From an optimization exercise on the open Yosys and OpenROAD flow, aimed at small area and a short achievable clock period; shortcuts taken in it are not production practice. At most, simulation tests tie the RTL to the original design; equivalence was not proved. Some runs may be left out. An edit can pass the tests and still lose a function that they never use. For run 1, only the layout was checked, not whether the RTL still works. Power is estimated from default activity; no workload was simulated.

<file path="flow/run.sh">
#!/bin/bash
# synth_recipe.tcl (not shown) runs the flow's synth.tcl, then flattens the netlist and writes it again
# the make line also repeats each setting of config.mk as NAME=value (left out here)
make -C /OpenROAD-flow-scripts/flow DESIGN_CONFIG=/design/flow/config.mk WORK_HOME=/design/flow/orfs CLKGATE_MAP_FILE= SYNTH_SCRIPT=/design/flow/synth_recipe.tcl finish
</file>
<file path="flow/config.mk">
export PLATFORM = sky130hd
export DESIGN_NAME = fc2
export DESIGN_NICKNAME = fc2
export VERILOG_FILES = /design/flow/design.v
export SDC_FILE = /design/flow/constraint.sdc
export NUM_CORES = 8
export LEC_CHECK = 0
export CAP_MARGIN = 20
export CORE_MARGIN = 2
export CORE_UTILIZATION = 50
export SETUP_SLACK_MARGIN = 4.0
export SLEW_MARGIN = 20
export SYNTH_HIERARCHICAL = 1
</file>
<file path="flow/constraint.sdc">
create_clock -name core_clock -period 8.0 [get_ports {clk}]
set_input_delay 1.6000 -clock core_clock [delete_from_list [all_inputs] [get_ports {clk}]]
set_output_delay 1.6000 -clock core_clock [all_outputs]
set_load 0.01 [all_outputs]
</file>
<file path="flow/design.v">
module fc2_column #(
    parameter logic [7:0] BIAS = 8'h00
) (
    input  logic        clk,
    input  logic [7:0]  weight,
    input  logic [12:0] m1, m2, m3, n1, n2,
    input  logic        xmin,
    input  logic        first,
    output logic [17:0] res
);
    localparam logic [23:0] INIT = {{8{BIAS[7]}}, BIAS, 8'h80} + 24'd11534336;
    logic [7:0] w;
    logic [23:0] acc, acc_in, acc_d;    
    logic [1:0] cb, cb_in, cb_d;    
    logic ovf;
    logic sel0_0, sel0_1, sel0_2;
    logic sn1;
    logic sn3;
    logic sn5;
    logic sn7;
    logic sn9;
    logic sn11;
    logic sn13;
    logic sn15;
    logic sn17;
    logic sn19;
    logic sn21;
    logic sn23;
    logic sn25;
    logic pp27;
    logic sel1_0, sel1_1, sel1_2;
    logic sn28;
    logic sn30;
    logic sn32;
    logic sn34;
    logic sn36;
    logic sn38;
    logic sn40;
    logic sn42;
    logic sn44;
    logic sn46;
    logic sn48;
    logic sn50;
    logic sn52;
    logic pp54;
    logic sel2_0, sel2_1, sel2_2;
    logic sn55;
    logic sn57;
    logic sn59;
    logic sn61;
    logic sn63;
    logic sn65;
    logic sn67;
    logic sn69;
    logic sn71;
    logic sn73;
    logic sn75;
    logic sn77;
    logic sn79;
    logic pp81;
    logic sel3_0, sel3_1, sel3_2;
    logic sn82;
    logic sn84;
    logic sn86;
    logic sn88;
    logic sn90;
    logic sn92;
    logic sn94;
    logic sn96;
    logic sn98;
    logic sn100;
    logic sn102;
    logic sn104;
    logic sn106;
    logic pp108;
    logic s109;
    logic c110;
    logic s112;
    logic c113;
    logic s115;
    logic c116;
    logic s118;
    logic c119;
    logic s121;
    logic c122;
    logic s124;
    logic c125;
    logic s127;
    logic c128;
    logic s130;
    logic c131;
    logic s133;
    logic c134;
    logic s136;
    logic c137;
    logic s139;
    logic c140;
    logic s142;
    logic c143;
    logic s145;
    logic c146;
    logic s148;
    logic c149;
    logic s151;
    logic c152;
    logic s154;
    logic c155;
    logic s157;
    logic c158;
    logic s160;
    logic c161;
    logic s163;
    logic c164;
    logic s166;
    logic c167;
    logic s169;
    logic c170;
    logic s172;
    logic c173;
    logic s175;
    logic c176;
    logic s178;
    logic c179;
    logic s181;
    logic c182;
    logic s184;
    logic c185;
    logic s187;
    logic c188;
    logic s190;
    logic c191;
    logic s193;
    logic c194;
    logic s196;
    logic c197;
    logic s199;
    logic c200;
    logic s202;
    logic c203;
    logic s205;
    logic c206;
    logic s208;
    logic c209;
    logic s211;
    logic c212;
    logic s214;
    logic c215;
    logic s217;
    logic c218;
    logic s220;
    logic c221;
    logic s223;
    logic c224;
    logic s226;
    logic c227;
    logic s229;
    logic c230;
    logic s232;
    logic c233;
    logic s235;
    logic c236;
    logic s238;
    logic c239;
    logic s241;
    logic c242;
    logic s244;
    logic c245;
    logic p247;
    logic p248;
    logic p249;
    logic p250;
    logic p251;
    logic p252;
    logic p253;
    logic p254;
    logic p255;
    logic g256;
    logic g257;
    logic g258;
    logic g259;
    logic g260;
    logic g261;
    logic g262;
    logic g263;
    logic g264;
    logic gg265;
    logic pq266;
    logic gg267;
    logic pq268;
    logic gg269;
    logic pq270;
    logic gg271;
    logic pq272;
    logic gg273;
    logic pq274;
    logic gg275;
    logic pq276;
    logic gg277;
    logic pq278;
    logic gg279;
    logic pq280;
    logic gg281;
    logic pq282;
    logic gg283;
    logic pq284;
    logic gg285;
    logic pq286;
    logic gg287;
    logic pq288;
    logic gg289;
    logic pq290;
    logic p291;
    logic p292;
    logic p293;
    logic p294;
    logic p295;
    logic p296;
    logic p297;
    logic p298;
    logic g299;
    logic g300;
    logic g301;
    logic g302;
    logic g303;
    logic g304;
    logic g305;
    logic g306;
    logic gg307;
    logic pq308;
    logic gg309;
    logic pq310;
    logic gg311;
    logic pq312;
    logic gg313;
    logic pq314;
    logic gg315;
    logic pq316;
    logic gg317;
    logic pq318;
    logic gg319;
    logic pq320;
    logic gg321;
    logic pq322;
    logic gg323;
    logic pq324;
    logic gg325;
    logic pq326;
    logic gg327;
    logic pq328;
    logic gg329;
    logic pq330;
    logic p331;
    logic p332;
    logic p333;
    logic p334;
    logic p335;
    logic p336;
    logic p337;
    logic g338;
    logic g339;
    logic g340;
    logic g341;
    logic g342;
    logic g343;
    logic g344;
    logic gg345;
    logic pq346;
    logic gg347;
    logic pq348;
    logic gg349;
    logic pq350;
    logic gg351;
    logic pq352;
    logic gg353;
    logic pq354;
    logic gg355;
    logic pq356;
    logic gg357;
    logic pq358;
    logic gg359;
    logic pq360;
    logic gg361;
    logic pq362;
    assign sel0_0 = ~w[1] & w[0];
    assign sel0_1 = w[1] & ~w[0];
    assign sel0_2 = w[1] & w[0];
    fc2_sel sl2 (.s0(sel0_0), .s1(sel0_1), .s2(sel0_2), .a(m1[0]), .b(m2[0]), .c(m3[0]), .yn(sn1));
    fc2_sel sl4 (.s0(sel0_0), .s1(sel0_1), .s2(sel0_2), .a(m1[1]), .b(m2[1]), .c(m3[1]), .yn(sn3));
    fc2_sel sl6 (.s0(sel0_0), .s1(sel0_1), .s2(sel0_2), .a(m1[2]), .b(m2[2]), .c(m3[2]), .yn(sn5));
    fc2_sel sl8 (.s0(sel0_0), .s1(sel0_1), .s2(sel0_2), .a(m1[3]), .b(m2[3]), .c(m3[3]), .yn(sn7));
    fc2_sel sl10 (.s0(sel0_0), .s1(sel0_1), .s2(sel0_2), .a(m1[4]), .b(m2[4]), .c(m3[4]), .yn(sn9));
    fc2_sel sl12 (.s0(sel0_0), .s1(sel0_1), .s2(sel0_2), .a(m1[5]), .b(m2[5]), .c(m3[5]), .yn(sn11));
    fc2_sel sl14 (.s0(sel0_0), .s1(sel0_1), .s2(sel0_2), .a(m1[6]), .b(m2[6]), .c(m3[6]), .yn(sn13));
    fc2_sel sl16 (.s0(sel0_0), .s1(sel0_1), .s2(sel0_2), .a(m1[7]), .b(m2[7]), .c(m3[7]), .yn(sn15));
    fc2_sel sl18 (.s0(sel0_0), .s1(sel0_1), .s2(sel0_2), .a(m1[8]), .b(m2[8]), .c(m3[8]), .yn(sn17));
    fc2_sel sl20 (.s0(sel0_0), .s1(sel0_1), .s2(sel0_2), .a(m1[9]), .b(m2[9]), .c(m3[9]), .yn(sn19));
    fc2_sel sl22 (.s0(sel0_0), .s1(sel0_1), .s2(sel0_2), .a(m1[10]), .b(m2[10]), .c(m3[10]), .yn(sn21));
    fc2_sel sl24 (.s0(sel0_0), .s1(sel0_1), .s2(sel0_2), .a(m1[11]), .b(m2[11]), .c(m3[11]), .yn(sn23));
    fc2_sel sl26 (.s0(sel0_0), .s1(sel0_1), .s2(sel0_2), .a(m1[12]), .b(m2[12]), .c(m3[12]), .yn(sn25));
    assign pp27 = ~sn25;
    assign sel1_0 = ~w[3] & w[2];
    assign sel1_1 = w[3] & ~w[2];
    assign sel1_2 = w[3] & w[2];
    fc2_sel sl29 (.s0(sel1_0), .s1(sel1_1), .s2(sel1_2), .a(m1[0]), .b(m2[0]), .c(m3[0]), .yn(sn28));
    fc2_sel sl31 (.s0(sel1_0), .s1(sel1_1), .s2(sel1_2), .a(m1[1]), .b(m2[1]), .c(m3[1]), .yn(sn30));
    fc2_sel sl33 (.s0(sel1_0), .s1(sel1_1), .s2(sel1_2), .a(m1[2]), .b(m2[2]), .c(m3[2]), .yn(sn32));
    fc2_sel sl35 (.s0(sel1_0), .s1(sel1_1), .s2(sel1_2), .a(m1[3]), .b(m2[3]), .c(m3[3]), .yn(sn34));
    fc2_sel sl37 (.s0(sel1_0), .s1(sel1_1), .s2(sel1_2), .a(m1[4]), .b(m2[4]), .c(m3[4]), .yn(sn36));
    fc2_sel sl39 (.s0(sel1_0), .s1(sel1_1), .s2(sel1_2), .a(m1[5]), .b(m2[5]), .c(m3[5]), .yn(sn38));
    fc2_sel sl41 (.s0(sel1_0), .s1(sel1_1), .s2(sel1_2), .a(m1[6]), .b(m2[6]), .c(m3[6]), .yn(sn40));
    fc2_sel sl43 (.s0(sel1_0), .s1(sel1_1), .s2(sel1_2), .a(m1[7]), .b(m2[7]), .c(m3[7]), .yn(sn42));
    fc2_sel sl45 (.s0(sel1_0), .s1(sel1_1), .s2(sel1_2), .a(m1[8]), .b(m2[8]), .c(m3[8]), .yn(sn44));
    fc2_sel sl47 (.s0(sel1_0), .s1(sel1_1), .s2(sel1_2), .a(m1[9]), .b(m2[9]), .c(m3[9]), .yn(sn46));
    fc2_sel sl49 (.s0(sel1_0), .s1(sel1_1), .s2(sel1_2), .a(m1[10]), .b(m2[10]), .c(m3[10]), .yn(sn48));
    fc2_sel sl51 (.s0(sel1_0), .s1(sel1_1), .s2(sel1_2), .a(m1[11]), .b(m2[11]), .c(m3[11]), .yn(sn50));
    fc2_sel sl53 (.s0(sel1_0), .s1(sel1_1), .s2(sel1_2), .a(m1[12]), .b(m2[12]), .c(m3[12]), .yn(sn52));
    assign pp54 = ~sn52;
    assign sel2_0 = ~w[5] & w[4];
    assign sel2_1 = w[5] & ~w[4];
    assign sel2_2 = w[5] & w[4];
    fc2_sel sl56 (.s0(sel2_0), .s1(sel2_1), .s2(sel2_2), .a(m1[0]), .b(m2[0]), .c(m3[0]), .yn(sn55));
    fc2_sel sl58 (.s0(sel2_0), .s1(sel2_1), .s2(sel2_2), .a(m1[1]), .b(m2[1]), .c(m3[1]), .yn(sn57));
    fc2_sel sl60 (.s0(sel2_0), .s1(sel2_1), .s2(sel2_2), .a(m1[2]), .b(m2[2]), .c(m3[2]), .yn(sn59));
    fc2_sel sl62 (.s0(sel2_0), .s1(sel2_1), .s2(sel2_2), .a(m1[3]), .b(m2[3]), .c(m3[3]), .yn(sn61));
    fc2_sel sl64 (.s0(sel2_0), .s1(sel2_1), .s2(sel2_2), .a(m1[4]), .b(m2[4]), .c(m3[4]), .yn(sn63));
    fc2_sel sl66 (.s0(sel2_0), .s1(sel2_1), .s2(sel2_2), .a(m1[5]), .b(m2[5]), .c(m3[5]), .yn(sn65));
    fc2_sel sl68 (.s0(sel2_0), .s1(sel2_1), .s2(sel2_2), .a(m1[6]), .b(m2[6]), .c(m3[6]), .yn(sn67));
    fc2_sel sl70 (.s0(sel2_0), .s1(sel2_1), .s2(sel2_2), .a(m1[7]), .b(m2[7]), .c(m3[7]), .yn(sn69));
    fc2_sel sl72 (.s0(sel2_0), .s1(sel2_1), .s2(sel2_2), .a(m1[8]), .b(m2[8]), .c(m3[8]), .yn(sn71));
    fc2_sel sl74 (.s0(sel2_0), .s1(sel2_1), .s2(sel2_2), .a(m1[9]), .b(m2[9]), .c(m3[9]), .yn(sn73));
    fc2_sel sl76 (.s0(sel2_0), .s1(sel2_1), .s2(sel2_2), .a(m1[10]), .b(m2[10]), .c(m3[10]), .yn(sn75));
    fc2_sel sl78 (.s0(sel2_0), .s1(sel2_1), .s2(sel2_2), .a(m1[11]), .b(m2[11]), .c(m3[11]), .yn(sn77));
    fc2_sel sl80 (.s0(sel2_0), .s1(sel2_1), .s2(sel2_2), .a(m1[12]), .b(m2[12]), .c(m3[12]), .yn(sn79));
    assign pp81 = ~sn79;
    assign sel3_0 = ~w[7] & w[6];
    assign sel3_1 = w[7] & ~w[6];
    assign sel3_2 = w[7] & w[6];
    fc2_sel sl83 (.s0(sel3_0), .s1(sel3_1), .s2(sel3_2), .a(m1[0]), .b(n2[0]), .c(n1[0]), .yn(sn82));
    fc2_sel sl85 (.s0(sel3_0), .s1(sel3_1), .s2(sel3_2), .a(m1[1]), .b(n2[1]), .c(n1[1]), .yn(sn84));
    fc2_sel sl87 (.s0(sel3_0), .s1(sel3_1), .s2(sel3_2), .a(m1[2]), .b(n2[2]), .c(n1[2]), .yn(sn86));
    fc2_sel sl89 (.s0(sel3_0), .s1(sel3_1), .s2(sel3_2), .a(m1[3]), .b(n2[3]), .c(n1[3]), .yn(sn88));
    fc2_sel sl91 (.s0(sel3_0), .s1(sel3_1), .s2(sel3_2), .a(m1[4]), .b(n2[4]), .c(n1[4]), .yn(sn90));
    fc2_sel sl93 (.s0(sel3_0), .s1(sel3_1), .s2(sel3_2), .a(m1[5]), .b(n2[5]), .c(n1[5]), .yn(sn92));
    fc2_sel sl95 (.s0(sel3_0), .s1(sel3_1), .s2(sel3_2), .a(m1[6]), .b(n2[6]), .c(n1[6]), .yn(sn94));
    fc2_sel sl97 (.s0(sel3_0), .s1(sel3_1), .s2(sel3_2), .a(m1[7]), .b(n2[7]), .c(n1[7]), .yn(sn96));
    fc2_sel sl99 (.s0(sel3_0), .s1(sel3_1), .s2(sel3_2), .a(m1[8]), .b(n2[8]), .c(n1[8]), .yn(sn98));
    fc2_sel sl101 (.s0(sel3_0), .s1(sel3_1), .s2(sel3_2), .a(m1[9]), .b(n2[9]), .c(n1[9]), .yn(sn100));
    fc2_sel sl103 (.s0(sel3_0), .s1(sel3_1), .s2(sel3_2), .a(m1[10]), .b(n2[10]), .c(n1[10]), .yn(sn102));
    fc2_sel sl105 (.s0(sel3_0), .s1(sel3_1), .s2(sel3_2), .a(m1[11]), .b(n2[11]), .c(n1[11]), .yn(sn104));
    fc2_sel sl107 (.s0(sel3_0), .s1(sel3_1), .s2(sel3_2), .a(m1[12]), .b(n2[12]), .c(n1[12]), .yn(sn106));
    assign pp108 = ~sn106;
    assign ovf = xmin & (w == 8'h80);
    assign acc_in = first ? ~INIT : acc;
    assign cb_in = first ? ~2'd0 : cb;
    fc2_xnor hx111 (.a(acc_in[6]), .b(sn13), .y(s109));
    fc2_or ho111 (.a(acc_in[6]), .b(sn13), .y(c110));
    fc2_fa fa114 (.a(acc_in[7]), .b(sn15), .c(sn38), .s(s112), .co(c113));
    fc2_fa fa117 (.a(acc_in[8]), .b(sn17), .c(sn40), .s(s115), .co(c116));
    fc2_fa fa120 (.a(acc_in[9]), .b(cb_in[0]), .c(sn19), .s(s118), .co(c119));
    fc2_xnor hx123 (.a(sn42), .b(sn65), .y(s121));
    fc2_or ho123 (.a(sn42), .b(sn65), .y(c122));
    fc2_fa fa126 (.a(acc_in[10]), .b(sn21), .c(sn44), .s(s124), .co(c125));
    fc2_xnor hx129 (.a(sn67), .b(sn90), .y(s127));
    fc2_or ho129 (.a(sn67), .b(sn90), .y(c128));
    fc2_fa fa132 (.a(acc_in[11]), .b(sn23), .c(sn46), .s(s130), .co(c131));
    fc2_xnor hx135 (.a(sn69), .b(sn92), .y(s133));
    fc2_or ho135 (.a(sn69), .b(sn92), .y(c134));
    fc2_fa fa138 (.a(acc_in[12]), .b(pp27), .c(sn48), .s(s136), .co(c137));
    fc2_xnor hx141 (.a(sn71), .b(sn94), .y(s139));
    fc2_or ho141 (.a(sn71), .b(sn94), .y(c140));
    fc2_fa fa144 (.a(acc_in[13]), .b(sn50), .c(sn73), .s(s142), .co(c143));
    fc2_xnor hx147 (.a(acc_in[14]), .b(pp54), .y(s145));
    fc2_or ho147 (.a(acc_in[14]), .b(pp54), .y(c146));
    fc2_xnor hx150 (.a(acc_in[4]), .b(sn9), .y(s148));
    fc2_or ho150 (.a(acc_in[4]), .b(sn9), .y(c149));
    fc2_fa fa153 (.a(acc_in[5]), .b(sn11), .c(sn34), .s(s151), .co(c152));
    fc2_fa fa156 (.a(sn36), .b(sn59), .c(sn82), .s(s154), .co(c155));
    fc2_fa fa159 (.a(sn61), .b(sn84), .c(c110), .s(s157), .co(c158));
    fc2_fa fa162 (.a(sn63), .b(sn86), .c(c113), .s(s160), .co(c161));
    fc2_fa fa165 (.a(sn88), .b(s121), .c(c116), .s(s163), .co(c164));
    fc2_fa fa168 (.a(c122), .b(s127), .c(c119), .s(s166), .co(c167));
    fc2_fa fa171 (.a(c128), .b(s133), .c(c125), .s(s169), .co(c170));
    fc2_fa fa174 (.a(c134), .b(s139), .c(c131), .s(s172), .co(c173));
    fc2_fa fa177 (.a(sn96), .b(c140), .c(c137), .s(s175), .co(c176));
    fc2_fa fa180 (.a(sn75), .b(sn98), .c(s145), .s(s178), .co(c179));
    fc2_fa fa183 (.a(acc_in[15]), .b(sn77), .c(sn100), .s(s181), .co(c182));
    fc2_xnor hx186 (.a(acc_in[16]), .b(pp81), .y(s184));
    fc2_or ho186 (.a(acc_in[16]), .b(pp81), .y(c185));
    fc2_xnor hx189 (.a(acc_in[17]), .b(cb_in[1]), .y(s187));
    fc2_or ho189 (.a(acc_in[17]), .b(cb_in[1]), .y(c188));
    fc2_xnor hx192 (.a(acc_in[18]), .b(pp108), .y(s190));
    fc2_or ho192 (.a(acc_in[18]), .b(pp108), .y(c191));
    fc2_xnor hx195 (.a(acc_in[2]), .b(sn5), .y(s193));
    fc2_or ho195 (.a(acc_in[2]), .b(sn5), .y(c194));
    fc2_fa fa198 (.a(acc_in[3]), .b(sn7), .c(sn30), .s(s196), .co(c197));
    fc2_fa fa201 (.a(sn32), .b(sn55), .c(s148), .s(s199), .co(c200));
    fc2_fa fa204 (.a(sn57), .b(c149), .c(s151), .s(s202), .co(c203));
    fc2_fa fa207 (.a(s109), .b(c152), .c(s154), .s(s205), .co(c206));
    fc2_fa fa210 (.a(c155), .b(s112), .c(s157), .s(s208), .co(c209));
    fc2_fa fa213 (.a(s115), .b(c158), .c(s160), .s(s211), .co(c212));
    fc2_fa fa216 (.a(s118), .b(c161), .c(s163), .s(s214), .co(c215));
    fc2_fa fa219 (.a(s124), .b(c164), .c(s166), .s(s217), .co(c218));
    fc2_fa fa222 (.a(s130), .b(c167), .c(s169), .s(s220), .co(c221));
    fc2_fa fa225 (.a(s136), .b(c170), .c(s172), .s(s223), .co(c224));
    fc2_fa fa228 (.a(s142), .b(c173), .c(s175), .s(s226), .co(c227));
    fc2_fa fa231 (.a(c143), .b(s178), .c(c176), .s(s229), .co(c230));
    fc2_fa fa234 (.a(c146), .b(s181), .c(c179), .s(s232), .co(c233));
    fc2_fa fa237 (.a(sn102), .b(s184), .c(c182), .s(s235), .co(c236));
    fc2_fa fa240 (.a(sn104), .b(s187), .c(c185), .s(s238), .co(c239));
    fc2_fa fa243 (.a(c188), .b(~(~ovf)), .c(s190), .s(s241), .co(c242));
    fc2_xnor hx246 (.a(acc_in[19]), .b(c191), .y(s244));
    fc2_or ho246 (.a(acc_in[19]), .b(c191), .y(c245));
    assign p247 = acc_in[0] ^ sn1;
    assign p248 = acc_in[1] ^ sn3;
    assign p249 = sn28 ^ s193;
    assign p250 = c194 ^ s196;
    assign p251 = c197 ^ s199;
    assign p252 = c200 ^ s202;
    assign p253 = c203 ^ s205;
    assign p254 = c206 ^ s208;
    assign p255 = c209 ^ s211;
    assign g256 = acc_in[0] | sn1;
    assign g257 = acc_in[1] & sn3;
    assign g258 = sn28 & s193;
    assign g259 = c194 & s196;
    assign g260 = c197 & s199;
    assign g261 = c200 & s202;
    assign g262 = c203 & s205;
    assign g263 = c206 & s208;
    assign g264 = c209 & s211;
    assign gg265 = g257 | (p248 & g256);
    assign pq266 = p248 & p247;
    assign gg267 = g259 | (p250 & g258);
    assign pq268 = p250 & p249;
    assign gg269 = g261 | (p252 & g260);
    assign pq270 = p252 & p251;
    assign gg271 = g263 | (p254 & g262);
    assign pq272 = p254 & p253;
    assign gg273 = g258 | (p249 & gg265);
    assign pq274 = p249 & pq266;
    assign gg275 = gg267 | (pq268 & gg265);
    assign pq276 = pq268 & pq266;
    assign gg277 = g262 | (p253 & gg269);
    assign pq278 = p253 & pq270;
    assign gg279 = gg271 | (pq272 & gg269);
    assign pq280 = pq272 & pq270;
    assign gg281 = g260 | (p251 & gg275);
    assign pq282 = p251 & pq276;
    assign gg283 = gg269 | (pq270 & gg275);
    assign pq284 = pq270 & pq276;
    assign gg285 = gg277 | (pq278 & gg275);
    assign pq286 = pq278 & pq276;
    assign gg287 = gg279 | (pq280 & gg275);
    assign pq288 = pq280 & pq276;
    assign gg289 = g264 | (p255 & gg287);
    assign pq290 = p255 & pq288;
    assign p291 = c212 ^ s214;
    assign p292 = c215 ^ s217;
    assign p293 = c218 ^ s220;
    assign p294 = c221 ^ s223;
    assign p295 = c224 ^ s226;
    assign p296 = c227 ^ s229;
    assign p297 = c230 ^ s232;
    assign p298 = c233 ^ s235;
    assign g299 = c212 | s214;
    assign g300 = c215 & s217;
    assign g301 = c218 & s220;
    assign g302 = c221 & s223;
    assign g303 = c224 & s226;
    assign g304 = c227 & s229;
    assign g305 = c230 & s232;
    assign g306 = c233 & s235;
    assign gg307 = g300 | (p292 & g299);
    assign pq308 = p292 & p291;
    assign gg309 = g302 | (p294 & g301);
    assign pq310 = p294 & p293;
    assign gg311 = g304 | (p296 & g303);
    assign pq312 = p296 & p295;
    assign gg313 = g306 | (p298 & g305);
    assign pq314 = p298 & p297;
    assign gg315 = g301 | (p293 & gg307);
    assign pq316 = p293 & pq308;
    assign gg317 = gg309 | (pq310 & gg307);
    assign pq318 = pq310 & pq308;
    assign gg319 = g305 | (p297 & gg311);
    assign pq320 = p297 & pq312;
    assign gg321 = gg313 | (pq314 & gg311);
    assign pq322 = pq314 & pq312;
    assign gg323 = g303 | (p295 & gg317);
    assign pq324 = p295 & pq318;
    assign gg325 = gg311 | (pq312 & gg317);
    assign pq326 = pq312 & pq318;
    assign gg327 = gg319 | (pq320 & gg317);
    assign pq328 = pq320 & pq318;
    assign gg329 = gg321 | (pq322 & gg317);
    assign pq330 = pq322 & pq318;
    assign p331 = c236 ^ s238;
    assign p332 = c239 ^ s241;
    assign p333 = c242 ^ s244;
    assign p334 = acc_in[20] ^ c245;
    assign p335 = acc_in[21] ^ 1'b1;
    assign p336 = acc_in[22] ^ 1'b1;
    assign p337 = acc_in[23] ^ 1'b1;
    assign g338 = c236 | s238;
    assign g339 = c239 & s241;
    assign g340 = c242 & s244;
    assign g341 = acc_in[20] & c245;
    assign g342 = acc_in[21] & 1'b1;
    assign g343 = acc_in[22] & 1'b1;
    assign g344 = acc_in[23] & 1'b1;
    assign gg345 = g339 | (p332 & g338);
    assign pq346 = p332 & p331;
    assign gg347 = g341 | (p334 & g340);
    assign pq348 = p334 & p333;
    assign gg349 = g343 | (p336 & g342);
    assign pq350 = p336 & p335;
    assign gg351 = g340 | (p333 & gg345);
    assign pq352 = p333 & pq346;
    assign gg353 = gg347 | (pq348 & gg345);
    assign pq354 = pq348 & pq346;
    assign gg355 = g344 | (p337 & gg349);
    assign pq356 = p337 & pq350;
    assign gg357 = g342 | (p335 & gg353);
    assign pq358 = p335 & pq354;
    assign gg359 = gg349 | (pq350 & gg353);
    assign pq360 = pq350 & pq354;
    assign gg361 = gg355 | (pq356 & gg353);
    assign pq362 = pq356 & pq354;
    assign acc_d = {p337 ^ gg359, p336 ^ gg357, p335 ^ gg353, p334 ^ gg351, p333 ^ gg345, p332 ^ g338, ~p331, p298 ^ gg327, p297 ^ gg325, p296 ^ gg323, p295 ^ gg317, p294 ^ gg315, p293 ^ gg307, p292 ^ g299, ~p291, p255 ^ gg287, p254 ^ gg285, p253 ^ gg283, p252 ^ gg281, p251 ^ gg275, p250 ^ gg273, p249 ^ gg265, p248 ^ g256, ~p247};
    assign cb_d = {gg329, gg289};
    always_ff @(posedge clk) begin
        w <= weight;
        acc <= acc_d;
        cb <= cb_d;
    end
    assign res = {acc[23:9], cb, ~acc[8] & ~(&acc[7:0])};
endmodule
module fc2_fa (
    input  logic a, b, c,
    output logic s, co
);
    assign s = a ^ b ^ c;
    assign co = (a & b) | (c & (a ^ b));
endmodule
module fc2_ha (
    input  logic a, b,
    output logic s, co
);
    assign s = a ^ b;
    assign co = a & b;
endmodule
module fc2_sel (
    input  logic s0, s1, s2, a, b, c,
    output logic yn
);
    assign yn = ~((s0 & a) | (s1 & b) | (s2 & c));
endmodule
module fc2_xnor (
    input  logic a, b,
    output logic y
);
    assign y = ~(a ^ b);
endmodule
module fc2_or (
    input  logic a, b,
    output logic y
);
    assign y = a | b;
endmodule
module fc2 (
    input clk,
    input rst_n,
    input logic [511:0] weight ,
    input  logic [10:0] in_data,
    input in_valid,
    output logic out_valid,
    output logic [15:0] sum
);
localparam logic [511:0] BIAS_FLAT = {
    8'h24, 8'h0E, 8'h01, 8'h02, 8'h1F, 8'h12, 8'hFE, 8'hEF,
    8'h1A, 8'hE5, 8'h08, 8'h19, 8'h3E, 8'hD0, 8'h25, 8'h07,
    8'h12, 8'hF0, 8'hBC, 8'hF6, 8'hFF, 8'h06, 8'hF7, 8'hFD,
    8'h0E, 8'h01, 8'hD4, 8'hE7, 8'hF4, 8'hE0, 8'hD1, 8'h3E,
    8'h09, 8'h20, 8'hC6, 8'hFA, 8'hFD, 8'h17, 8'hF4, 8'hF0,
    8'h12, 8'h17, 8'hF3, 8'h12, 8'h01, 8'h12, 8'h01, 8'h19,
    8'h23, 8'hB9, 8'hFB, 8'h12, 8'hD8, 8'hB2, 8'h19, 8'hE9,
    8'hE9, 8'h16, 8'h11, 8'hC5, 8'h1C, 8'h01, 8'h26, 8'hD8
};
logic       run, primed;
logic [7:0] ph, ph_n;
logic       load;
assign ph_n = (run || in_valid) ? ph + 8'd1 : ph;
always_ff @(posedge clk or negedge rst_n) begin
    if (!rst_n) begin
        run <= 1'b0;
        ph <= 8'd255;
        load <= 1'b0;
        primed <= 1'b0;
        out_valid <= 1'b0;
    end else begin
        if (in_valid) run <= 1'b1;
        ph <= ph_n;
        load <= (ph_n == 8'd0);
        if (run && ph == 8'd255) primed <= 1'b1;
        out_valid <= primed && (ph >= 8'd5) && (ph <= 8'd68);
    end
end
logic [12:0] xe, x1, x3, xn1;
logic        xmin;
assign xe = {{2{in_data[10]}}, in_data};
always_ff @(posedge clk) begin
    x1 <= xe;
    x3 <= xe + {xe[11:0], 1'b0};
    xn1 <= -xe;
    xmin <= (in_data == 11'h400);
end
logic [17:0] res [0:63];
genvar i;
generate
    for (i = 0; i < 64; i = i + 1) begin : col
        fc2_column #(.BIAS(BIAS_FLAT[(63-i)*8 +: 8])) fc (
            .clk(clk),
            .weight(weight[8*i +: 8]),
            .m1(x1),
            .m2({x1[11:0], 1'b0}),
            .m3(x3),
            .n1(xn1),
            .n2({xn1[11:0], 1'b0}),
            .xmin(xmin),
            .first(load),
            .res(res[i])
        );
    end
endgenerate
logic [17:0] sr [1:68];
logic [15:0] sr0;
logic [14:0] hi, t;
logic [1:0] cbt;
assign hi = ~sr[1][17:3];
assign cbt = ~sr[1][2:1];
assign t = hi + ({14'd0, cbt[0]} << 0) + ({14'd0, cbt[1]} << 8);
always_ff @(posedge clk) begin
    for (int k = 1; k < 5; k = k + 1) sr[k] <= sr[k+1];
    for (int k = 5; k < 68; k = k + 1) sr[k] <= load ? res[k-5] : sr[k+1];
    sr[68] <= load ? res[63] : 18'd0;
    sr0 <= {t, sr[1][0]};
end
assign sum = sr0;
endmodule
</file>
Fig. 1: run 1, power grid
The bar under the picture is 200 microns long. Pins as bars on the die edge.
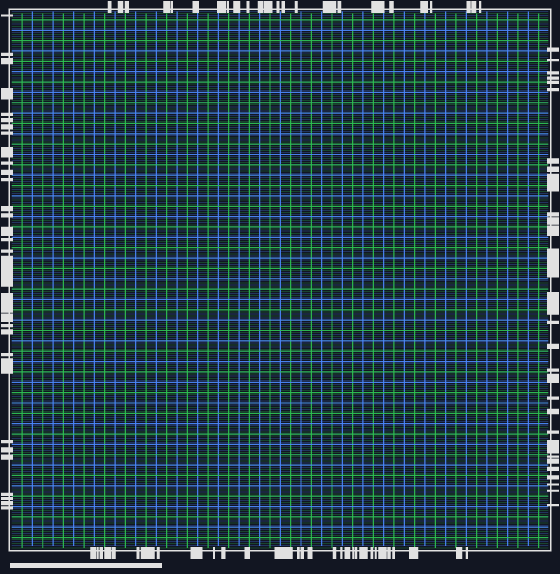
green -> VSS
blue -> VDD
met1 rails = 260
rows = 259
met5 straps = 51
signal pins = 543
met4 straps = 51
die width: 709.4 microns
overall die height: 709.4 microns
peak supply drop: 0.0003922 V
CORE AREA: 496500 sq um

Fig. 2: run 1, metal 3
The bar under the picture is 200 microns long.
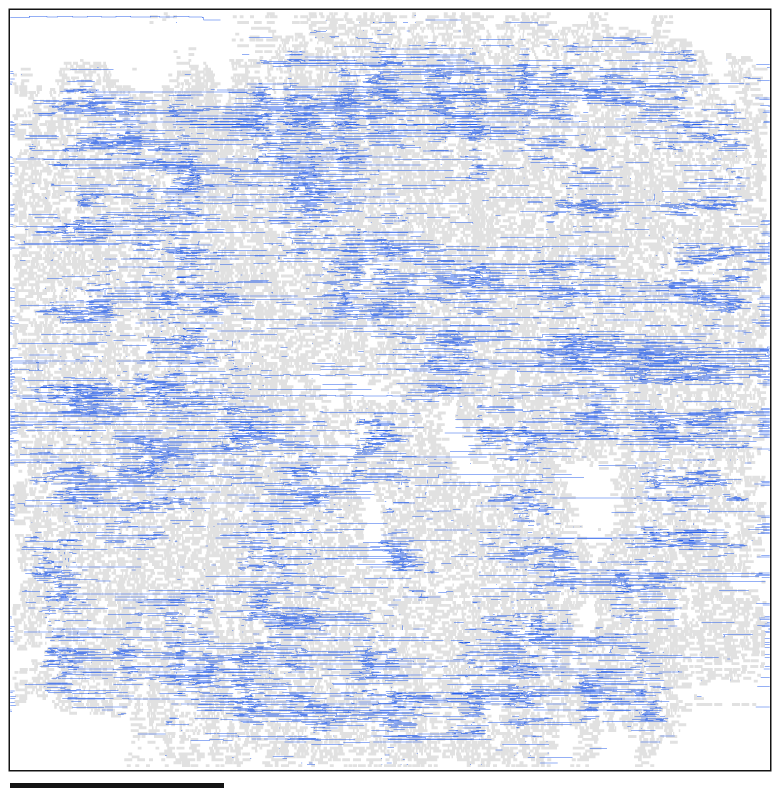
nets with wire on the layer = 3075
share of all routed wire = 13%
met3 Usage GRT: 9.425%
drt total wl: 943300 microns
via count: 202200

Fig. 3: run 1, cells coloured by class
The bar under the picture is 200 microns long. Fill, decap, tap and diode cells in grey.
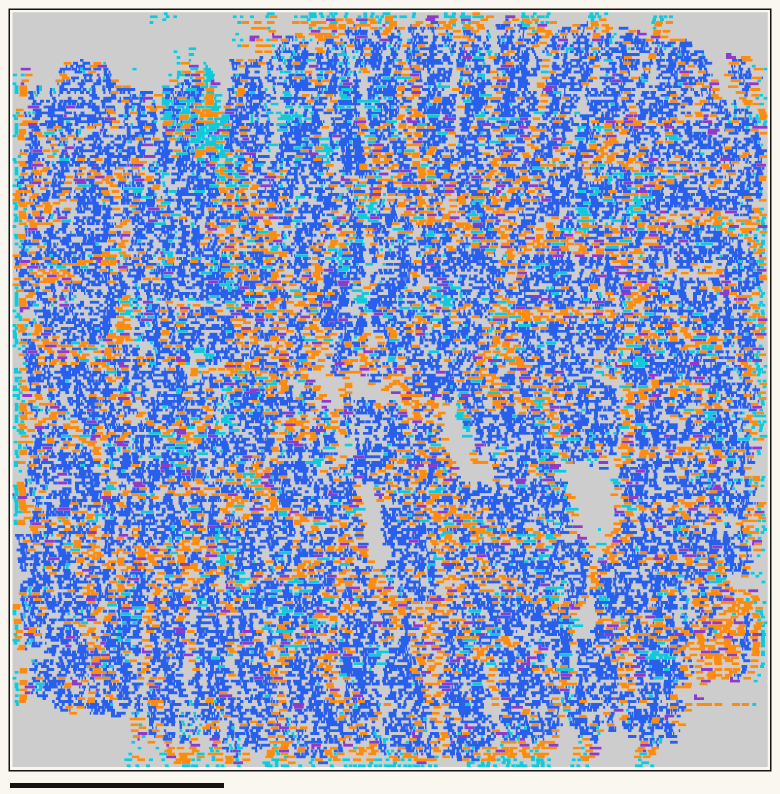
blue -> remaining logic cells  # cells 17597, share of their area 62%
purple -> clock drivers and dummy loads  # cells 747, share of their area 5.0%
cyan -> remaining buffers and delay cells  # cells 2220, share of their area 9.5%
orange -> registers  # cells 3462, share of their area 24%
final instance area: 301700 sq um
row cnt: 259
sequential cell area share: 23.04%
Final Util: 60.77%

==> summary.txt, run 1 <==
Run status
  • Status: finished clean

Routing
  • Routed wire per std cell: roughly 30 microns
  • DRC violations left: 0
  • Iteration-0 DRC Markers: roughly 42000
  • Vias per inst: 6.568
  • ANT nets after route: 0
  • Pre-Repair DR Iteration Count: 19

Place
  • Placer Congestion: between 0.8 and 0.9
  • Port Buffers: 542
  • Placed instance count: 28810
  • Post-DP HPWL: ~530000 microns

Power and ir drop
  • Tot Pwr: between 0.15 and 0.2 W
  • Pwr Density: between 500 and 600 nW/um^2
  • Lkg Pwr: ~120 nW

Worst setup path
  • Worst Path Class, Setup: reg -> reg
  • Critical path fanouts, max: 7
  • Arr. time, crit path: 5.41 ns
  • Reg-to-Reg End: col[35].fc.acc[14]$_DFF_P_
  • RR Startpoint: load$_DFF_PN0_
  • R2R Setup Slk: roughly 3.5 ns
  • Nature of the critical path endpoint: register
  • Worst reg2reg path depth: 15
  • CP Launch Type: register
  • CP Data Required Time: roughly 8.9 ns

Global route
  • Initial antenna violation count: 97
  • First-pass GRT wire length: about 1300000 microns
  • Global route total overflow: 0
  • Vias in the first global route: roughly 200k
  • Global Route Usage Sum: 34.61%
  • Met1 usage: between 40% and 50%
  • Met2 Usage GRT: between 50% and 60%
  • GRT busiest layer: met2
  • Largest net degree at the start of global routing: 154

Synthesis
  • Top FF cell, synth: dfxtp_1
  • Post-Synthesis Cells: about 22000
  • Syn Area/Cell: roughly 11 sq um
  • EDFF count, synth: 0
  • Seq/Total Area, Yosys: between 20% and 30%
  • YS warnings: 55
  • Asr flop ratio synth: 0.3466%
  • Dominant cell type by area after synthesis: dfxtp_1
  • Largest cells by area after synthesis: dfxtp_1 28%, fa_1 22%, a222oi_1 13%
  • Post-synth top area share: between 20 and 30%
  • Synth Cell Area: 248800 sq um
  • Register bit total from synthesis: between 3000 and 4000
  • Library cells used by synthesis: between 50 and 60

Die
  • I/O pin cnt: 543
  • Die area: ~500000 sq um
  • Initial core utilization: around half

Worst hold path
  • Hold Path End: sr0[0]$_DFF_P_
  • Worst hold-check path type: reg -> reg
  • Hold_sp: sr[1][0]$_DFF_P_
  • Worst hold stages: 0

STA
  • Final hold vios: 0
  • Pins Over Slew Limit: 0
  • RSZ-0062 raised after global routing: yes
  • Worst-margin pin slew: approximately 1.2 ns
  • Setup violators final: 0
  • F_max: 0.2227 GHz
  • Sum Neg Setup Slack: 0 ns
  • Fin crit share: a little under three fifths
  • Clock Skew: about 0.070 ns
  • Minimum clock period: around 4.5 ns
  • Rel. slew slack: 17.04%

Layout
  • Number of fill cells in the layout: 40070
  • Layout Nets: approximately 28000
  • Synthesis-to-finish area growth: 21.29%
  • Finished Layout Cells: between 30000 and 40000
  • Area occupied by multi-input gates: 174000 sq um
  • Share of layout cells above drive strength 1: between 20% and 30%
  • Sequential cell area: between 60000 and 70000 sq um

Flow run
  • Max-Cap Viols: 0

Clock tree
  • TritonCTS clock tree: built
  • Clock Latency Late Sink: 1.06 ns
  • CTS root buffer: clkbuf_16
  • H-Tree Level Count: 5
  • Clock sinks: roughly 3500
  • Clk slew on worst S/H paths: about 0.06 ns
  • CTS max path bufs: 4
  • Clock buffer count from CTS: 403
==> run 1: cell type report <==
type	instances	share of cell area, %
multi-input cells	15710	57.68
flip-flops and latches	3462	23.04
repair buffers	2220	9.271
clock buffers	519	3.752
well taps	6655	2.760
inverters	1884	2.358
clock inverters	228	1.058
diodes	98	0.08128
==> run 1: layout by cell type, fill, tap and decap left out, types with 65 or more instances in the layout <==
cell                n
a21o_1            321
a21oi_1           240
a21oi_2           199
a222oi_1         3328
and2_1            257
buf_12            200
buf_16            164
buf_4             928
buf_6             171
clkbuf_16         503
clkbuf_8           65
clkdlybuf4s50_1   542
conb_1            256
dfxtp_1          3408
diode_2            98
fa_1             2141
fa_2              612
ha_1              929
ha_2               66
ha_4              183
inv_1            1703
inv_2             164
mux2_2           1134
nand2_1           217
nand2b_1          192
nand4_1           130
nor2_1            459
nor2b_1           757
nor2b_2           179
nor4b_1           110
o211ai_1          128
or2_1             743
or2_2             622
or2_4             297
xnor2_1          1059
xor2_1            320
==> run 1: cell families after synthesis <==
logic type	count (synthesis)	synth area share, %
other	1	0.001507
adder cells (fa/ha/maj)	3931	28.08
AO/OA/AOI/OAI	4611	17.25
flip-flops	3462	27.89
AND/OR/NAND/NOR	4324	10.29
buffers and inverters	3102	6.219
XOR/XNOR	1446	5.091
multiplexers	1145	5.178
==> run 1: critical path, cell delays in order (launching register included) <==
cell and delay [ns]:
dfrtp_4 0.58, buf_12 0.19, clkbuf_16 0.19, buf_8 0.13
buf_6 0.12, buf_8 0.12, buf_16 0.13, or2_4 0.25
fa_2 0.40, fa_1 0.55, fa_1 0.43, fa_2 0.38
a21o_1 0.18, a21o_1 0.18, fa_2 0.34, xor2_1 0.16
==> run 1: Yosys stat by module (local to each module, per instance), excerpt <==
module	cells inside	flops+latches	times used	cell area (sq um)
fc2_fa	1	0	2176	20.02
fc2_xnor	1	0	768	8.758
fc2_sel	1	0	3328	10.01
fc2	2747	1286	1	40710
fc2_or	1	0	768	6.256
==> run 1: how the worst max path moves through the flow <==
stage / start / slack, ns / endpoint
3_5_place_dp: load$_DFF_PN0_ / 2.76 / col[62].fc.acc[14]$_DFF_P_
6_report: load$_DFF_PN0_ / 3.51 / col[35].fc.acc[14]$_DFF_P_
2_1_floorplan: x1[10]$_DFF_P_ / -2.36 / col[0].fc.acc[14]$_DFF_P_
3_3_place_gp: load$_DFF_PN0_ / 2.81 / col[62].fc.acc[14]$_DFF_P_
5_1_grt: load$_DFF_PN0_ / 3.42 / col[35].fc.acc[14]$_DFF_P_
4_1_cts: load$_DFF_PN0_ / 3.50 / col[31].fc.acc[14]$_DFF_P_
==> run 1: report_power, final <==
group	switching [W]	internal (W)	leakage (nW)
Combinational	0.0618	0.0598	82.9
Clock	0.00830	0.0120	7.05
Sequential	0.00458	0.0274	29.1
Total	0.0747	0.0992	119
==> run 1: stage by stage <==
stage / instance area [sq um] / hold WS, ns / setup WS, ns
4_1_cts: 288200 / 0.3219 / 3.496
2_1_floorplan: 249700 / 0.3096 / -2.358
3_3_place_gp: 260700 / 0.3102 / 2.805
6_report: 301700 / 0.3156 / 3.509
5_1_grt: 301600 / 0.3299 / 3.423
3_5_place_dp: 260700 / 0.3121 / 2.759
==> run 1: timing repair <==
| action | CTS | global route |
|---|---|---|
| gates cloned | 119 | 101 |
| resized for setup | 1225 | 1811 |
| pin swaps | 399 | 1555 |
| hold buffers | 0 | 0 |
| setup endpoints to repair | 1038 | 751 |
| setup buffers | 424 | 477 |
==> run 1: per-layer routing <==
| metal | wire length [microns] | up-vias |
|---|---|---|
| li1 | - | 85420 |
| met1 | 339300 | 99470 |
| met2 | 413000 | 14110 |
| met3 | 119600 | 3113 |
| met4 | 70970 | 46 |
| met5 | 507 | - |
==> run 1: Yosys cell counts, types with 130 or more instances <==
master    number
dfxtp_1     3450
a222oi_1    3328
fa_1        2753
inv_1       1884
ha_1        1178
mux2_2      1134
xnor2_1     1126
buf_4        989
nor2b_1      980
or2_2        892
or2_1        770
nor2_1       470
a21oi_1      443
a21o_1       323
xor2_1       320
and2_1       274
nand2b_1     245
nand2_1      218
clkbuf_1     137
nand4_1      130
==> run 1: flip-flops by register name, summed over array words and instances, names as in the netlist, 8 cells and up <==
name,count
xn1,13
sr,1224
x1,10
col.fc.w,512
col.fc.acc,1536
col.fc.cb,128
sr0,16
x3,10
ph,8
--- run 2 (changed files replaced; the others as in run 1) ---
==> flow/design.v <==
module fc2_column #(
    parameter logic [7:0] BIAS = 8'h00
) (
    input  logic        clk,
    input  logic [7:0]  weight,
    input  logic [12:0] m1, m2, m3, n1, n2,
    input  logic        xmin,
    input  logic        first,
    output logic [19:0] res
);
    localparam logic [23:0] INIT = {{8{BIAS[7]}}, BIAS, 8'h80} + 24'd11534336;
    logic [7:0] w;
    logic [23:0] acc, acc_in, acc_d;    
    logic [3:0] cb, cb_in, cb_d;    
    logic ovf;
    logic sel0_0, sel0_1, sel0_2;
    logic sn1;
    logic sn3;
    logic sn5;
    logic sn7;
    logic sn9;
    logic sn11;
    logic sn13;
    logic sn15;
    logic sn17;
    logic sn19;
    logic sn21;
    logic sn23;
    logic sn25;
    logic pp27;
    logic sel1_0, sel1_1, sel1_2;
    logic sn28;
    logic sn30;
    logic sn32;
    logic sn34;
    logic sn36;
    logic sn38;
    logic sn40;
    logic sn42;
    logic sn44;
    logic sn46;
    logic sn48;
    logic sn50;
    logic sn52;
    logic pp54;
    logic sel2_0, sel2_1, sel2_2;
    logic sn55;
    logic sn57;
    logic sn59;
    logic sn61;
    logic sn63;
    logic sn65;
    logic sn67;
    logic sn69;
    logic sn71;
    logic sn73;
    logic sn75;
    logic sn77;
    logic sn79;
    logic pp81;
    logic sel3_0, sel3_1, sel3_2;
    logic sn82;
    logic sn84;
    logic sn86;
    logic sn88;
    logic sn90;
    logic sn92;
    logic sn94;
    logic sn96;
    logic sn98;
    logic sn100;
    logic sn102;
    logic sn104;
    logic sn106;
    logic pp108;
    logic s109;
    logic c110;
    logic s112;
    logic c113;
    logic s115;
    logic c116;
    logic s118;
    logic c119;
    logic s121;
    logic c122;
    logic s124;
    logic c125;
    logic s127;
    logic c128;
    logic s130;
    logic c131;
    logic s133;
    logic c134;
    logic s136;
    logic c137;
    logic s139;
    logic c140;
    logic s142;
    logic c143;
    logic s145;
    logic c146;
    logic s148;
    logic c149;
    logic s151;
    logic c152;
    logic s154;
    logic c155;
    logic s157;
    logic c158;
    logic s160;
    logic c161;
    logic s163;
    logic c164;
    logic s166;
    logic c167;
    logic s169;
    logic c170;
    logic s172;
    logic c173;
    logic s175;
    logic c176;
    logic s178;
    logic c179;
    logic s181;
    logic c182;
    logic s184;
    logic c185;
    logic s187;
    logic c188;
    logic s190;
    logic c191;
    logic s193;
    logic c194;
    logic s196;
    logic c197;
    logic s199;
    logic c200;
    logic s202;
    logic c203;
    logic s205;
    logic c206;
    logic s208;
    logic c209;
    logic s211;
    logic c212;
    logic s214;
    logic c215;
    logic s217;
    logic c218;
    logic s220;
    logic c221;
    logic s223;
    logic c224;
    logic s226;
    logic c227;
    logic s229;
    logic c230;
    logic s232;
    logic c233;
    logic s235;
    logic c236;
    logic s238;
    logic c239;
    logic s241;
    logic c242;
    logic s244;
    logic c245;
    logic s247;
    logic c248;
    logic p250;
    logic p251;
    logic p252;
    logic p253;
    logic p254;
    logic p255;
    logic p256;
    logic p257;
    logic p258;
    logic g259;
    logic g260;
    logic g261;
    logic g262;
    logic g263;
    logic g264;
    logic g265;
    logic g266;
    logic g267;
    logic gg268;
    logic pq269;
    logic gg270;
    logic pq271;
    logic gg272;
    logic pq273;
    logic gg274;
    logic pq275;
    logic gg276;
    logic pq277;
    logic gg278;
    logic pq279;
    logic gg280;
    logic pq281;
    logic gg282;
    logic pq283;
    logic gg284;
    logic pq285;
    logic gg286;
    logic pq287;
    logic gg288;
    logic pq289;
    logic gg290;
    logic pq291;
    logic gg292;
    logic pq293;
    logic p294;
    logic p295;
    logic p296;
    logic p297;
    logic g298;
    logic g299;
    logic g300;
    logic g301;
    logic gg302;
    logic pq303;
    logic gg304;
    logic pq305;
    logic gg306;
    logic pq307;
    logic gg308;
    logic pq309;
    logic p310;
    logic p311;
    logic p312;
    logic p313;
    logic g314;
    logic g315;
    logic g316;
    logic g317;
    logic gg318;
    logic pq319;
    logic gg320;
    logic pq321;
    logic gg322;
    logic pq323;
    logic gg324;
    logic pq325;
    logic p326;
    logic p327;
    logic p328;
    logic p329;
    logic g330;
    logic g331;
    logic g332;
    logic g333;
    logic gg334;
    logic pq335;
    logic gg336;
    logic pq337;
    logic gg338;
    logic pq339;
    logic gg340;
    logic pq341;
    logic p342;
    logic p343;
    logic p344;
    logic g345;
    logic g346;
    logic g347;
    logic gg348;
    logic pq349;
    logic gg350;
    logic pq351;
    assign sel0_0 = ~w[1] & w[0];
    assign sel0_1 = w[1] & ~w[0];
    assign sel0_2 = w[1] & w[0];
    fc2_sel sl2 (.s0(sel0_0), .s1(sel0_1), .s2(sel0_2), .a(m1[0]), .b(m2[0]), .c(m3[0]), .yn(sn1));
    fc2_sel sl4 (.s0(sel0_0), .s1(sel0_1), .s2(sel0_2), .a(m1[1]), .b(m2[1]), .c(m3[1]), .yn(sn3));
    fc2_sel sl6 (.s0(sel0_0), .s1(sel0_1), .s2(sel0_2), .a(m1[2]), .b(m2[2]), .c(m3[2]), .yn(sn5));
    fc2_sel sl8 (.s0(sel0_0), .s1(sel0_1), .s2(sel0_2), .a(m1[3]), .b(m2[3]), .c(m3[3]), .yn(sn7));
    fc2_sel sl10 (.s0(sel0_0), .s1(sel0_1), .s2(sel0_2), .a(m1[4]), .b(m2[4]), .c(m3[4]), .yn(sn9));
    fc2_sel sl12 (.s0(sel0_0), .s1(sel0_1), .s2(sel0_2), .a(m1[5]), .b(m2[5]), .c(m3[5]), .yn(sn11));
    fc2_sel sl14 (.s0(sel0_0), .s1(sel0_1), .s2(sel0_2), .a(m1[6]), .b(m2[6]), .c(m3[6]), .yn(sn13));
    fc2_sel sl16 (.s0(sel0_0), .s1(sel0_1), .s2(sel0_2), .a(m1[7]), .b(m2[7]), .c(m3[7]), .yn(sn15));
    fc2_sel sl18 (.s0(sel0_0), .s1(sel0_1), .s2(sel0_2), .a(m1[8]), .b(m2[8]), .c(m3[8]), .yn(sn17));
    fc2_sel sl20 (.s0(sel0_0), .s1(sel0_1), .s2(sel0_2), .a(m1[9]), .b(m2[9]), .c(m3[9]), .yn(sn19));
    fc2_sel sl22 (.s0(sel0_0), .s1(sel0_1), .s2(sel0_2), .a(m1[10]), .b(m2[10]), .c(m3[10]), .yn(sn21));
    fc2_sel sl24 (.s0(sel0_0), .s1(sel0_1), .s2(sel0_2), .a(m1[11]), .b(m2[11]), .c(m3[11]), .yn(sn23));
    fc2_sel sl26 (.s0(sel0_0), .s1(sel0_1), .s2(sel0_2), .a(m1[12]), .b(m2[12]), .c(m3[12]), .yn(sn25));
    assign pp27 = ~sn25;
    assign sel1_0 = ~w[3] & w[2];
    assign sel1_1 = w[3] & ~w[2];
    assign sel1_2 = w[3] & w[2];
    fc2_sel sl29 (.s0(sel1_0), .s1(sel1_1), .s2(sel1_2), .a(m1[0]), .b(m2[0]), .c(m3[0]), .yn(sn28));
    fc2_sel sl31 (.s0(sel1_0), .s1(sel1_1), .s2(sel1_2), .a(m1[1]), .b(m2[1]), .c(m3[1]), .yn(sn30));
    fc2_sel sl33 (.s0(sel1_0), .s1(sel1_1), .s2(sel1_2), .a(m1[2]), .b(m2[2]), .c(m3[2]), .yn(sn32));
    fc2_sel sl35 (.s0(sel1_0), .s1(sel1_1), .s2(sel1_2), .a(m1[3]), .b(m2[3]), .c(m3[3]), .yn(sn34));
    fc2_sel sl37 (.s0(sel1_0), .s1(sel1_1), .s2(sel1_2), .a(m1[4]), .b(m2[4]), .c(m3[4]), .yn(sn36));
    fc2_sel sl39 (.s0(sel1_0), .s1(sel1_1), .s2(sel1_2), .a(m1[5]), .b(m2[5]), .c(m3[5]), .yn(sn38));
    fc2_sel sl41 (.s0(sel1_0), .s1(sel1_1), .s2(sel1_2), .a(m1[6]), .b(m2[6]), .c(m3[6]), .yn(sn40));
    fc2_sel sl43 (.s0(sel1_0), .s1(sel1_1), .s2(sel1_2), .a(m1[7]), .b(m2[7]), .c(m3[7]), .yn(sn42));
    fc2_sel sl45 (.s0(sel1_0), .s1(sel1_1), .s2(sel1_2), .a(m1[8]), .b(m2[8]), .c(m3[8]), .yn(sn44));
    fc2_sel sl47 (.s0(sel1_0), .s1(sel1_1), .s2(sel1_2), .a(m1[9]), .b(m2[9]), .c(m3[9]), .yn(sn46));
    fc2_sel sl49 (.s0(sel1_0), .s1(sel1_1), .s2(sel1_2), .a(m1[10]), .b(m2[10]), .c(m3[10]), .yn(sn48));
    fc2_sel sl51 (.s0(sel1_0), .s1(sel1_1), .s2(sel1_2), .a(m1[11]), .b(m2[11]), .c(m3[11]), .yn(sn50));
    fc2_sel sl53 (.s0(sel1_0), .s1(sel1_1), .s2(sel1_2), .a(m1[12]), .b(m2[12]), .c(m3[12]), .yn(sn52));
    assign pp54 = ~sn52;
    assign sel2_0 = ~w[5] & w[4];
    assign sel2_1 = w[5] & ~w[4];
    assign sel2_2 = w[5] & w[4];
    fc2_sel sl56 (.s0(sel2_0), .s1(sel2_1), .s2(sel2_2), .a(m1[0]), .b(m2[0]), .c(m3[0]), .yn(sn55));
    fc2_sel sl58 (.s0(sel2_0), .s1(sel2_1), .s2(sel2_2), .a(m1[1]), .b(m2[1]), .c(m3[1]), .yn(sn57));
    fc2_sel sl60 (.s0(sel2_0), .s1(sel2_1), .s2(sel2_2), .a(m1[2]), .b(m2[2]), .c(m3[2]), .yn(sn59));
    fc2_sel sl62 (.s0(sel2_0), .s1(sel2_1), .s2(sel2_2), .a(m1[3]), .b(m2[3]), .c(m3[3]), .yn(sn61));
    fc2_sel sl64 (.s0(sel2_0), .s1(sel2_1), .s2(sel2_2), .a(m1[4]), .b(m2[4]), .c(m3[4]), .yn(sn63));
    fc2_sel sl66 (.s0(sel2_0), .s1(sel2_1), .s2(sel2_2), .a(m1[5]), .b(m2[5]), .c(m3[5]), .yn(sn65));
    fc2_sel sl68 (.s0(sel2_0), .s1(sel2_1), .s2(sel2_2), .a(m1[6]), .b(m2[6]), .c(m3[6]), .yn(sn67));
    fc2_sel sl70 (.s0(sel2_0), .s1(sel2_1), .s2(sel2_2), .a(m1[7]), .b(m2[7]), .c(m3[7]), .yn(sn69));
    fc2_sel sl72 (.s0(sel2_0), .s1(sel2_1), .s2(sel2_2), .a(m1[8]), .b(m2[8]), .c(m3[8]), .yn(sn71));
    fc2_sel sl74 (.s0(sel2_0), .s1(sel2_1), .s2(sel2_2), .a(m1[9]), .b(m2[9]), .c(m3[9]), .yn(sn73));
    fc2_sel sl76 (.s0(sel2_0), .s1(sel2_1), .s2(sel2_2), .a(m1[10]), .b(m2[10]), .c(m3[10]), .yn(sn75));
    fc2_sel sl78 (.s0(sel2_0), .s1(sel2_1), .s2(sel2_2), .a(m1[11]), .b(m2[11]), .c(m3[11]), .yn(sn77));
    fc2_sel sl80 (.s0(sel2_0), .s1(sel2_1), .s2(sel2_2), .a(m1[12]), .b(m2[12]), .c(m3[12]), .yn(sn79));
    assign pp81 = ~sn79;
    assign sel3_0 = ~w[7] & w[6];
    assign sel3_1 = w[7] & ~w[6];
    assign sel3_2 = w[7] & w[6];
    fc2_sel sl83 (.s0(sel3_0), .s1(sel3_1), .s2(sel3_2), .a(m1[0]), .b(n2[0]), .c(n1[0]), .yn(sn82));
    fc2_sel sl85 (.s0(sel3_0), .s1(sel3_1), .s2(sel3_2), .a(m1[1]), .b(n2[1]), .c(n1[1]), .yn(sn84));
    fc2_sel sl87 (.s0(sel3_0), .s1(sel3_1), .s2(sel3_2), .a(m1[2]), .b(n2[2]), .c(n1[2]), .yn(sn86));
    fc2_sel sl89 (.s0(sel3_0), .s1(sel3_1), .s2(sel3_2), .a(m1[3]), .b(n2[3]), .c(n1[3]), .yn(sn88));
    fc2_sel sl91 (.s0(sel3_0), .s1(sel3_1), .s2(sel3_2), .a(m1[4]), .b(n2[4]), .c(n1[4]), .yn(sn90));
    fc2_sel sl93 (.s0(sel3_0), .s1(sel3_1), .s2(sel3_2), .a(m1[5]), .b(n2[5]), .c(n1[5]), .yn(sn92));
    fc2_sel sl95 (.s0(sel3_0), .s1(sel3_1), .s2(sel3_2), .a(m1[6]), .b(n2[6]), .c(n1[6]), .yn(sn94));
    fc2_sel sl97 (.s0(sel3_0), .s1(sel3_1), .s2(sel3_2), .a(m1[7]), .b(n2[7]), .c(n1[7]), .yn(sn96));
    fc2_sel sl99 (.s0(sel3_0), .s1(sel3_1), .s2(sel3_2), .a(m1[8]), .b(n2[8]), .c(n1[8]), .yn(sn98));
    fc2_sel sl101 (.s0(sel3_0), .s1(sel3_1), .s2(sel3_2), .a(m1[9]), .b(n2[9]), .c(n1[9]), .yn(sn100));
    fc2_sel sl103 (.s0(sel3_0), .s1(sel3_1), .s2(sel3_2), .a(m1[10]), .b(n2[10]), .c(n1[10]), .yn(sn102));
    fc2_sel sl105 (.s0(sel3_0), .s1(sel3_1), .s2(sel3_2), .a(m1[11]), .b(n2[11]), .c(n1[11]), .yn(sn104));
    fc2_sel sl107 (.s0(sel3_0), .s1(sel3_1), .s2(sel3_2), .a(m1[12]), .b(n2[12]), .c(n1[12]), .yn(sn106));
    assign pp108 = ~sn106;
    assign ovf = xmin & (w == 8'h80);
    assign acc_in = first ? ~INIT : acc;
    assign cb_in = first ? ~4'd0 : cb;
    fc2_xnor hx111 (.a(acc_in[6]), .b(sn13), .y(s109));
    fc2_or ho111 (.a(acc_in[6]), .b(sn13), .y(c110));
    fc2_fa fa114 (.a(acc_in[7]), .b(sn15), .c(sn38), .s(s112), .co(c113));
    fc2_fa fa117 (.a(acc_in[8]), .b(sn17), .c(sn40), .s(s115), .co(c116));
    fc2_fa fa120 (.a(acc_in[9]), .b(cb_in[0]), .c(sn19), .s(s118), .co(c119));
    fc2_xnor hx123 (.a(sn42), .b(sn65), .y(s121));
    fc2_or ho123 (.a(sn42), .b(sn65), .y(c122));
    fc2_fa fa126 (.a(acc_in[10]), .b(sn21), .c(sn44), .s(s124), .co(c125));
    fc2_xnor hx129 (.a(sn67), .b(sn90), .y(s127));
    fc2_or ho129 (.a(sn67), .b(sn90), .y(c128));
    fc2_fa fa132 (.a(acc_in[11]), .b(sn23), .c(sn46), .s(s130), .co(c131));
    fc2_xnor hx135 (.a(sn69), .b(sn92), .y(s133));
    fc2_or ho135 (.a(sn69), .b(sn92), .y(c134));
    fc2_fa fa138 (.a(acc_in[12]), .b(pp27), .c(sn48), .s(s136), .co(c137));
    fc2_xnor hx141 (.a(sn71), .b(sn94), .y(s139));
    fc2_or ho141 (.a(sn71), .b(sn94), .y(c140));
    fc2_fa fa144 (.a(acc_in[13]), .b(cb_in[1]), .c(sn50), .s(s142), .co(c143));
    fc2_xnor hx147 (.a(sn73), .b(sn96), .y(s145));
    fc2_or ho147 (.a(sn73), .b(sn96), .y(c146));
    fc2_fa fa150 (.a(acc_in[14]), .b(pp54), .c(sn75), .s(s148), .co(c149));
    fc2_xnor hx153 (.a(acc_in[4]), .b(sn9), .y(s151));
    fc2_or ho153 (.a(acc_in[4]), .b(sn9), .y(c152));
    fc2_fa fa156 (.a(acc_in[5]), .b(sn11), .c(sn34), .s(s154), .co(c155));
    fc2_fa fa159 (.a(sn36), .b(sn59), .c(sn82), .s(s157), .co(c158));
    fc2_fa fa162 (.a(sn61), .b(sn84), .c(c110), .s(s160), .co(c161));
    fc2_fa fa165 (.a(sn63), .b(sn86), .c(c113), .s(s163), .co(c164));
    fc2_fa fa168 (.a(sn88), .b(s121), .c(c116), .s(s166), .co(c167));
    fc2_fa fa171 (.a(c122), .b(s127), .c(c119), .s(s169), .co(c170));
    fc2_fa fa174 (.a(c128), .b(s133), .c(c125), .s(s172), .co(c173));
    fc2_fa fa177 (.a(c134), .b(s139), .c(c131), .s(s175), .co(c176));
    fc2_fa fa180 (.a(c140), .b(s145), .c(c137), .s(s178), .co(c179));
    fc2_fa fa183 (.a(sn98), .b(c146), .c(c143), .s(s181), .co(c182));
    fc2_fa fa186 (.a(acc_in[15]), .b(sn77), .c(sn100), .s(s184), .co(c185));
    fc2_xnor hx189 (.a(acc_in[16]), .b(pp81), .y(s187));
    fc2_or ho189 (.a(acc_in[16]), .b(pp81), .y(c188));
    fc2_xnor hx192 (.a(acc_in[17]), .b(cb_in[2]), .y(s190));
    fc2_or ho192 (.a(acc_in[17]), .b(cb_in[2]), .y(c191));
    fc2_xnor hx195 (.a(acc_in[18]), .b(pp108), .y(s193));
    fc2_or ho195 (.a(acc_in[18]), .b(pp108), .y(c194));
    fc2_xnor hx198 (.a(acc_in[2]), .b(sn5), .y(s196));
    fc2_or ho198 (.a(acc_in[2]), .b(sn5), .y(c197));
    fc2_fa fa201 (.a(acc_in[3]), .b(sn7), .c(sn30), .s(s199), .co(c200));
    fc2_fa fa204 (.a(sn32), .b(sn55), .c(s151), .s(s202), .co(c203));
    fc2_fa fa207 (.a(sn57), .b(c152), .c(s154), .s(s205), .co(c206));
    fc2_fa fa210 (.a(s109), .b(c155), .c(s157), .s(s208), .co(c209));
    fc2_fa fa213 (.a(c158), .b(s112), .c(s160), .s(s211), .co(c212));
    fc2_fa fa216 (.a(s115), .b(c161), .c(s163), .s(s214), .co(c215));
    fc2_fa fa219 (.a(s118), .b(c164), .c(s166), .s(s217), .co(c218));
    fc2_fa fa222 (.a(s124), .b(c167), .c(s169), .s(s220), .co(c221));
    fc2_fa fa225 (.a(s130), .b(c170), .c(s172), .s(s223), .co(c224));
    fc2_fa fa228 (.a(s136), .b(c173), .c(s175), .s(s226), .co(c227));
    fc2_fa fa231 (.a(s142), .b(c176), .c(s178), .s(s229), .co(c230));
    fc2_fa fa234 (.a(s148), .b(c179), .c(s181), .s(s232), .co(c233));
    fc2_fa fa237 (.a(c149), .b(s184), .c(c182), .s(s235), .co(c236));
    fc2_fa fa240 (.a(sn102), .b(s187), .c(c185), .s(s238), .co(c239));
    fc2_fa fa243 (.a(sn104), .b(s190), .c(c188), .s(s241), .co(c242));
    fc2_fa fa246 (.a(c191), .b(~(~ovf)), .c(s193), .s(s244), .co(c245));
    fc2_xnor hx249 (.a(acc_in[19]), .b(c194), .y(s247));
    fc2_or ho249 (.a(acc_in[19]), .b(c194), .y(c248));
    assign p250 = acc_in[0] ^ sn1;
    assign p251 = acc_in[1] ^ sn3;
    assign p252 = sn28 ^ s196;
    assign p253 = c197 ^ s199;
    assign p254 = c200 ^ s202;
    assign p255 = c203 ^ s205;
    assign p256 = c206 ^ s208;
    assign p257 = c209 ^ s211;
    assign p258 = c212 ^ s214;
    assign g259 = acc_in[0] | sn1;
    assign g260 = acc_in[1] & sn3;
    assign g261 = sn28 & s196;
    assign g262 = c197 & s199;
    assign g263 = c200 & s202;
    assign g264 = c203 & s205;
    assign g265 = c206 & s208;
    assign g266 = c209 & s211;
    assign g267 = c212 & s214;
    assign gg268 = g260 | (p251 & g259);
    assign pq269 = p251 & p250;
    assign gg270 = g262 | (p253 & g261);
    assign pq271 = p253 & p252;
    assign gg272 = g264 | (p255 & g263);
    assign pq273 = p255 & p254;
    assign gg274 = g266 | (p257 & g265);
    assign pq275 = p257 & p256;
    assign gg276 = g261 | (p252 & gg268);
    assign pq277 = p252 & pq269;
    assign gg278 = gg270 | (pq271 & gg268);
    assign pq279 = pq271 & pq269;
    assign gg280 = g265 | (p256 & gg272);
    assign pq281 = p256 & pq273;
    assign gg282 = gg274 | (pq275 & gg272);
    assign pq283 = pq275 & pq273;
    assign gg284 = g263 | (p254 & gg278);
    assign pq285 = p254 & pq279;
    assign gg286 = gg272 | (pq273 & gg278);
    assign pq287 = pq273 & pq279;
    assign gg288 = gg280 | (pq281 & gg278);
    assign pq289 = pq281 & pq279;
    assign gg290 = gg282 | (pq283 & gg278);
    assign pq291 = pq283 & pq279;
    assign gg292 = g267 | (p258 & gg290);
    assign pq293 = p258 & pq291;
    assign p294 = c215 ^ s217;
    assign p295 = c218 ^ s220;
    assign p296 = c221 ^ s223;
    assign p297 = c224 ^ s226;
    assign g298 = c215 | s217;
    assign g299 = c218 & s220;
    assign g300 = c221 & s223;
    assign g301 = c224 & s226;
    assign gg302 = g299 | (p295 & g298);
    assign pq303 = p295 & p294;
    assign gg304 = g301 | (p297 & g300);
    assign pq305 = p297 & p296;
    assign gg306 = g300 | (p296 & gg302);
    assign pq307 = p296 & pq303;
    assign gg308 = gg304 | (pq305 & gg302);
    assign pq309 = pq305 & pq303;
    assign p310 = c227 ^ s229;
    assign p311 = c230 ^ s232;
    assign p312 = c233 ^ s235;
    assign p313 = c236 ^ s238;
    assign g314 = c227 | s229;
    assign g315 = c230 & s232;
    assign g316 = c233 & s235;
    assign g317 = c236 & s238;
    assign gg318 = g315 | (p311 & g314);
    assign pq319 = p311 & p310;
    assign gg320 = g317 | (p313 & g316);
    assign pq321 = p313 & p312;
    assign gg322 = g316 | (p312 & gg318);
    assign pq323 = p312 & pq319;
    assign gg324 = gg320 | (pq321 & gg318);
    assign pq325 = pq321 & pq319;
    assign p326 = c239 ^ s241;
    assign p327 = c242 ^ s244;
    assign p328 = c245 ^ s247;
    assign p329 = acc_in[20] ^ c248;
    assign g330 = c239 | s241;
    assign g331 = c242 & s244;
    assign g332 = c245 & s247;
    assign g333 = acc_in[20] & c248;
    assign gg334 = g331 | (p327 & g330);
    assign pq335 = p327 & p326;
    assign gg336 = g333 | (p329 & g332);
    assign pq337 = p329 & p328;
    assign gg338 = g332 | (p328 & gg334);
    assign pq339 = p328 & pq335;
    assign gg340 = gg336 | (pq337 & gg334);
    assign pq341 = pq337 & pq335;
    assign p342 = acc_in[21] ^ cb_in[3];
    assign p343 = acc_in[22] ^ 1'b1;
    assign p344 = acc_in[23] ^ 1'b1;
    assign g345 = acc_in[21] | cb_in[3];
    assign g346 = acc_in[22] & 1'b1;
    assign g347 = acc_in[23] & 1'b1;
    assign gg348 = g346 | (p343 & g345);
    assign pq349 = p343 & p342;
    assign gg350 = g347 | (p344 & gg348);
    assign pq351 = p344 & pq349;
    assign acc_d = {p344 ^ gg348, p343 ^ g345, ~p342, p329 ^ gg338, p328 ^ gg334, p327 ^ g330, ~p326, p313 ^ gg322, p312 ^ gg318, p311 ^ g314, ~p310, p297 ^ gg306, p296 ^ gg302, p295 ^ g298, ~p294, p258 ^ gg290, p257 ^ gg288, p256 ^ gg286, p255 ^ gg284, p254 ^ gg278, p253 ^ gg276, p252 ^ gg268, p251 ^ g259, ~p250};
    assign cb_d = {gg340, gg324, gg308, gg292};
    always_ff @(posedge clk) begin
        w <= weight;
        acc <= acc_d;
        cb <= cb_d;
    end
    assign res = {acc[23:9], cb, ~acc[8] & ~(&acc[7:0])};
endmodule
module fc2_fa (
    input  logic a, b, c,
    output logic s, co
);
    assign s = a ^ b ^ c;
    assign co = (a & b) | (c & (a ^ b));
endmodule
module fc2_ha (
    input  logic a, b,
    output logic s, co
);
    assign s = a ^ b;
    assign co = a & b;
endmodule
module fc2_sel (
    input  logic s0, s1, s2, a, b, c,
    output logic yn
);
    assign yn = ~((s0 & a) | (s1 & b) | (s2 & c));
endmodule
module fc2_xnor (
    input  logic a, b,
    output logic y
);
    assign y = ~(a ^ b);
endmodule
module fc2_or (
    input  logic a, b,
    output logic y
);
    assign y = a | b;
endmodule
module fc2 (
    input clk,
    input rst_n,
    input logic [511:0] weight ,
    input  logic [10:0] in_data,
    input in_valid,
    output logic out_valid,
    output logic [15:0] sum
);
localparam logic [511:0] BIAS_FLAT = {
    8'h24, 8'h0E, 8'h01, 8'h02, 8'h1F, 8'h12, 8'hFE, 8'hEF,
    8'h1A, 8'hE5, 8'h08, 8'h19, 8'h3E, 8'hD0, 8'h25, 8'h07,
    8'h12, 8'hF0, 8'hBC, 8'hF6, 8'hFF, 8'h06, 8'hF7, 8'hFD,
    8'h0E, 8'h01, 8'hD4, 8'hE7, 8'hF4, 8'hE0, 8'hD1, 8'h3E,
    8'h09, 8'h20, 8'hC6, 8'hFA, 8'hFD, 8'h17, 8'hF4, 8'hF0,
    8'h12, 8'h17, 8'hF3, 8'h12, 8'h01, 8'h12, 8'h01, 8'h19,
    8'h23, 8'hB9, 8'hFB, 8'h12, 8'hD8, 8'hB2, 8'h19, 8'hE9,
    8'hE9, 8'h16, 8'h11, 8'hC5, 8'h1C, 8'h01, 8'h26, 8'hD8
};
logic       run, primed;
logic [7:0] ph, ph_n;
logic       load;
assign ph_n = (run || in_valid) ? ph + 8'd1 : ph;
always_ff @(posedge clk or negedge rst_n) begin
    if (!rst_n) begin
        run <= 1'b0;
        ph <= 8'd255;
        load <= 1'b0;
        primed <= 1'b0;
        out_valid <= 1'b0;
    end else begin
        if (in_valid) run <= 1'b1;
        ph <= ph_n;
        load <= (ph_n == 8'd0);
        if (run && ph == 8'd255) primed <= 1'b1;
        out_valid <= primed && (ph >= 8'd5) && (ph <= 8'd68);
    end
end
logic [12:0] xe, x1, x3, xn1;
logic        xmin;
assign xe = {{2{in_data[10]}}, in_data};
always_ff @(posedge clk) begin
    x1 <= xe;
    x3 <= xe + {xe[11:0], 1'b0};
    xn1 <= -xe;
    xmin <= (in_data == 11'h400);
end
logic [19:0] res [0:63];
genvar i;
generate
    for (i = 0; i < 64; i = i + 1) begin : col
        fc2_column #(.BIAS(BIAS_FLAT[(63-i)*8 +: 8])) fc (
            .clk(clk),
            .weight(weight[8*i +: 8]),
            .m1(x1),
            .m2({x1[11:0], 1'b0}),
            .m3(x3),
            .n1(xn1),
            .n2({xn1[11:0], 1'b0}),
            .xmin(xmin),
            .first(load),
            .res(res[i])
        );
    end
endgenerate
logic [19:0] sr [1:68];
logic [15:0] sr0;
logic [14:0] hi, t;
logic [3:0] cbt;
assign hi = ~sr[1][19:5];
assign cbt = ~sr[1][4:1];
assign t = hi + ({14'd0, cbt[0]} << 0) + ({14'd0, cbt[1]} << 4) + ({14'd0, cbt[2]} << 8) + ({14'd0, cbt[3]} << 12);
always_ff @(posedge clk) begin
    for (int k = 1; k < 5; k = k + 1) sr[k] <= sr[k+1];
    for (int k = 5; k < 68; k = k + 1) sr[k] <= load ? res[k-5] : sr[k+1];
    sr[68] <= load ? res[63] : 20'd0;
    sr0 <= {t, sr[1][0]};
end
assign sum = sr0;
endmodule
Fig. 4: run 2, metal 3
The bar under the picture is 200 microns long.
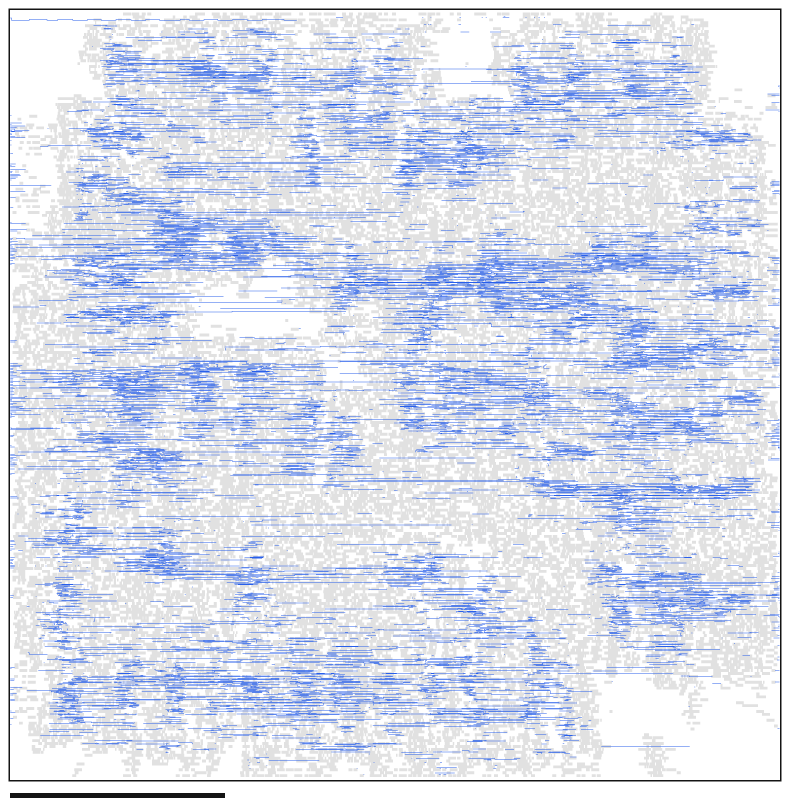
wire length on this layer = 122 mm
main direction = horizontal
nets with wire on the layer = 2946
share of all routed wire = 13%
met3 Usage GRT: 8.842%
drt total wl: 929200 microns
via count: 200700

Fig. 5: run 2, finished layout with every layer on
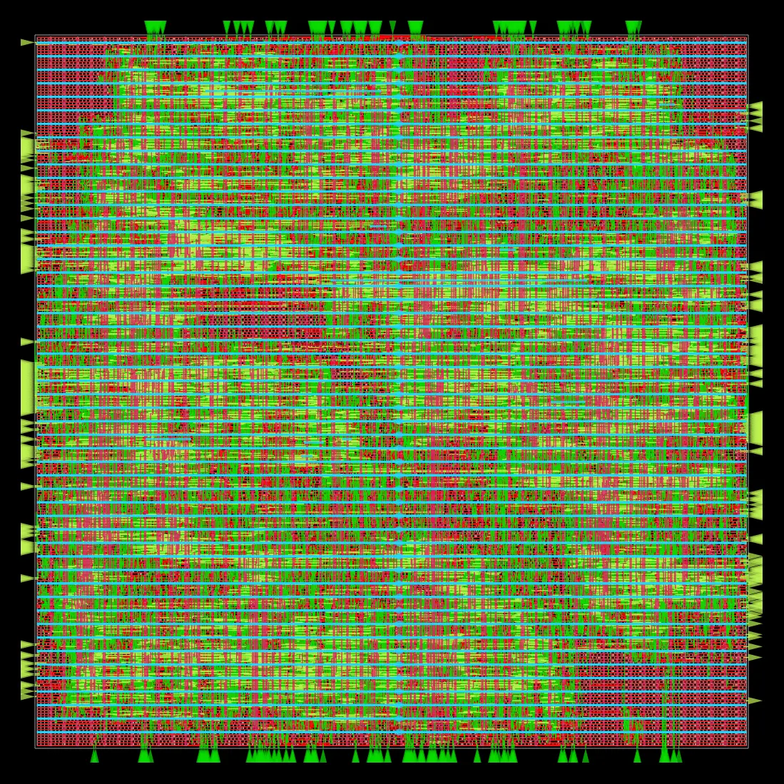
Final Util: 59.61%
die area: 515200 sq um
final instance area: 303100 sq um
I/O pin cnt: 543
overall die height: 717.8 microns

Fig. 6: run 2, cells coloured by class
The bar under the picture is 200 microns long. Fill, decap, tap and diode cells in grey.
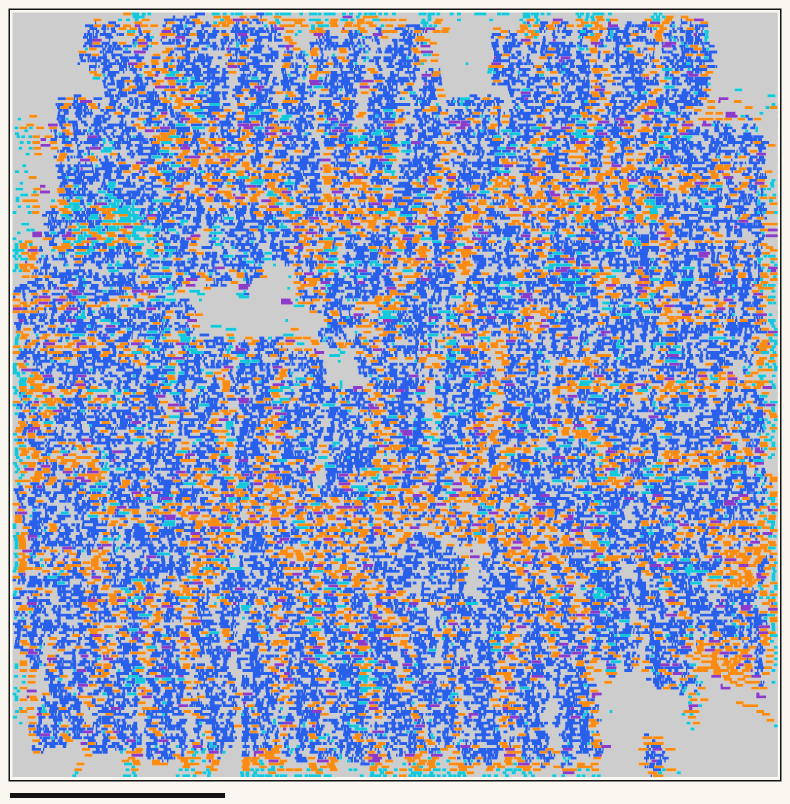
orange -> registers  # cells 3726, share of their area 25%
blue -> remaining logic cells  # cells 17415, share of their area 61%
purple -> clock drivers and dummy loads  # cells 796, share of their area 5.2%
cyan -> remaining buffers and delay cells  # cells 1831, share of their area 8.3%
CORE AREA: 508400 sq um
sequential cell area share: 24.68%

==> run 2 against run 1 <==
Against the previous run: routed wire length down 1.5%; global-route usage shrank 1.7 points; register-to-register slack better by 0.20 ns; clock skew increased by 0.014 ns; non-clock buffer count shrank 389; sequential power is essentially flat; still clean on timing, DRC and antenna; fmax increased by 4.6%; synthesized cell count is 0.44% higher; design area grew 0.45%; sequential share of layout area is 1.6 points higher.
==> summary.txt, run 2 <==
Run status
  • Status: finished clean

Layout
  • Share of layout cells above drive strength 1: about a quarter
  • Largest Register: col.fc.acc
  • Leading cell type in the layout, fill and taps excluded: dfxtp_1
  • Synthesis-to-finish area growth: 18.98%
  • Layout Nets: ~28000
  • Most frequent cells in the layout: 3680 x dfxtp_1, 3328 x a222oi_1, 2076 x fa_1, 1847 x inv_1, 1260 x mux2_2
  • Biggest regs: col.fc.acc (1536), sr (1360), col.fc.w (512)
  • Max reg flops: 1536

STA
  • Minimum clock period: between 4 and 5 ns
  • Pins Over Slew Limit: 0
  • Fin crit share: 53.67%
  • Sum Neg Setup Slack: 0 ns
  • Worst-margin pin slew: roughly 1.3 ns
  • RSZ-0062 raised after global routing: yes
  • F_max: 0.2329 GHz
  • Final hold vios: 0
  • Clock Skew: 0.08457 ns
  • Hold WS: 0.3202 ns
  • Rel. slew slack: between 10% and 20%
  • Setup violators final: 0

Synthesis
  • Synth cell count leaders: 3714 x dfxtp_1, 3328 x a222oi_1, 2881 x fa_1
  • Most frequent cell after synthesis: dfxtp_1
  • Syn Area/Cell: 11.52 sq um
  • Synth Cell Area: 254700 sq um
  • Dominant cell type by area after synthesis: dfxtp_1
  • YS warnings: 55
  • Asr flop ratio synth: less than 1%
  • Post-Synthesis Cells: approximately 22000
  • Seq/Total Area, Yosys: between 20% and 30%
  • Post-synth top area share: ~29%
  • Largest cells by area after synthesis: dfxtp_1 29%, fa_1 23%, a222oi_1 13%
  • Library cells used by synthesis: 57
  • EDFF count, synth: 0
  • Top FF cell, synth: dfxtp_1

Worst setup path
  • Slowest CP cell: a222oi_1
  • Nature of the critical path endpoint: register
  • Cells along the critical path: buf_12, a222oi_1, fa_1, fa_1, ha_4, o211ai_2, a21oi_2, nor2_2, o21a_1, fa_1, inv_1
  • Critical path fanouts, max: slightly below 70
  • Worst Path Class, Setup: reg -> reg
  • CP Launch Type: register
  • Slowest stage delay, CP: around 0.76 ns
  • Arr. time, crit path: about 5.2 ns
  • Worst reg2reg path depth: 11
  • RR Startpoint: x3[5]$_DFF_P_
  • CP Data Required Time: approximately 9 ns
  • R2R Setup Slk: 3.71 ns
  • Critical Path Most Common Cell: fa_1
  • Reg-to-Reg End: col[28].fc.acc[8]$_DFF_P_

Place
  • Post-DP HPWL: between 500000 and 600000 microns
  • Placer Congestion: 0.8610
  • Port Buffers: approximately 540
  • Post-DP Area: approximately 270000 sq um

Global route
  • Global Route Usage Sum: roughly 33%
  • Largest net degree at the start of global routing: between 100 and 150
  • First-pass GRT wire length: 1293000 microns
  • Initial antenna violation count: 91
  • Global route total overflow: 0
  • Vias in the first global route: between 200k and 250k

Routing
  • Pre-Repair DR Iteration Count: 17
  • Iteration-0 DRC Markers: 41080
  • ANT nets after route: 0
  • Vias per inst: 6.515
  • DRC violations left: 0
  • Routed wire per std cell: 30.17 microns

Die
  • Die width: slightly above 700 microns
  • Row cnt: around 260
  • Initial core utilization: about 50%

Worst hold path
  • Hold_sp: sr[5][1]$_DFF_P_
  • Worst hold stages: 0
  • Hold Path End: sr[4][1]$_DFF_P_
  • Worst hold-check path type: reg -> reg

Clock tree
  • Hold_buf cts: 0
  • Clock Latency Late Sink: approximately 1.1 ns
  • H-Tree Level Count: 5
  • CTS max path bufs: 4
  • Clock buffer count from CTS: between 400 and 500
  • Clk slew on worst S/H paths: ~0.060 ns
  • Clock sinks: 3726
  • TritonCTS clock tree: built
  • CTS root buffer: clkbuf_16

Power and ir drop
  • Peak supply drop: 0.0003094 V
  • Tot Pwr: approximately 0.14 W
  • Lkg Pwr: ~120 nW
  • Pwr Density: between 400 and 500 nW/um^2

Flow run
  • Max-Cap Viols: 0
==> run 2: cell count changes after synthesis, moves of 66 or more <==
cell	before	now
o211ai_1	128	7
o21ai_0	121	55
xnor2_1	1126	941
nand2_1	218	152
fa_1	2753	2881
a21oi_1	443	123
a21o_1	323	458
mux2_2	1134	1260
inv_1	1884	1951
dfxtp_1	3450	3714
==> run 2: cell families after synthesis <==
group	synth area share, %
AOI/OAI and AO/OA	15.94
xor gates and xnor gates	4.315
adders and majority gates	28.44
buffers and inverters	6.180
DFF	29.31
muxes	5.625
other	0.001472
and+or+nand+nor	10.19
==> run 2: stage by stage <==
stage                     std cells  setup slack (ns)
after floorplan               22370            -2.231
after global placement        28830             3.027
after detailed placement      28830             3.221
after CTS                     29970             3.712
after global routing          30760             3.656
final                         30800             3.706
==> run 2: Yosys stat by module, one instance, submodules excluded, a selection <==
module    flip-flops and latches  area [sq um]
fc2_fa                         0         20.02
fc2_xnor                       0         8.758
fc2_sel                        0         10.01
fc2                         1422         44890
fc2_or                         0         6.256
==> run 2: how the worst max path moves through the flow <==
stage / from / endpoint
5_1_grt: load$_DFF_PN0_ / col[59].fc.acc[8]$_DFF_P_
6_report: x3[5]$_DFF_P_ / col[28].fc.acc[8]$_DFF_P_
4_1_cts: load$_DFF_PN0_ / col[14].fc.acc[16]$_DFF_P_
3_3_place_gp: load$_DFF_PN0_ / col[59].fc.acc[16]$_DFF_P_
2_1_floorplan: x1[10]$_DFF_P_ / col[0].fc.acc[16]$_DFF_P_
3_5_place_dp: load$_DFF_PN0_ / col[59].fc.acc[16]$_DFF_P_
==> run 2: cell type report <==
cell class / instances / area [sq um]
diodes: 301 / 753.2
clock buffers: 566 / 12080
clock inverters: 230 / 3093
fillers: 41570 / 205400
inverters: 1951 / 7323
multi-input cells: 15460 / 172200
flip-flops and latches: 3726 / 74790
well taps: 6732 / 8423
repair buffers: 1831 / 24380
==> run 2: what timing repair did <==
item	in CTS	in global routing
setup endpoints to repair	847	551
setup buffers	225	414
gates resized for setup	680	1620
pin swaps	135	915
gates cloned	112	119
==> run 2: routing by layer <==
layer	global-route usage [%]	share of wire [%]
met2	49.94	44
met4	18.56	6.6
met5	0	0.063
met3	8.842	13
met1	42.48	37
==> run 2: critical path, delay by kind of cell (launching register included) <==
kind | cells | cell delay, ns
buffers and inverters | 2 | 0.22
adder cells (fa/ha/maj) | 4 | 1.85
AO/OA/AOI/OAI | 4 | 1.22
flip-flops | 1 | 0.38
AND/OR/NAND/NOR | 1 | 0.07
==> run 2: power by group <==
part | leakage (nW) | internal, W | switching (W)
Sequential | 31.0 | 0.0281 | 0.00405
Clock | 7.35 | 0.0125 | 0.00880
Combinational | 83.3 | 0.0449 | 0.0458
==> run 3: too many edits to list; what changed since run 2 <==
flow/design.v: 624 -> 651 lines; modules unchanged: 5
  fc2_column: edited, 512 -> 487 lines
  fc2_group: new, 43 lines
  fc2_xor: new, 6 lines
  fc2_gp: new, 7 lines
  fc2_g: new, 6 lines
  fc2: edited, 80 -> 70 lines
==> module fc2_gp as of run 3 <==
module fc2_gp (
    input  logic gh, ph, gl, pl,
    output logic g, p
);
    assign g = gh | (ph & gl);
    assign p = ph & pl;
endmodule
==> module fc2 as of run 3 <==
module fc2 (
    input clk,
    input rst_n,
    input logic [511:0] weight ,
    input  logic [10:0] in_data,
    input in_valid,
    output logic out_valid,
    output logic [15:0] sum
);
localparam logic [511:0] BIAS_FLAT = {
    8'h24, 8'h0E, 8'h01, 8'h02, 8'h1F, 8'h12, 8'hFE, 8'hEF,
    8'h1A, 8'hE5, 8'h08, 8'h19, 8'h3E, 8'hD0, 8'h25, 8'h07,
    8'h12, 8'hF0, 8'hBC, 8'hF6, 8'hFF, 8'h06, 8'hF7, 8'hFD,
    8'h0E, 8'h01, 8'hD4, 8'hE7, 8'hF4, 8'hE0, 8'hD1, 8'h3E,
    8'h09, 8'h20, 8'hC6, 8'hFA, 8'hFD, 8'h17, 8'hF4, 8'hF0,
    8'h12, 8'h17, 8'hF3, 8'h12, 8'h01, 8'h12, 8'h01, 8'h19,
    8'h23, 8'hB9, 8'hFB, 8'h12, 8'hD8, 8'hB2, 8'h19, 8'hE9,
    8'hE9, 8'h16, 8'h11, 8'hC5, 8'h1C, 8'h01, 8'h26, 8'hD8
};
logic       run, primed;
logic [7:0] ph, ph_n;
logic       load;
assign ph_n = (run || in_valid) ? ph + 8'd1 : ph;
always_ff @(posedge clk or negedge rst_n) begin
    if (!rst_n) begin
        run <= 1'b0;
        ph <= 8'd255;
        load <= 1'b0;
        primed <= 1'b0;
        out_valid <= 1'b0;
    end else begin
        if (in_valid) run <= 1'b1;
        ph <= ph_n;
        load <= (ph_n == 8'd0);
        if (run && ph == 8'd255) primed <= 1'b1;
        out_valid <= primed && (ph >= 8'd5) && (ph <= 8'd68);
    end
end
logic [19:0] res [0:63];
genvar g;
generate
    for (g = 0; g < 8; g = g + 1) begin : grp
        logic [159:0] gres;
        fc2_group #(.BIASES(BIAS_FLAT[(7 - g)*64 +: 64])) fg (
            .clk(clk),
            .weight(weight[64*g +: 64]),
            .in_data(in_data),
            .load_n(ph_n == 8'd0),
            .res(gres)
        );
        for (genvar j = 0; j < 8; j = j + 1) begin : ch
            assign res[8*g + j] = gres[20*j +: 20];
        end
    end
endgenerate
logic [19:0] sr [1:68];
logic [15:0] sr0;
logic [14:0] hi, t;
logic [3:0] cbt;
assign hi = ~sr[1][19:5];
assign cbt = ~sr[1][4:1];
assign t = hi + ({14'd0, cbt[0]} << 0) + ({14'd0, cbt[1]} << 4) + ({14'd0, cbt[2]} << 8) + ({14'd0, cbt[3]} << 12);
always_ff @(posedge clk) begin
    for (int k = 1; k < 5; k = k + 1) sr[k] <= sr[k+1];
    for (int k = 5; k < 68; k = k + 1) sr[k] <= ({20{load}} & res[k-5]) | sr[k+1];
    sr[68] <= {20{load}} & res[63];
    sr0 <= {t, sr[1][0]};
end
assign sum = sr0;
endmodule
==> module fc2_g as of run 3 <==
module fc2_g (
    input  logic gh, ph, gl,
    output logic g
);
    assign g = gh | (ph & gl);
endmodule
==> module fc2_xor as of run 3 <==
module fc2_xor (
    input  logic a, b,
    output logic y
);
    assign y = a ^ b;
endmodule
==> module fc2_group as of run 3 <==
module fc2_group #(
    parameter logic [63:0] BIASES = '0    
) (
    input  logic        clk,
    input  logic [63:0] weight,
    input  logic [10:0] in_data,
    input  logic        load_n,
    output logic [159:0] res
);
    logic [12:0] xe, x1, x3, xn1;
    logic        xmin, load;
    logic [23:0] acc [0:7];
    logic [3:0] cb [0:7];
    logic [7:0] rb;
    assign xe = {{2{in_data[10]}}, in_data};
    always_ff @(posedge clk) begin
        x1 <= xe;
        x3 <= xe + {xe[11:0], 1'b0};
        xn1 <= -xe;
        xmin <= (in_data == 11'h400);
        load <= load_n;
    end
    genvar j;
    generate
        for (j = 0; j < 8; j = j + 1) begin : col
            fc2_column #(.BIAS(BIASES[(7-j)*8 +: 8])) fc (
                .clk(clk),
                .weight(weight[8*j +: 8]),
                .m1(x1),
                .m2({x1[11:0], 1'b0}),
                .m3(x3),
                .n1(xn1),
                .n2({xn1[11:0], 1'b0}),
                .xmin(xmin),
                .first(load),
                .acc(acc[j]),
                .cb(cb[j]),
                .rb(rb[j])
            );
            assign res[20*j +: 20] = {acc[j][23:9], cb[j], rb[j]};
        end
    endgenerate
endmodule
--- a/flow/config.mk
+++ b/flow/config.mk
@@ -8,6 +8,6 @@
 export CAP_MARGIN = 20
 export CORE_MARGIN = 2
-export CORE_UTILIZATION = 50
-export SETUP_SLACK_MARGIN = 4.0
+export CORE_UTILIZATION = 45
+export SETUP_SLACK_MARGIN = 4.3
 export SLEW_MARGIN = 20
 export SYNTH_HIERARCHICAL = 1
Fig. 7: run 3, cells coloured by class
The bar under the picture is 200 microns long. Fill, decap, tap and diode cells in grey.
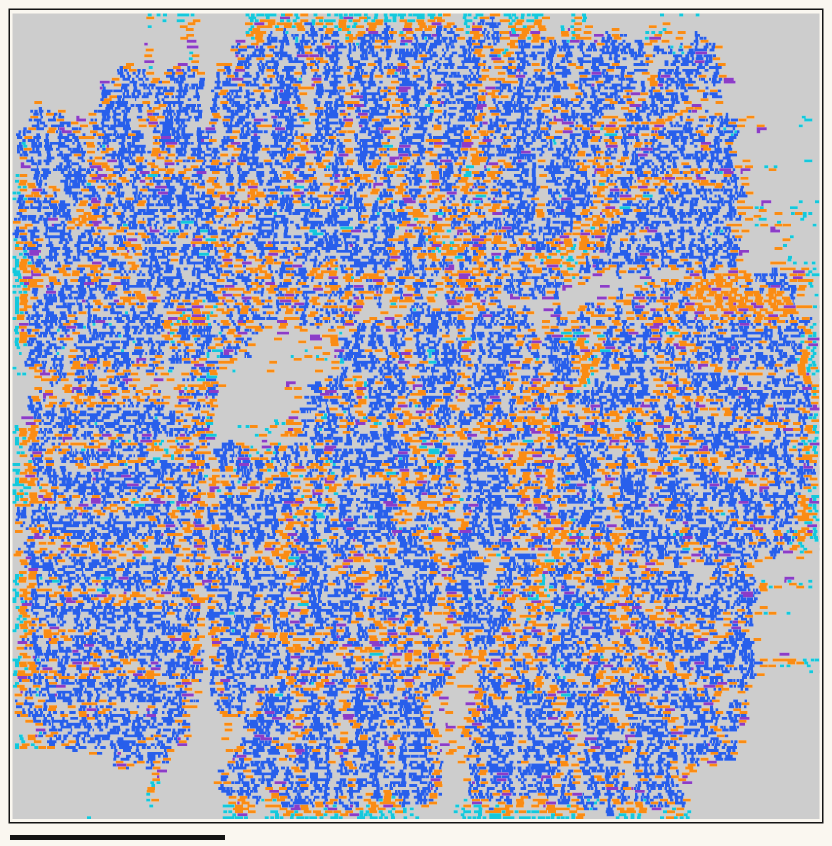
purple -> clock drivers and dummy loads  # cells 835, share of their area 5.7%
blue -> remaining logic cells  # cells 18063, share of their area 63%
orange -> registers  # cells 3972, share of their area 28%
cyan -> remaining buffers and delay cells  # cells 852, share of their area 3.2%
final instance area: 291200 sq um
Final Util: 51.57%

Fig. 8: run 3, power grid
The bar under the picture is 200 microns long. Pins as bars on the die edge.
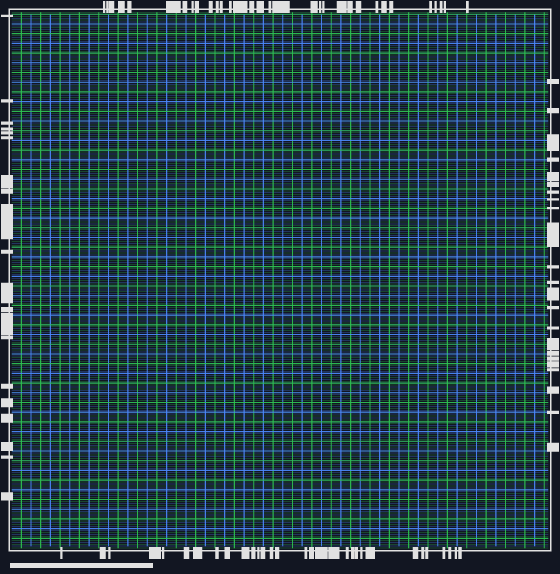
green -> VSS
blue -> VDD
met5 straps = 55
met1 rails = 277
met4 straps = 55
signal pins = 543
rows = 276
peak supply drop: 0.0003069 V
CORE AREA: 564600 sq um
die width: 756.7 microns
overall die height: 756.7 microns

Fig. 9: run 3, metal 3
The bar under the picture is 200 microns long.
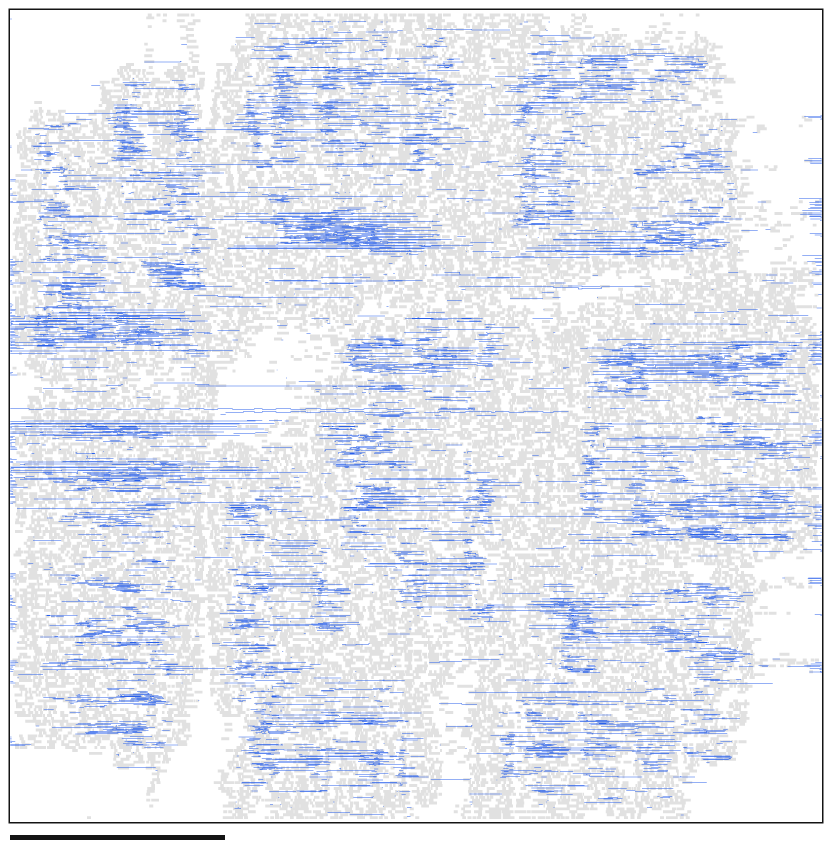
wire length on this layer = 83.3 mm
longest straight run = 258 microns
drt total wl: 813300 microns
via count: 195200
met3 Usage GRT: 6.116%

==> run 3 against run 2 <==
Against the previous run: largest power group unchanged; worst hold slack worse by 0.041 ns; flip-flop and latch count up 246; synthesized cell count fell by 0.56%; critical endpoint is now grp[6].fg.col[3].fc.acc[12]$_DFF_P_; combinational power increased by about 10%; clock skew down 0.020 ns; design area is 3.9% lower; critical path depth fell by 3.
==> summary.txt, run 3 <==
Synthesis
  • Dominant cell type by area after synthesis: dfxtp_1
  • Synth cell count leaders: 3960 x dfxtp_1, 3328 x a222oi_1, 2953 x a21o_1
  • Most frequent cell after synthesis: dfxtp_1
  • EDFF count, synth: 0
  • Seq/Total Area, Yosys: between 30% and 40%
  • Post-Synthesis Cells: roughly 22000
  • Post-synth top area share: a little under a third
  • Synth Cell Area: approximately 250000 sq um
  • Asr flop ratio synth: less than 1%
  • Syn Area/Cell: 11.59 sq um
  • Top FF cell, synth: dfxtp_1
  • Register bit total from synthesis: 3972
  • Library cells used by synthesis: 62
  • YS warnings: 78
  • Largest cells by area after synthesis: dfxtp_1 31%, fa_1 18%, a222oi_1 13%

Layout
  • Biggest regs: grp.fg.col.fc.acc (1536), sr (1360), grp.fg.col.fc.w (512)
  • Largest Register: grp.fg.col.fc.acc
  • Number of fill cells in the layout: roughly 50000
  • Layout Nets: around 27000
  • Most frequent cells in the layout: 3774 x dfxtp_1, 3328 x a222oi_1, 2953 x a21o_1, 2248 x fa_1, 2243 x or2_1
  • Leading cell type in the layout, fill and taps excluded: dfxtp_1
  • Share of layout cells above drive strength 1: 9.135%
  • Max reg flops: 1536
  • Synthesis-to-finish area growth: 14.22%

STA
  • Setup ws final: approximately 4.3 ns
  • Pins Over Slew Limit: 0
  • Sum Neg Setup Slack: 0 ns
  • Fin crit share: roughly 46%
  • F_max: 0.2721 GHz
  • Clock Skew: about 0.065 ns
  • Worst-margin pin slew: between 1 and 1.5 ns
  • Final hold vios: 0
  • Minimum clock period: between 3 and 4 ns
  • Setup violators final: 0
  • Rel. slew slack: between 20% and 30%
  • RSZ-0062 raised after global routing: yes

Worst setup path
  • Worst reg2reg path depth: 8
  • Worst path depth: 8
  • Slowest stage delay, CP: between 0.9 and 1 ns
  • Critical Path Most Common Cell: fa_1
  • Buf+Inv Stages, Crit Path: 0
  • Critical path fanouts, max: 24
  • CP Launch Type: register
  • Nature of the critical path endpoint: register
  • Slowest CP cell: dfxtp_2
  • CP Data Required Time: a little under 9 ns
  • Worst Path Class, Setup: reg -> reg
  • CP delay by family, top: adder cells
  • Arr. time, crit path: between 4 and 5 ns
  • Cells along the critical path: a222oi_1, fa_1, fa_1, fa_1, or2_1, a21o_1, a21o_1, xor2_1

Place
  • Placer Congestion: just under 0.9
  • Port Buffers: around 540
  • Placement Setup Slack: ~3.6 ns
  • Post-DP HPWL: approximately 530000 microns

Clock tree
  • TritonCTS clock tree: built
  • H-Tree Level Count: 5
  • CTS root buffer: clkbuf_16
  • Hold_buf cts: 0
  • Clock sinks: between 3000 and 4000
  • Clock Latency Late Sink: roughly 1.1 ns
  • Clock buffer count from CTS: approximately 450
  • CTS max path bufs: 4
  • Clk slew on worst S/H paths: 0.07 ns

Worst hold path
  • Worst hold-check path type: reg -> reg
  • Worst hold stages: 0

Flow run
  • Max-Cap Viols: 0

Global route
  • Largest net degree at the start of global routing: between 150 and 200
  • Vias in the first global route: around 200k
  • Global route total overflow: 0
  • Global Route Usage Sum: 27.31%
  • Initial antenna violation count: 68
  • First-pass GRT wire length: ~1200000 microns

Die
  • I/O pin cnt: between 500 and 600
  • Initial core utilization: 45.15%
  • Die area: ~570000 sq um
  • Row cnt: about 280

Routing
  • ANT nets after route: 0
  • Vias per inst: between 6 and 7
  • Routed wire per std cell: around 26 microns
  • DRC violations left: 0
  • Pre-Repair DR Iteration Count: 17
  • Iteration-0 DRC Markers: roughly 34000

Power and ir drop
  • Lkg Pwr: roughly 120 nW
  • Pwr Density: between 500 and 600 nW/um^2

Run status
  • Status: finished clean
## run 3: cell types whose count changed in the layout (fill, tap and decap cells not counted), moves of 435 or more
cell	previous run	this run
a21o_1	458	2953
or2_1	749	2243
inv_1	1847	387
mux2_2	1260	0
xor2_1	314	1239
fa_2	805	0
or2_2	722	58
nor2b_1	692	190
and2_1	269	727
buf_4	634	199
## run 3: final cells by class
class	instances	area, sq um	share of cell area (%)
Antenna cell	104	260.3	0.08937
Clock buffer	596	12770	4.384
Clock inverter	239	3242	1.113
Inverter	387	1453	0.4989
Multi-Input combinational cell	17680	175000	60.11
Sequential cell	3972	79960	27.46
Tap cell	7506	9392	3.225
Timing Repair Buffer	852	9077	3.117
## run 3: layer usage
metal | track usage, % | up-vias | share of wire [%]
li1 | - | 87110 | -
met1 | 35.80 | 95620 | 40
met2 | 43.13 | 10620 | 45
met3 | 6.116 | 1853 | 10
met4 | 12.25 | 34 | 4.6
met5 | 0 | - | 0.032
## run 3: path summary, 6_finish.rpt
check / from / end / slack (ns)
setup reg to reg: grp[6].fg.x3[8]$_DFF_P_ / grp[6].fg.col[3].fc.acc[12]$_DFF_P_ / 4.33
hold / removal: sr[5][14]$_DFF_P_ / sr[4][14]$_DFF_P_ / 0.28
max in group asynchronous: rst_n / load$_DFF_PN0_ / 6.67
setup / recovery: grp[6].fg.x3[8]$_DFF_P_ / grp[6].fg.col[3].fc.acc[12]$_DFF_P_ / 4.33
min in group asynchronous: rst_n / run$_DFFE_PN0P_ / 0.92
hold reg to reg: sr[5][14]$_DFF_P_ / sr[4][14]$_DFF_P_ / 0.28
## run 3: power by group
group	leakage (nW)	switching, W	internal (W)	total [W]
Clock	7.82	0.00916	0.0131	0.0223
Combinational	82.7	0.0496	0.0503	0.0999
Sequential	33.4	0.00548	0.0311	0.0365
## run 3: modules after synthesis (local to each module, per instance), excerpt
module | area, sq um | flip-flops and latches | cells inside
fc2 | 38820 | 1388 | 2910
fc2_gp | 13.76 | 0 | 2
fc2_sel | 10.01 | 0 | 1
fc2_ha | 12.51 | 0 | 1
fc2_g | 7.507 | 0 | 1
fc2_xor | 8.758 | 0 | 1
fc2_xnor | 8.758 | 0 | 1
fc2_or | 6.256 | 0 | 1
fc2_fa | 20.02 | 0 | 1
## run 3: logic make-up (layout without fill, tap and decap cells)
| group | count (synthesis) | after routing | synth area share (%) |
|---|---|---|---|
| adder cells (fa/ha/maj) | 3632 | 3632 | 24.44 |
| AND/OR/NAND/NOR | 4715 | 4715 | 12.09 |
| AO/OA/AOI/OAI | 6479 | 6479 | 22.27 |
| other | 72 | 488 | 0.1060 |
| buffers and inverters | 658 | 2074 | 1.407 |
| XOR/XNOR | 2466 | 2466 | 8.472 |
| flip-flops | 3972 | 3972 | 31.22 |
## run 3: what timing repair did
| item | in CTS | in global routing |
|---|---|---|
| resized for setup | 408 | 441 |
| pin swaps | 0 | 4 |
| setup buffers | 16 | 38 |
| setup endpoints to repair | 574 | 376 |
| gates cloned | 5 | 7 |
## run 3: per-stage QoR
step                      hold WS (ns)  power (W)  std cells  util [%]  instance area (sq um)
after global placement          0.3119     0.1329      30330     48.00                 271000
after detailed placement        0.3121     0.1354      30330     48.01                 271100
after floorplan                 0.3096     0.1144      22310         -                 256200
final                           0.2791     0.1587      31330     51.57                 291200
after CTS                       0.2918     0.1592      31180     51.13                 288700
after global routing            0.2971     0.1737      31310     51.56                 291100
==> run 4: too many edits to list; what changed since run 3 <==
flow/design.v: 651 -> 640 lines; modules unchanged: 10
  fc2_column: edited, 487 -> 476 lines
--- a/flow/config.mk
+++ b/flow/config.mk
@@ -9,5 +9,5 @@
 export CORE_MARGIN = 2
 export CORE_UTILIZATION = 45
-export SETUP_SLACK_MARGIN = 4.3
+export SETUP_SLACK_MARGIN = 4.5
 export SLEW_MARGIN = 20
 export SYNTH_HIERARCHICAL = 1
Fig. 10: run 4, finished layout with every layer on
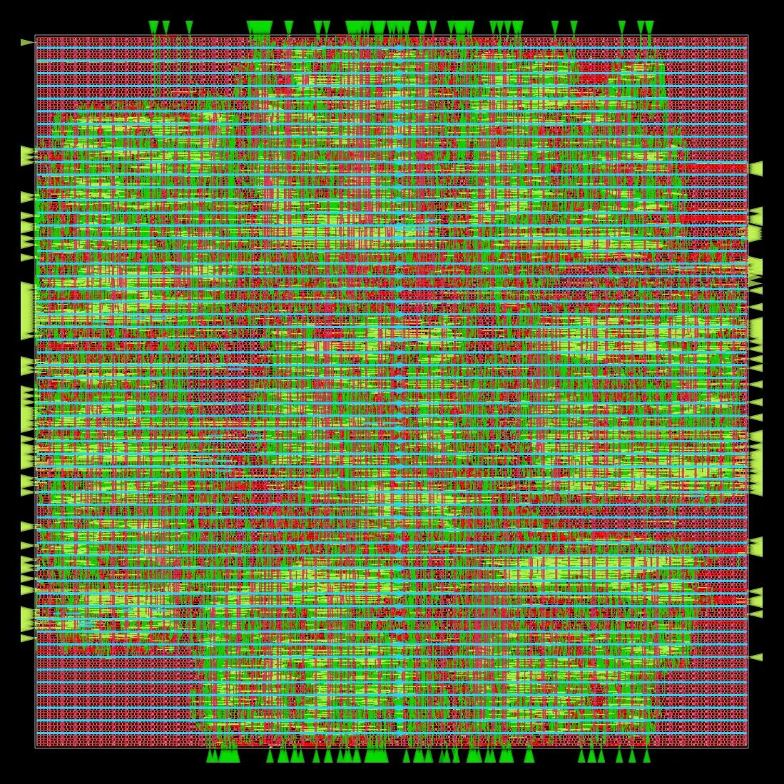
row cnt: 279
final instance area: 297300 sq um
overall die height: 764.5 microns

Fig. 11: run 4, I/O pins on the die edge
Pins as bars across the die edge, other pins in grey.
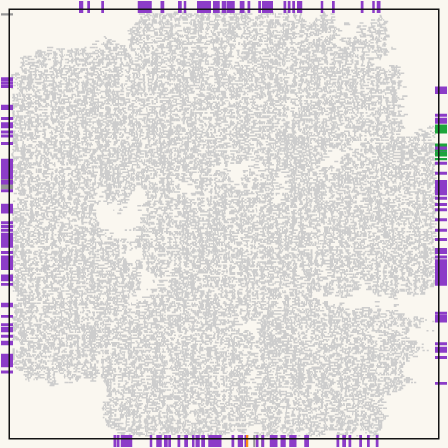
green -> `sum`  # pins 16, direction output, edge east
purple -> `weight`  # pins 512, direction input, edge 142 west, 130 south, 128 north, 112 east
orange -> `rst_n`  # pins 1, direction input, edge south
Port Buffers: 542
die width: 764.5 microns

Fig. 12: run 4, cells coloured by class
The bar under the picture is 200 microns long. Fill, decap, tap and diode cells in grey.
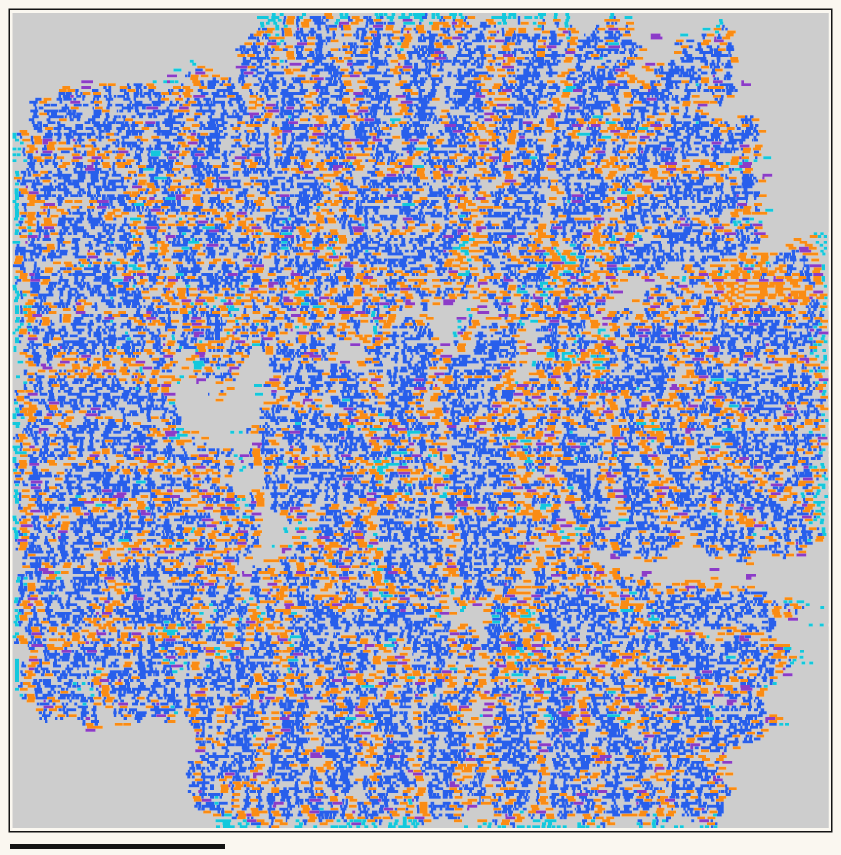
orange -> registers  # cells 4228, share of their area 30%
purple -> clock drivers and dummy loads  # cells 877, share of their area 5.9%
blue -> remaining logic cells  # cells 18128, share of their area 61%
cyan -> remaining buffers and delay cells  # cells 897, share of their area 3.7%
Final Util: 51.55%
sequential cell area share: 28.68%

==> run 4 against run 3 <==
Against the previous run: worst hold slack lost 0.00098 ns; clock power grew 5%; combinational power barely moved; synthesized cell count up 1.5%; clock-buffer cell count grew 48; utilization about the same; clock skew up 0.0042 ns; power is 2.1% higher; critical endpoint is now grp[3].fg.col[0].fc.acc[12]$_DFF_P_; largest cell class unchanged.
==> summary.txt, run 4 <==
Worst setup path
  • Critical path fanouts, max: 56
  • Cells along the critical path: clkbuf_8, a222oi_1, fa_1, fa_1, fa_1, ha_1, a21o_1, a21o_1, xor2_1
  • Reg-to-Reg End: grp[3].fg.col[0].fc.acc[12]$_DFF_P_
  • Slowest stage delay, CP: 0.51 ns
  • Critical Path Most Common Cell: fa_1
  • CP Data Required Time: between 8 and 9 ns
  • Worst Path Class, Setup: reg -> reg
  • Slowest CP cell: fa_1
  • Nature of the critical path endpoint: register
  • Arr. time, crit path: about 4.4 ns
  • RR Startpoint: grp[3].fg.x1[9]$_DFF_P_
  • Worst reg2reg path depth: 9
  • R2R Setup Slk: around 4.5 ns
  • CP Launch Type: register

Power and ir drop
  • Pwr Density: approximately 550 nW/um^2
  • Peak supply drop: approximately 0.00032 V
  • Lkg Pwr: around 130 nW

Worst hold path
  • Worst hold-check path type: reg -> reg
  • Hold_sp: sr[4][14]$_DFF_P_
  • Worst hold stages: 0
  • Hold Path End: sr[3][14]$_DFF_P_

STA
  • Hold WS: 0.2781 ns
  • Fin crit share: about 43%
  • Final hold vios: 0
  • Minimum clock period: approximately 3.5 ns
  • Setup ws final: around 4.5 ns
  • Clock Skew: a little under 0.07 ns
  • F_max: approximately 0.29 GHz
  • Rel. slew slack: a little under a quarter
  • Setup violators final: 0
  • Sum Neg Setup Slack: 0 ns
  • Worst-margin pin slew: about 1.1 ns
  • RSZ-0062 raised after global routing: yes
  • Pins Over Slew Limit: 0

Routing
  • Iteration-0 DRC Markers: approximately 38000
  • ANT nets after route: 0
  • DRC violations left: 0
  • Routed wire per std cell: between 20 and 30 microns
  • Drt total wl: approximately 860000 microns
  • Pre-Repair DR Iteration Count: 29
  • Vias per inst: 6.289
  • Via count: between 200k and 250k

Global route
  • Initial antenna violation count: between 100 and 150
  • Global Route Usage Sum: between 20% and 30%
  • First-pass GRT wire length: about 1300000 microns
  • Global route total overflow: 0
  • Vias in the first global route: 204600
  • Largest net degree at the start of global routing: 166

Place
  • Post-DP Area: 276200 sq um
  • Placement Setup Slack: between 3 and 4 ns
  • Placer Congestion: 0.8713
  • Post-DP HPWL: 537400 microns

Layout
  • Synthesis-to-finish area growth: 14.22%
  • Share of layout cells above drive strength 1: roughly 7.3%
  • Leading cell type in the layout, fill and taps excluded: dfxtp_1
  • Layout Nets: approximately 28000
  • Biggest regs: grp.fg.col.fc.acc (1536), sr (1360), grp.fg.col.fc.sel (768)
  • Max reg flops: roughly 1500
  • Number of fill cells in the layout: between 50000 and 60000
  • Largest Register: grp.fg.col.fc.acc
  • Most frequent cells in the layout: 3994 x dfxtp_1, 3328 x a222oi_1, 2954 x a21o_1, 2242 x or2_1, 2203 x fa_1

Die
  • I/O pin cnt: around 540
  • Die area: just under 600000 sq um
  • CORE AREA: roughly 580000 sq um
  • Initial core utilization: between 40% and 50%

Synthesis
  • Synth cell count leaders: 4216 x dfxtp_1, 3328 x a222oi_1, 2954 x a21o_1
  • YS warnings: 78
  • Asr flop ratio synth: less than 1%
  • Top FF cell, synth: dfxtp_1
  • Post-synth top area share: between 30% and 40%
  • Post-Synthesis Cells: 22320
  • Dominant cell type by area after synthesis: dfxtp_1
  • Syn Area/Cell: roughly 12 sq um
  • EDFF count, synth: 0
  • Library cells used by synthesis: 60
  • Register bit total from synthesis: between 4000 and 5000
  • Largest cells by area after synthesis: dfxtp_1 32%, fa_1 17%, a222oi_1 13%
  • Synth Cell Area: 260200 sq um
  • Seq/Total Area, Yosys: around 33%
  • Most frequent cell after synthesis: dfxtp_1

Clock tree
  • Clk slew on worst S/H paths: around 0.060 ns
  • H-Tree Level Count: 5
  • Clock sinks: ~4200
  • CTS max path bufs: 4
  • Clock buffer count from CTS: approximately 470
  • TritonCTS clock tree: built
  • Clock Latency Late Sink: 1.07 ns
  • CTS root buffer: clkbuf_16

Flow run
  • Max-Cap Viols: 0

Run status
  • Status: finished clean
[run 4: cell count changes after synthesis, sizes merged, moves of 17 or more]
cell,before,now
nor4,2,66
dfxtp,3960,4216
nor4bb,0,64
and2b,481,464
nor2b,631,648
nor4b,67,3
[run 4: modules after synthesis, one instance, submodules excluded, excerpt]
module    copies in the design  cell area, sq um
fc2_g                     1152             7.507
fc2_gp                     512             13.76
fc2_sel                   3328             10.01
fc2                          1             38820
fc2_xnor                  1088             8.758
fc2_or                    1088             6.256
fc2_xor                   1216             8.758
fc2_fa                    2240             20.02
fc2_ha                    1216             12.51
[run 4: cells by family after synthesis]
| family | count (synthesis) | synth area share [%] |
|---|---|---|
| buf+inv | 660 | 1.381 |
| compound gates | 6479 | 21.82 |
| xor+xnor | 2466 | 8.299 |
| simple gates | 4778 | 11.90 |
| other cells | 72 | 0.1038 |
| flops | 4228 | 32.55 |
| fa+ha+maj | 3632 | 23.95 |
[run 4: worst max-delay path by stage]
stage / from / end / slack [ns] / cells after the start
6_report: grp[3].fg.x1[9]$_DFF_P_ / grp[3].fg.col[0].fc.acc[12]$_DFF_P_ / 4.53 / 9
5_1_grt: grp[0].fg.x1[10]$_DFF_P_ / grp[0].fg.col[0].fc.acc[16]$_DFF_P_ / 4.42 / 10
4_1_cts: grp[6].fg.x1[6]$_DFF_P_ / grp[6].fg.col[3].fc.cb[0]$_DFF_P_ / 4.50 / 10
3_5_place_dp: grp[2].fg.load$_DFF_P_ / grp[2].fg.col[0].fc.acc[12]$_DFF_P_ / 3.68 / 9
3_3_place_gp: grp[2].fg.load$_DFF_P_ / grp[2].fg.col[0].fc.acc[12]$_DFF_P_ / 3.77 / 9
2_1_floorplan: grp[0].fg.x1[10]$_DFF_P_ / grp[0].fg.col[1].fc.acc[16]$_DFF_P_ / 4.37 / 8
[run 4: repair_timing]
action,4_1_cts,5_1_grt
gates cloned,20,16
hold endpoints to repair,0,0
pin swaps,0,47
hold buffers,0,0
resized for setup,218,192
setup buffers,55,79
endpoints found under the setup margin,821,277
[run 4: report_power, final]
part / leakage, nW / total [W] / internal, W / switching, W
logic: 82.2 / 0.0997 / 0.0505 / 0.0492
clock network: 8.20 / 0.0235 / 0.0140 / 0.00950
registers: 35.5 / 0.0389 / 0.0324 / 0.00650
total: 126 / 0.162 / 0.0969 / 0.0652
[run 4: through the flow]
stage,std cells,utilization [%],power [W]
floorplan,22630,-,0.1158
global placement,30810,47.90,0.1346
detailed placement,30810,47.90,0.1368
CTS,31760,51.21,0.1622
global route,31890,51.53,0.1769
finish,31920,51.55,0.1621
[run 4: cell type report]
cell class / instances / area (sq um) / area share (%)
multi-input combinational: 17740 / 173200 / 58.28
sequential: 4228 / 85250 / 28.68
clock buffer: 644 / 13560 / 4.562
timing repair buffer: 897 / 10580 / 3.560
tap: 7727 / 9668 / 3.252
clock inverter: 233 / 3317 / 1.116
inverter: 389 / 1460 / 0.4912
antenna: 67 / 167.7 / 0.05640
[run 4: routing by layer]
metal,wire [microns],GRT usage (%)
met1,344400,37.31
met2,374100,43.06
met3,99230,6.832
met4,41250,12.60
met5,289,0
[run 4: critical path, delay by kind of cell, from the launching register on]
kind / cells / cell delay (ns)
buf+inv: 1 / 0.44
flops: 1 / 0.32
xor+xnor: 1 / 0.15
compound gates: 3 / 0.67
fa+ha+maj: 4 / 1.68
--- run 5 (diff from run 4) ---
--- a/flow/design.v
+++ b/flow/design.v
@@ -346,5 +346,5 @@
     fc2_or ho135 (.a(sn69), .b(sn92), .y(c134));
-    fc2_fa fa138 (.a(acc_in[12]), .b(pp27), .c(sn48), .s(s136), .co(c137));
-    fc2_xnor hx141 (.a(sn71), .b(sn94), .y(s139));
-    fc2_or ho141 (.a(sn71), .b(sn94), .y(c140));
+    fc2_fa fa138 (.a(acc_in[12]), .b(sn48), .c(sn71), .s(s136), .co(c137));
+    fc2_xnor hx141 (.a(sn94), .b(pp27), .y(s139));
+    fc2_or ho141 (.a(sn94), .b(pp27), .y(c140));
     fc2_fa fa144 (.a(acc_in[13]), .b(cb_in[1]), .c(sn50), .s(s142), .co(c143));
@@ -352,3 +352,3 @@
     fc2_or ho147 (.a(sn73), .b(sn96), .y(c146));
-    fc2_fa fa150 (.a(acc_in[14]), .b(pp54), .c(sn75), .s(s148), .co(c149));
+    fc2_fa fa150 (.a(acc_in[14]), .b(sn75), .c(sn98), .s(s148), .co(c149));
     fc2_xnor hx153 (.a(acc_in[4]), .b(sn9), .y(s151));
@@ -362,12 +362,12 @@
     fc2_fa fa174 (.a(c128), .b(s133), .c(c125), .s(s172), .co(c173));
-    fc2_fa fa177 (.a(c134), .b(s139), .c(c131), .s(s175), .co(c176));
-    fc2_fa fa180 (.a(c140), .b(s145), .c(c137), .s(s178), .co(c179));
-    fc2_fa fa183 (.a(sn98), .b(c146), .c(c143), .s(s181), .co(c182));
+    fc2_fa fa177 (.a(c134), .b(c131), .c(s136), .s(s175), .co(c176));
+    fc2_fa fa180 (.a(s145), .b(c140), .c(c137), .s(s178), .co(c179));
+    fc2_fa fa183 (.a(pp54), .b(c146), .c(c143), .s(s181), .co(c182));
     fc2_fa fa186 (.a(acc_in[15]), .b(sn77), .c(sn100), .s(s184), .co(c185));
-    fc2_xnor hx189 (.a(acc_in[16]), .b(pp81), .y(s187));
-    fc2_or ho189 (.a(acc_in[16]), .b(pp81), .y(c188));
+    fc2_xnor hx189 (.a(acc_in[16]), .b(sn102), .y(s187));
+    fc2_or ho189 (.a(acc_in[16]), .b(sn102), .y(c188));
     fc2_xnor hx192 (.a(acc_in[17]), .b(cb_in[2]), .y(s190));
     fc2_or ho192 (.a(acc_in[17]), .b(cb_in[2]), .y(c191));
-    fc2_xnor hx195 (.a(acc_in[18]), .b(pp108), .y(s193));
-    fc2_or ho195 (.a(acc_in[18]), .b(pp108), .y(c194));
+    fc2_xnor hx195 (.a(acc_in[18]), .b(~(~ovf)), .y(s193));
+    fc2_or ho195 (.a(acc_in[18]), .b(~(~ovf)), .y(c194));
     fc2_xnor hx198 (.a(acc_in[2]), .b(sn5), .y(s196));
@@ -383,3 +383,3 @@
     fc2_fa fa225 (.a(s130), .b(c170), .c(s172), .s(s223), .co(c224));
-    fc2_fa fa228 (.a(s136), .b(c173), .c(s175), .s(s226), .co(c227));
+    fc2_fa fa228 (.a(s139), .b(c173), .c(s175), .s(s226), .co(c227));
     fc2_fa fa231 (.a(s142), .b(c176), .c(s178), .s(s229), .co(c230));
@@ -387,5 +387,5 @@
     fc2_fa fa237 (.a(c149), .b(s184), .c(c182), .s(s235), .co(c236));
-    fc2_fa fa240 (.a(sn102), .b(s187), .c(c185), .s(s238), .co(c239));
+    fc2_fa fa240 (.a(pp81), .b(s187), .c(c185), .s(s238), .co(c239));
     fc2_fa fa243 (.a(sn104), .b(s190), .c(c188), .s(s241), .co(c242));
-    fc2_fa fa246 (.a(c191), .b(~(~ovf)), .c(s193), .s(s244), .co(c245));
+    fc2_fa fa246 (.a(c191), .b(pp108), .c(s193), .s(s244), .co(c245));
     fc2_xnor hx249 (.a(acc_in[19]), .b(c194), .y(s247));
--- a/flow/config.mk
+++ b/flow/config.mk
@@ -10,3 +10,5 @@
 export CORE_UTILIZATION = 45
-export SETUP_SLACK_MARGIN = 4.5
+export CTS_CLUSTER_DIAMETER = 100
+export CTS_CLUSTER_SIZE = 20
+export SETUP_SLACK_MARGIN = 4.6
 export SLEW_MARGIN = 20
==> run 5 against run 4 <==
Against the previous run: largest cell class unchanged; register-to-register slack better by 0.03 ns; non-clock buffer count rose by 375; fmax increased by 0.86%; clock-buffer cell count decreased by 337; worst setup slack better by 0.029 ns; design area down 0.33%; synthesized area about the same; sequential share of layout area rose by 0.14 points; combinational power is 8% higher; global-route usage rose by 0.058 points; largest power group unchanged.
==> summary.txt, run 5 <==
Synthesis
  • Post-Synthesis Cells: 22320
  • Seq/Total Area, Yosys: between 30 and 40%
  • Asr flop ratio synth: less than 1%
  • Synth Cell Area: about 260000 sq um
  • YS warnings: just under 80
  • Post-synth top area share: approximately 32%
  • Most frequent cell after synthesis: dfxtp_1

Flow run
  • Max-Cap Viols: 0

Routing
  • Iteration-0 DRC Markers: 37020
  • Routed wire per std cell: between 20 and 30 microns
  • Pre-Repair DR Iteration Count: 23
  • DRC violations left: 0
  • Via count: 202800

STA
  • Final hold vios: 0
  • Hold WS: about 0.31 ns
  • Minimum clock period: between 3 and 4 ns

Clock tree
  • Clock sinks: 4228
  • CTS root buffer: clkbuf_16
  • CTS max path bufs: 4

Global route
  • GRT busiest layer: met2
  • Global route total overflow: 0
  • Met1 usage: between 30 and 40%
  • Largest net degree at the start of global routing: 157

Power and ir drop
  • Tot Pwr: approximately 0.16 W
  • Pwr Density: between 500 and 600 nW/um^2

Layout
  • Most frequent cells in the layout: 3892 x dfxtp_1, 3328 x a222oi_1, 2955 x a21o_1, 2210 x or2_1, 1927 x fa_1
  • Layout Nets: between 20000 and 30000
  • Non-clk invs: 389
  • Sequential cell area share: between 20% and 30%

Run status
  • Status: finished clean

Worst hold path
  • Hold_sp: sr[2][19]$_DFF_P_
  • Worst hold stages: 0

Worst setup path
  • Arr. time, crit path: about 4.3 ns
  • CP Launch Point: grp[3].fg.x1[10]$_DFF_P_
  • CP Launch Type: register

Place
  • Post-DP Area: 277700 sq um
  • Placement Setup Slack: around 3.5 ns
run 5: layer usage:
layer  wire [microns]  part of all wire, %
met5              731                0.082
met4            46360                  5.2
met3           104600                   12
met2           399200                   45
met1           340600                   38
run 5: critical path, stage by stage, from the launching register on:
cell and delay, ns:
dfxtp_4 0.38, buf_12 0.15, buf_4 0.17, a222oi_1 0.43, fa_2 0.53, fa_2 0.35
fa_1 0.50, or2_1 0.26, a21o_1 0.21, a21o_1 0.17, xor2_1 0.16
run 5: report_power, final:
group          switching (W)  internal (W)
logic                 0.0520        0.0563
registers            0.00630        0.0324
clock network        0.00799       0.00664
total                 0.0663        0.0953
run 5: worst max-delay path by stage:
stage / end / slack (ns) / cells past startpoint
after floorplan: grp[0].fg.col[7].fc.acc[16]$_DFF_P_ / 4.39 / 8
after global placement: grp[5].fg.col[5].fc.acc[12]$_DFF_P_ / 3.55 / 9
after detailed placement: grp[5].fg.col[7].fc.acc[12]$_DFF_P_ / 3.51 / 9
after CTS: grp[3].fg.col[0].fc.acc[12]$_DFF_P_ / 4.47 / 9
after global routing: grp[3].fg.col[6].fc.acc[12]$_DFF_P_ / 4.50 / 10
final: grp[3].fg.col[1].fc.acc[16]$_DFF_P_ / 4.56 / 10
run 5: timing repair:
item / in CTS / in global routing
endpoints found under the setup margin: 857 / 294
hold buffers: 0 / 0
buffers inserted: 128 / 300
resized for setup: 318 / 470
pin swaps: 50 / 517
cloned: 31 / 86
run 5: cell families (layout without fill, tap and decap cells):
logic type               count (synthesis)  count (layout)  share of synthesized area [%]
XOR/XNOR                              2466            2466                          8.298
AO/OA/AOI/OAI                         6479            6479                          21.82
flip-flops                            4228            4228                          32.55
buffers and inverters                  660            2030                          1.381
AND/OR/NAND/NOR                       4780            4780                          11.91
other                                   72             480                         0.1038
adder cells (fa/ha/maj)               3632            3632                          23.94
Fig. 13: run 5, I/O pins on the die edge
Pins as bars across the die edge, other pins in grey.
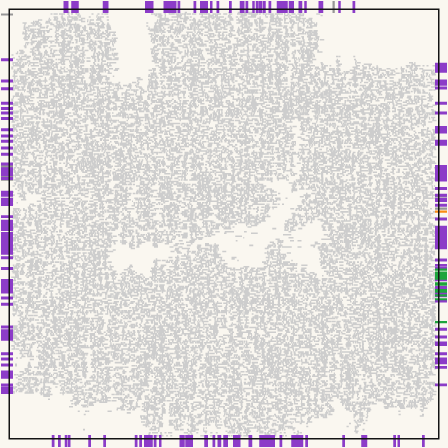
purple -> `weight`  # pins 512, direction input, edge 148 west, 124 east, 124 south, 116 north
green -> `sum`  # pins 16, direction output, edge east
orange -> `rst_n`  # pins 1, direction input, edge east
all pins by edge = 159 west, 143 east, 124 south, 117 north
overall die height: 764.5 microns
die width: 764.5 microns

Fig. 14: run 5, finished layout with every layer on
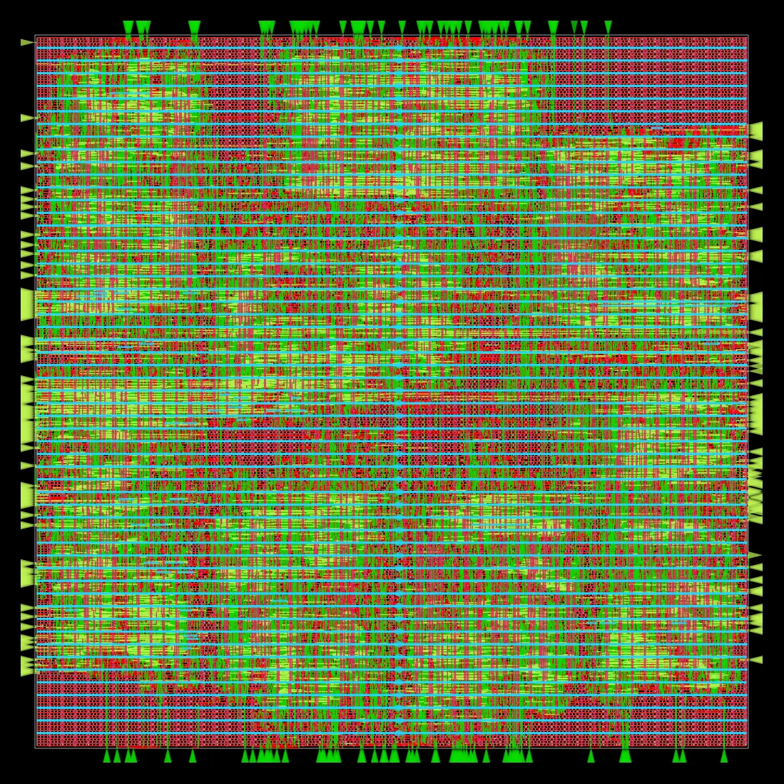
drt total wl: 891400 microns
Final Util: 51.38%
final instance area: 296300 sq um

Fig. 15: run 5, power grid
The bar under the picture is 200 microns long. Pins as bars on the die edge.
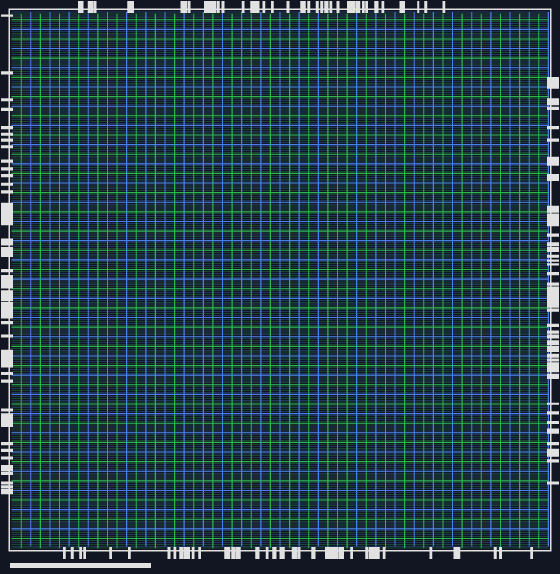
green -> VSS
blue -> VDD
rows = 279
met5 straps = 55
met4 straps = 56
met1 rails = 280
peak supply drop: 0.0003678 V
CORE AREA: 576700 sq um

-- port drivers added, routing unchanged --
The flow's constraints put no driver on any port. The routed layouts listed below were extracted and timed again, unchanged, in two steps. Step 1, drivers: a clkbuf_16 drives clk and a buf_2 each remaining input, both assumed. Step 2, shift: input delay + t, output delay - t, t = (earliest + latest rising clock arrival at the registers) / 2. This alone moves slack from input paths to output paths. Slacks: ideal / step 1 / step 2; pairs: ideal / step 1.
| run | shift t [ns] | setup slack, ns | worst setup path after step 2 | slew at the worst register clock pin (ns) | worst slew at a driven data input, ns |
|---|---|---|---|---|---|
| run 1 | 1.155 | 3.509 / 3.509 / 3.509 | register to register | 0.07 / 0.07 | 0.34 |
| run 2 | 1.175 | 3.706 / 3.706 / 3.706 | register to register | 0.07 / 0.07 | 0.31 |
| run 3 | 1.148 | 4.325 / 4.325 / 3.775 | input to register | 0.07 / 0.07 | 0.28 |
| run 4 | 1.167 | 4.530 / 4.530 / 3.695 | input to register | 0.07 / 0.07 | 0.37 |
| run 5 | 1.137 | 4.559 / 4.559 / 3.652 | input to register | 0.10 / 0.10 | 0.35 |
After both steps every run listed still meets setup and hold. The setup slack of run 5, which loses most, moves by 0.000 ns with the drivers and by -0.907 ns with both steps.
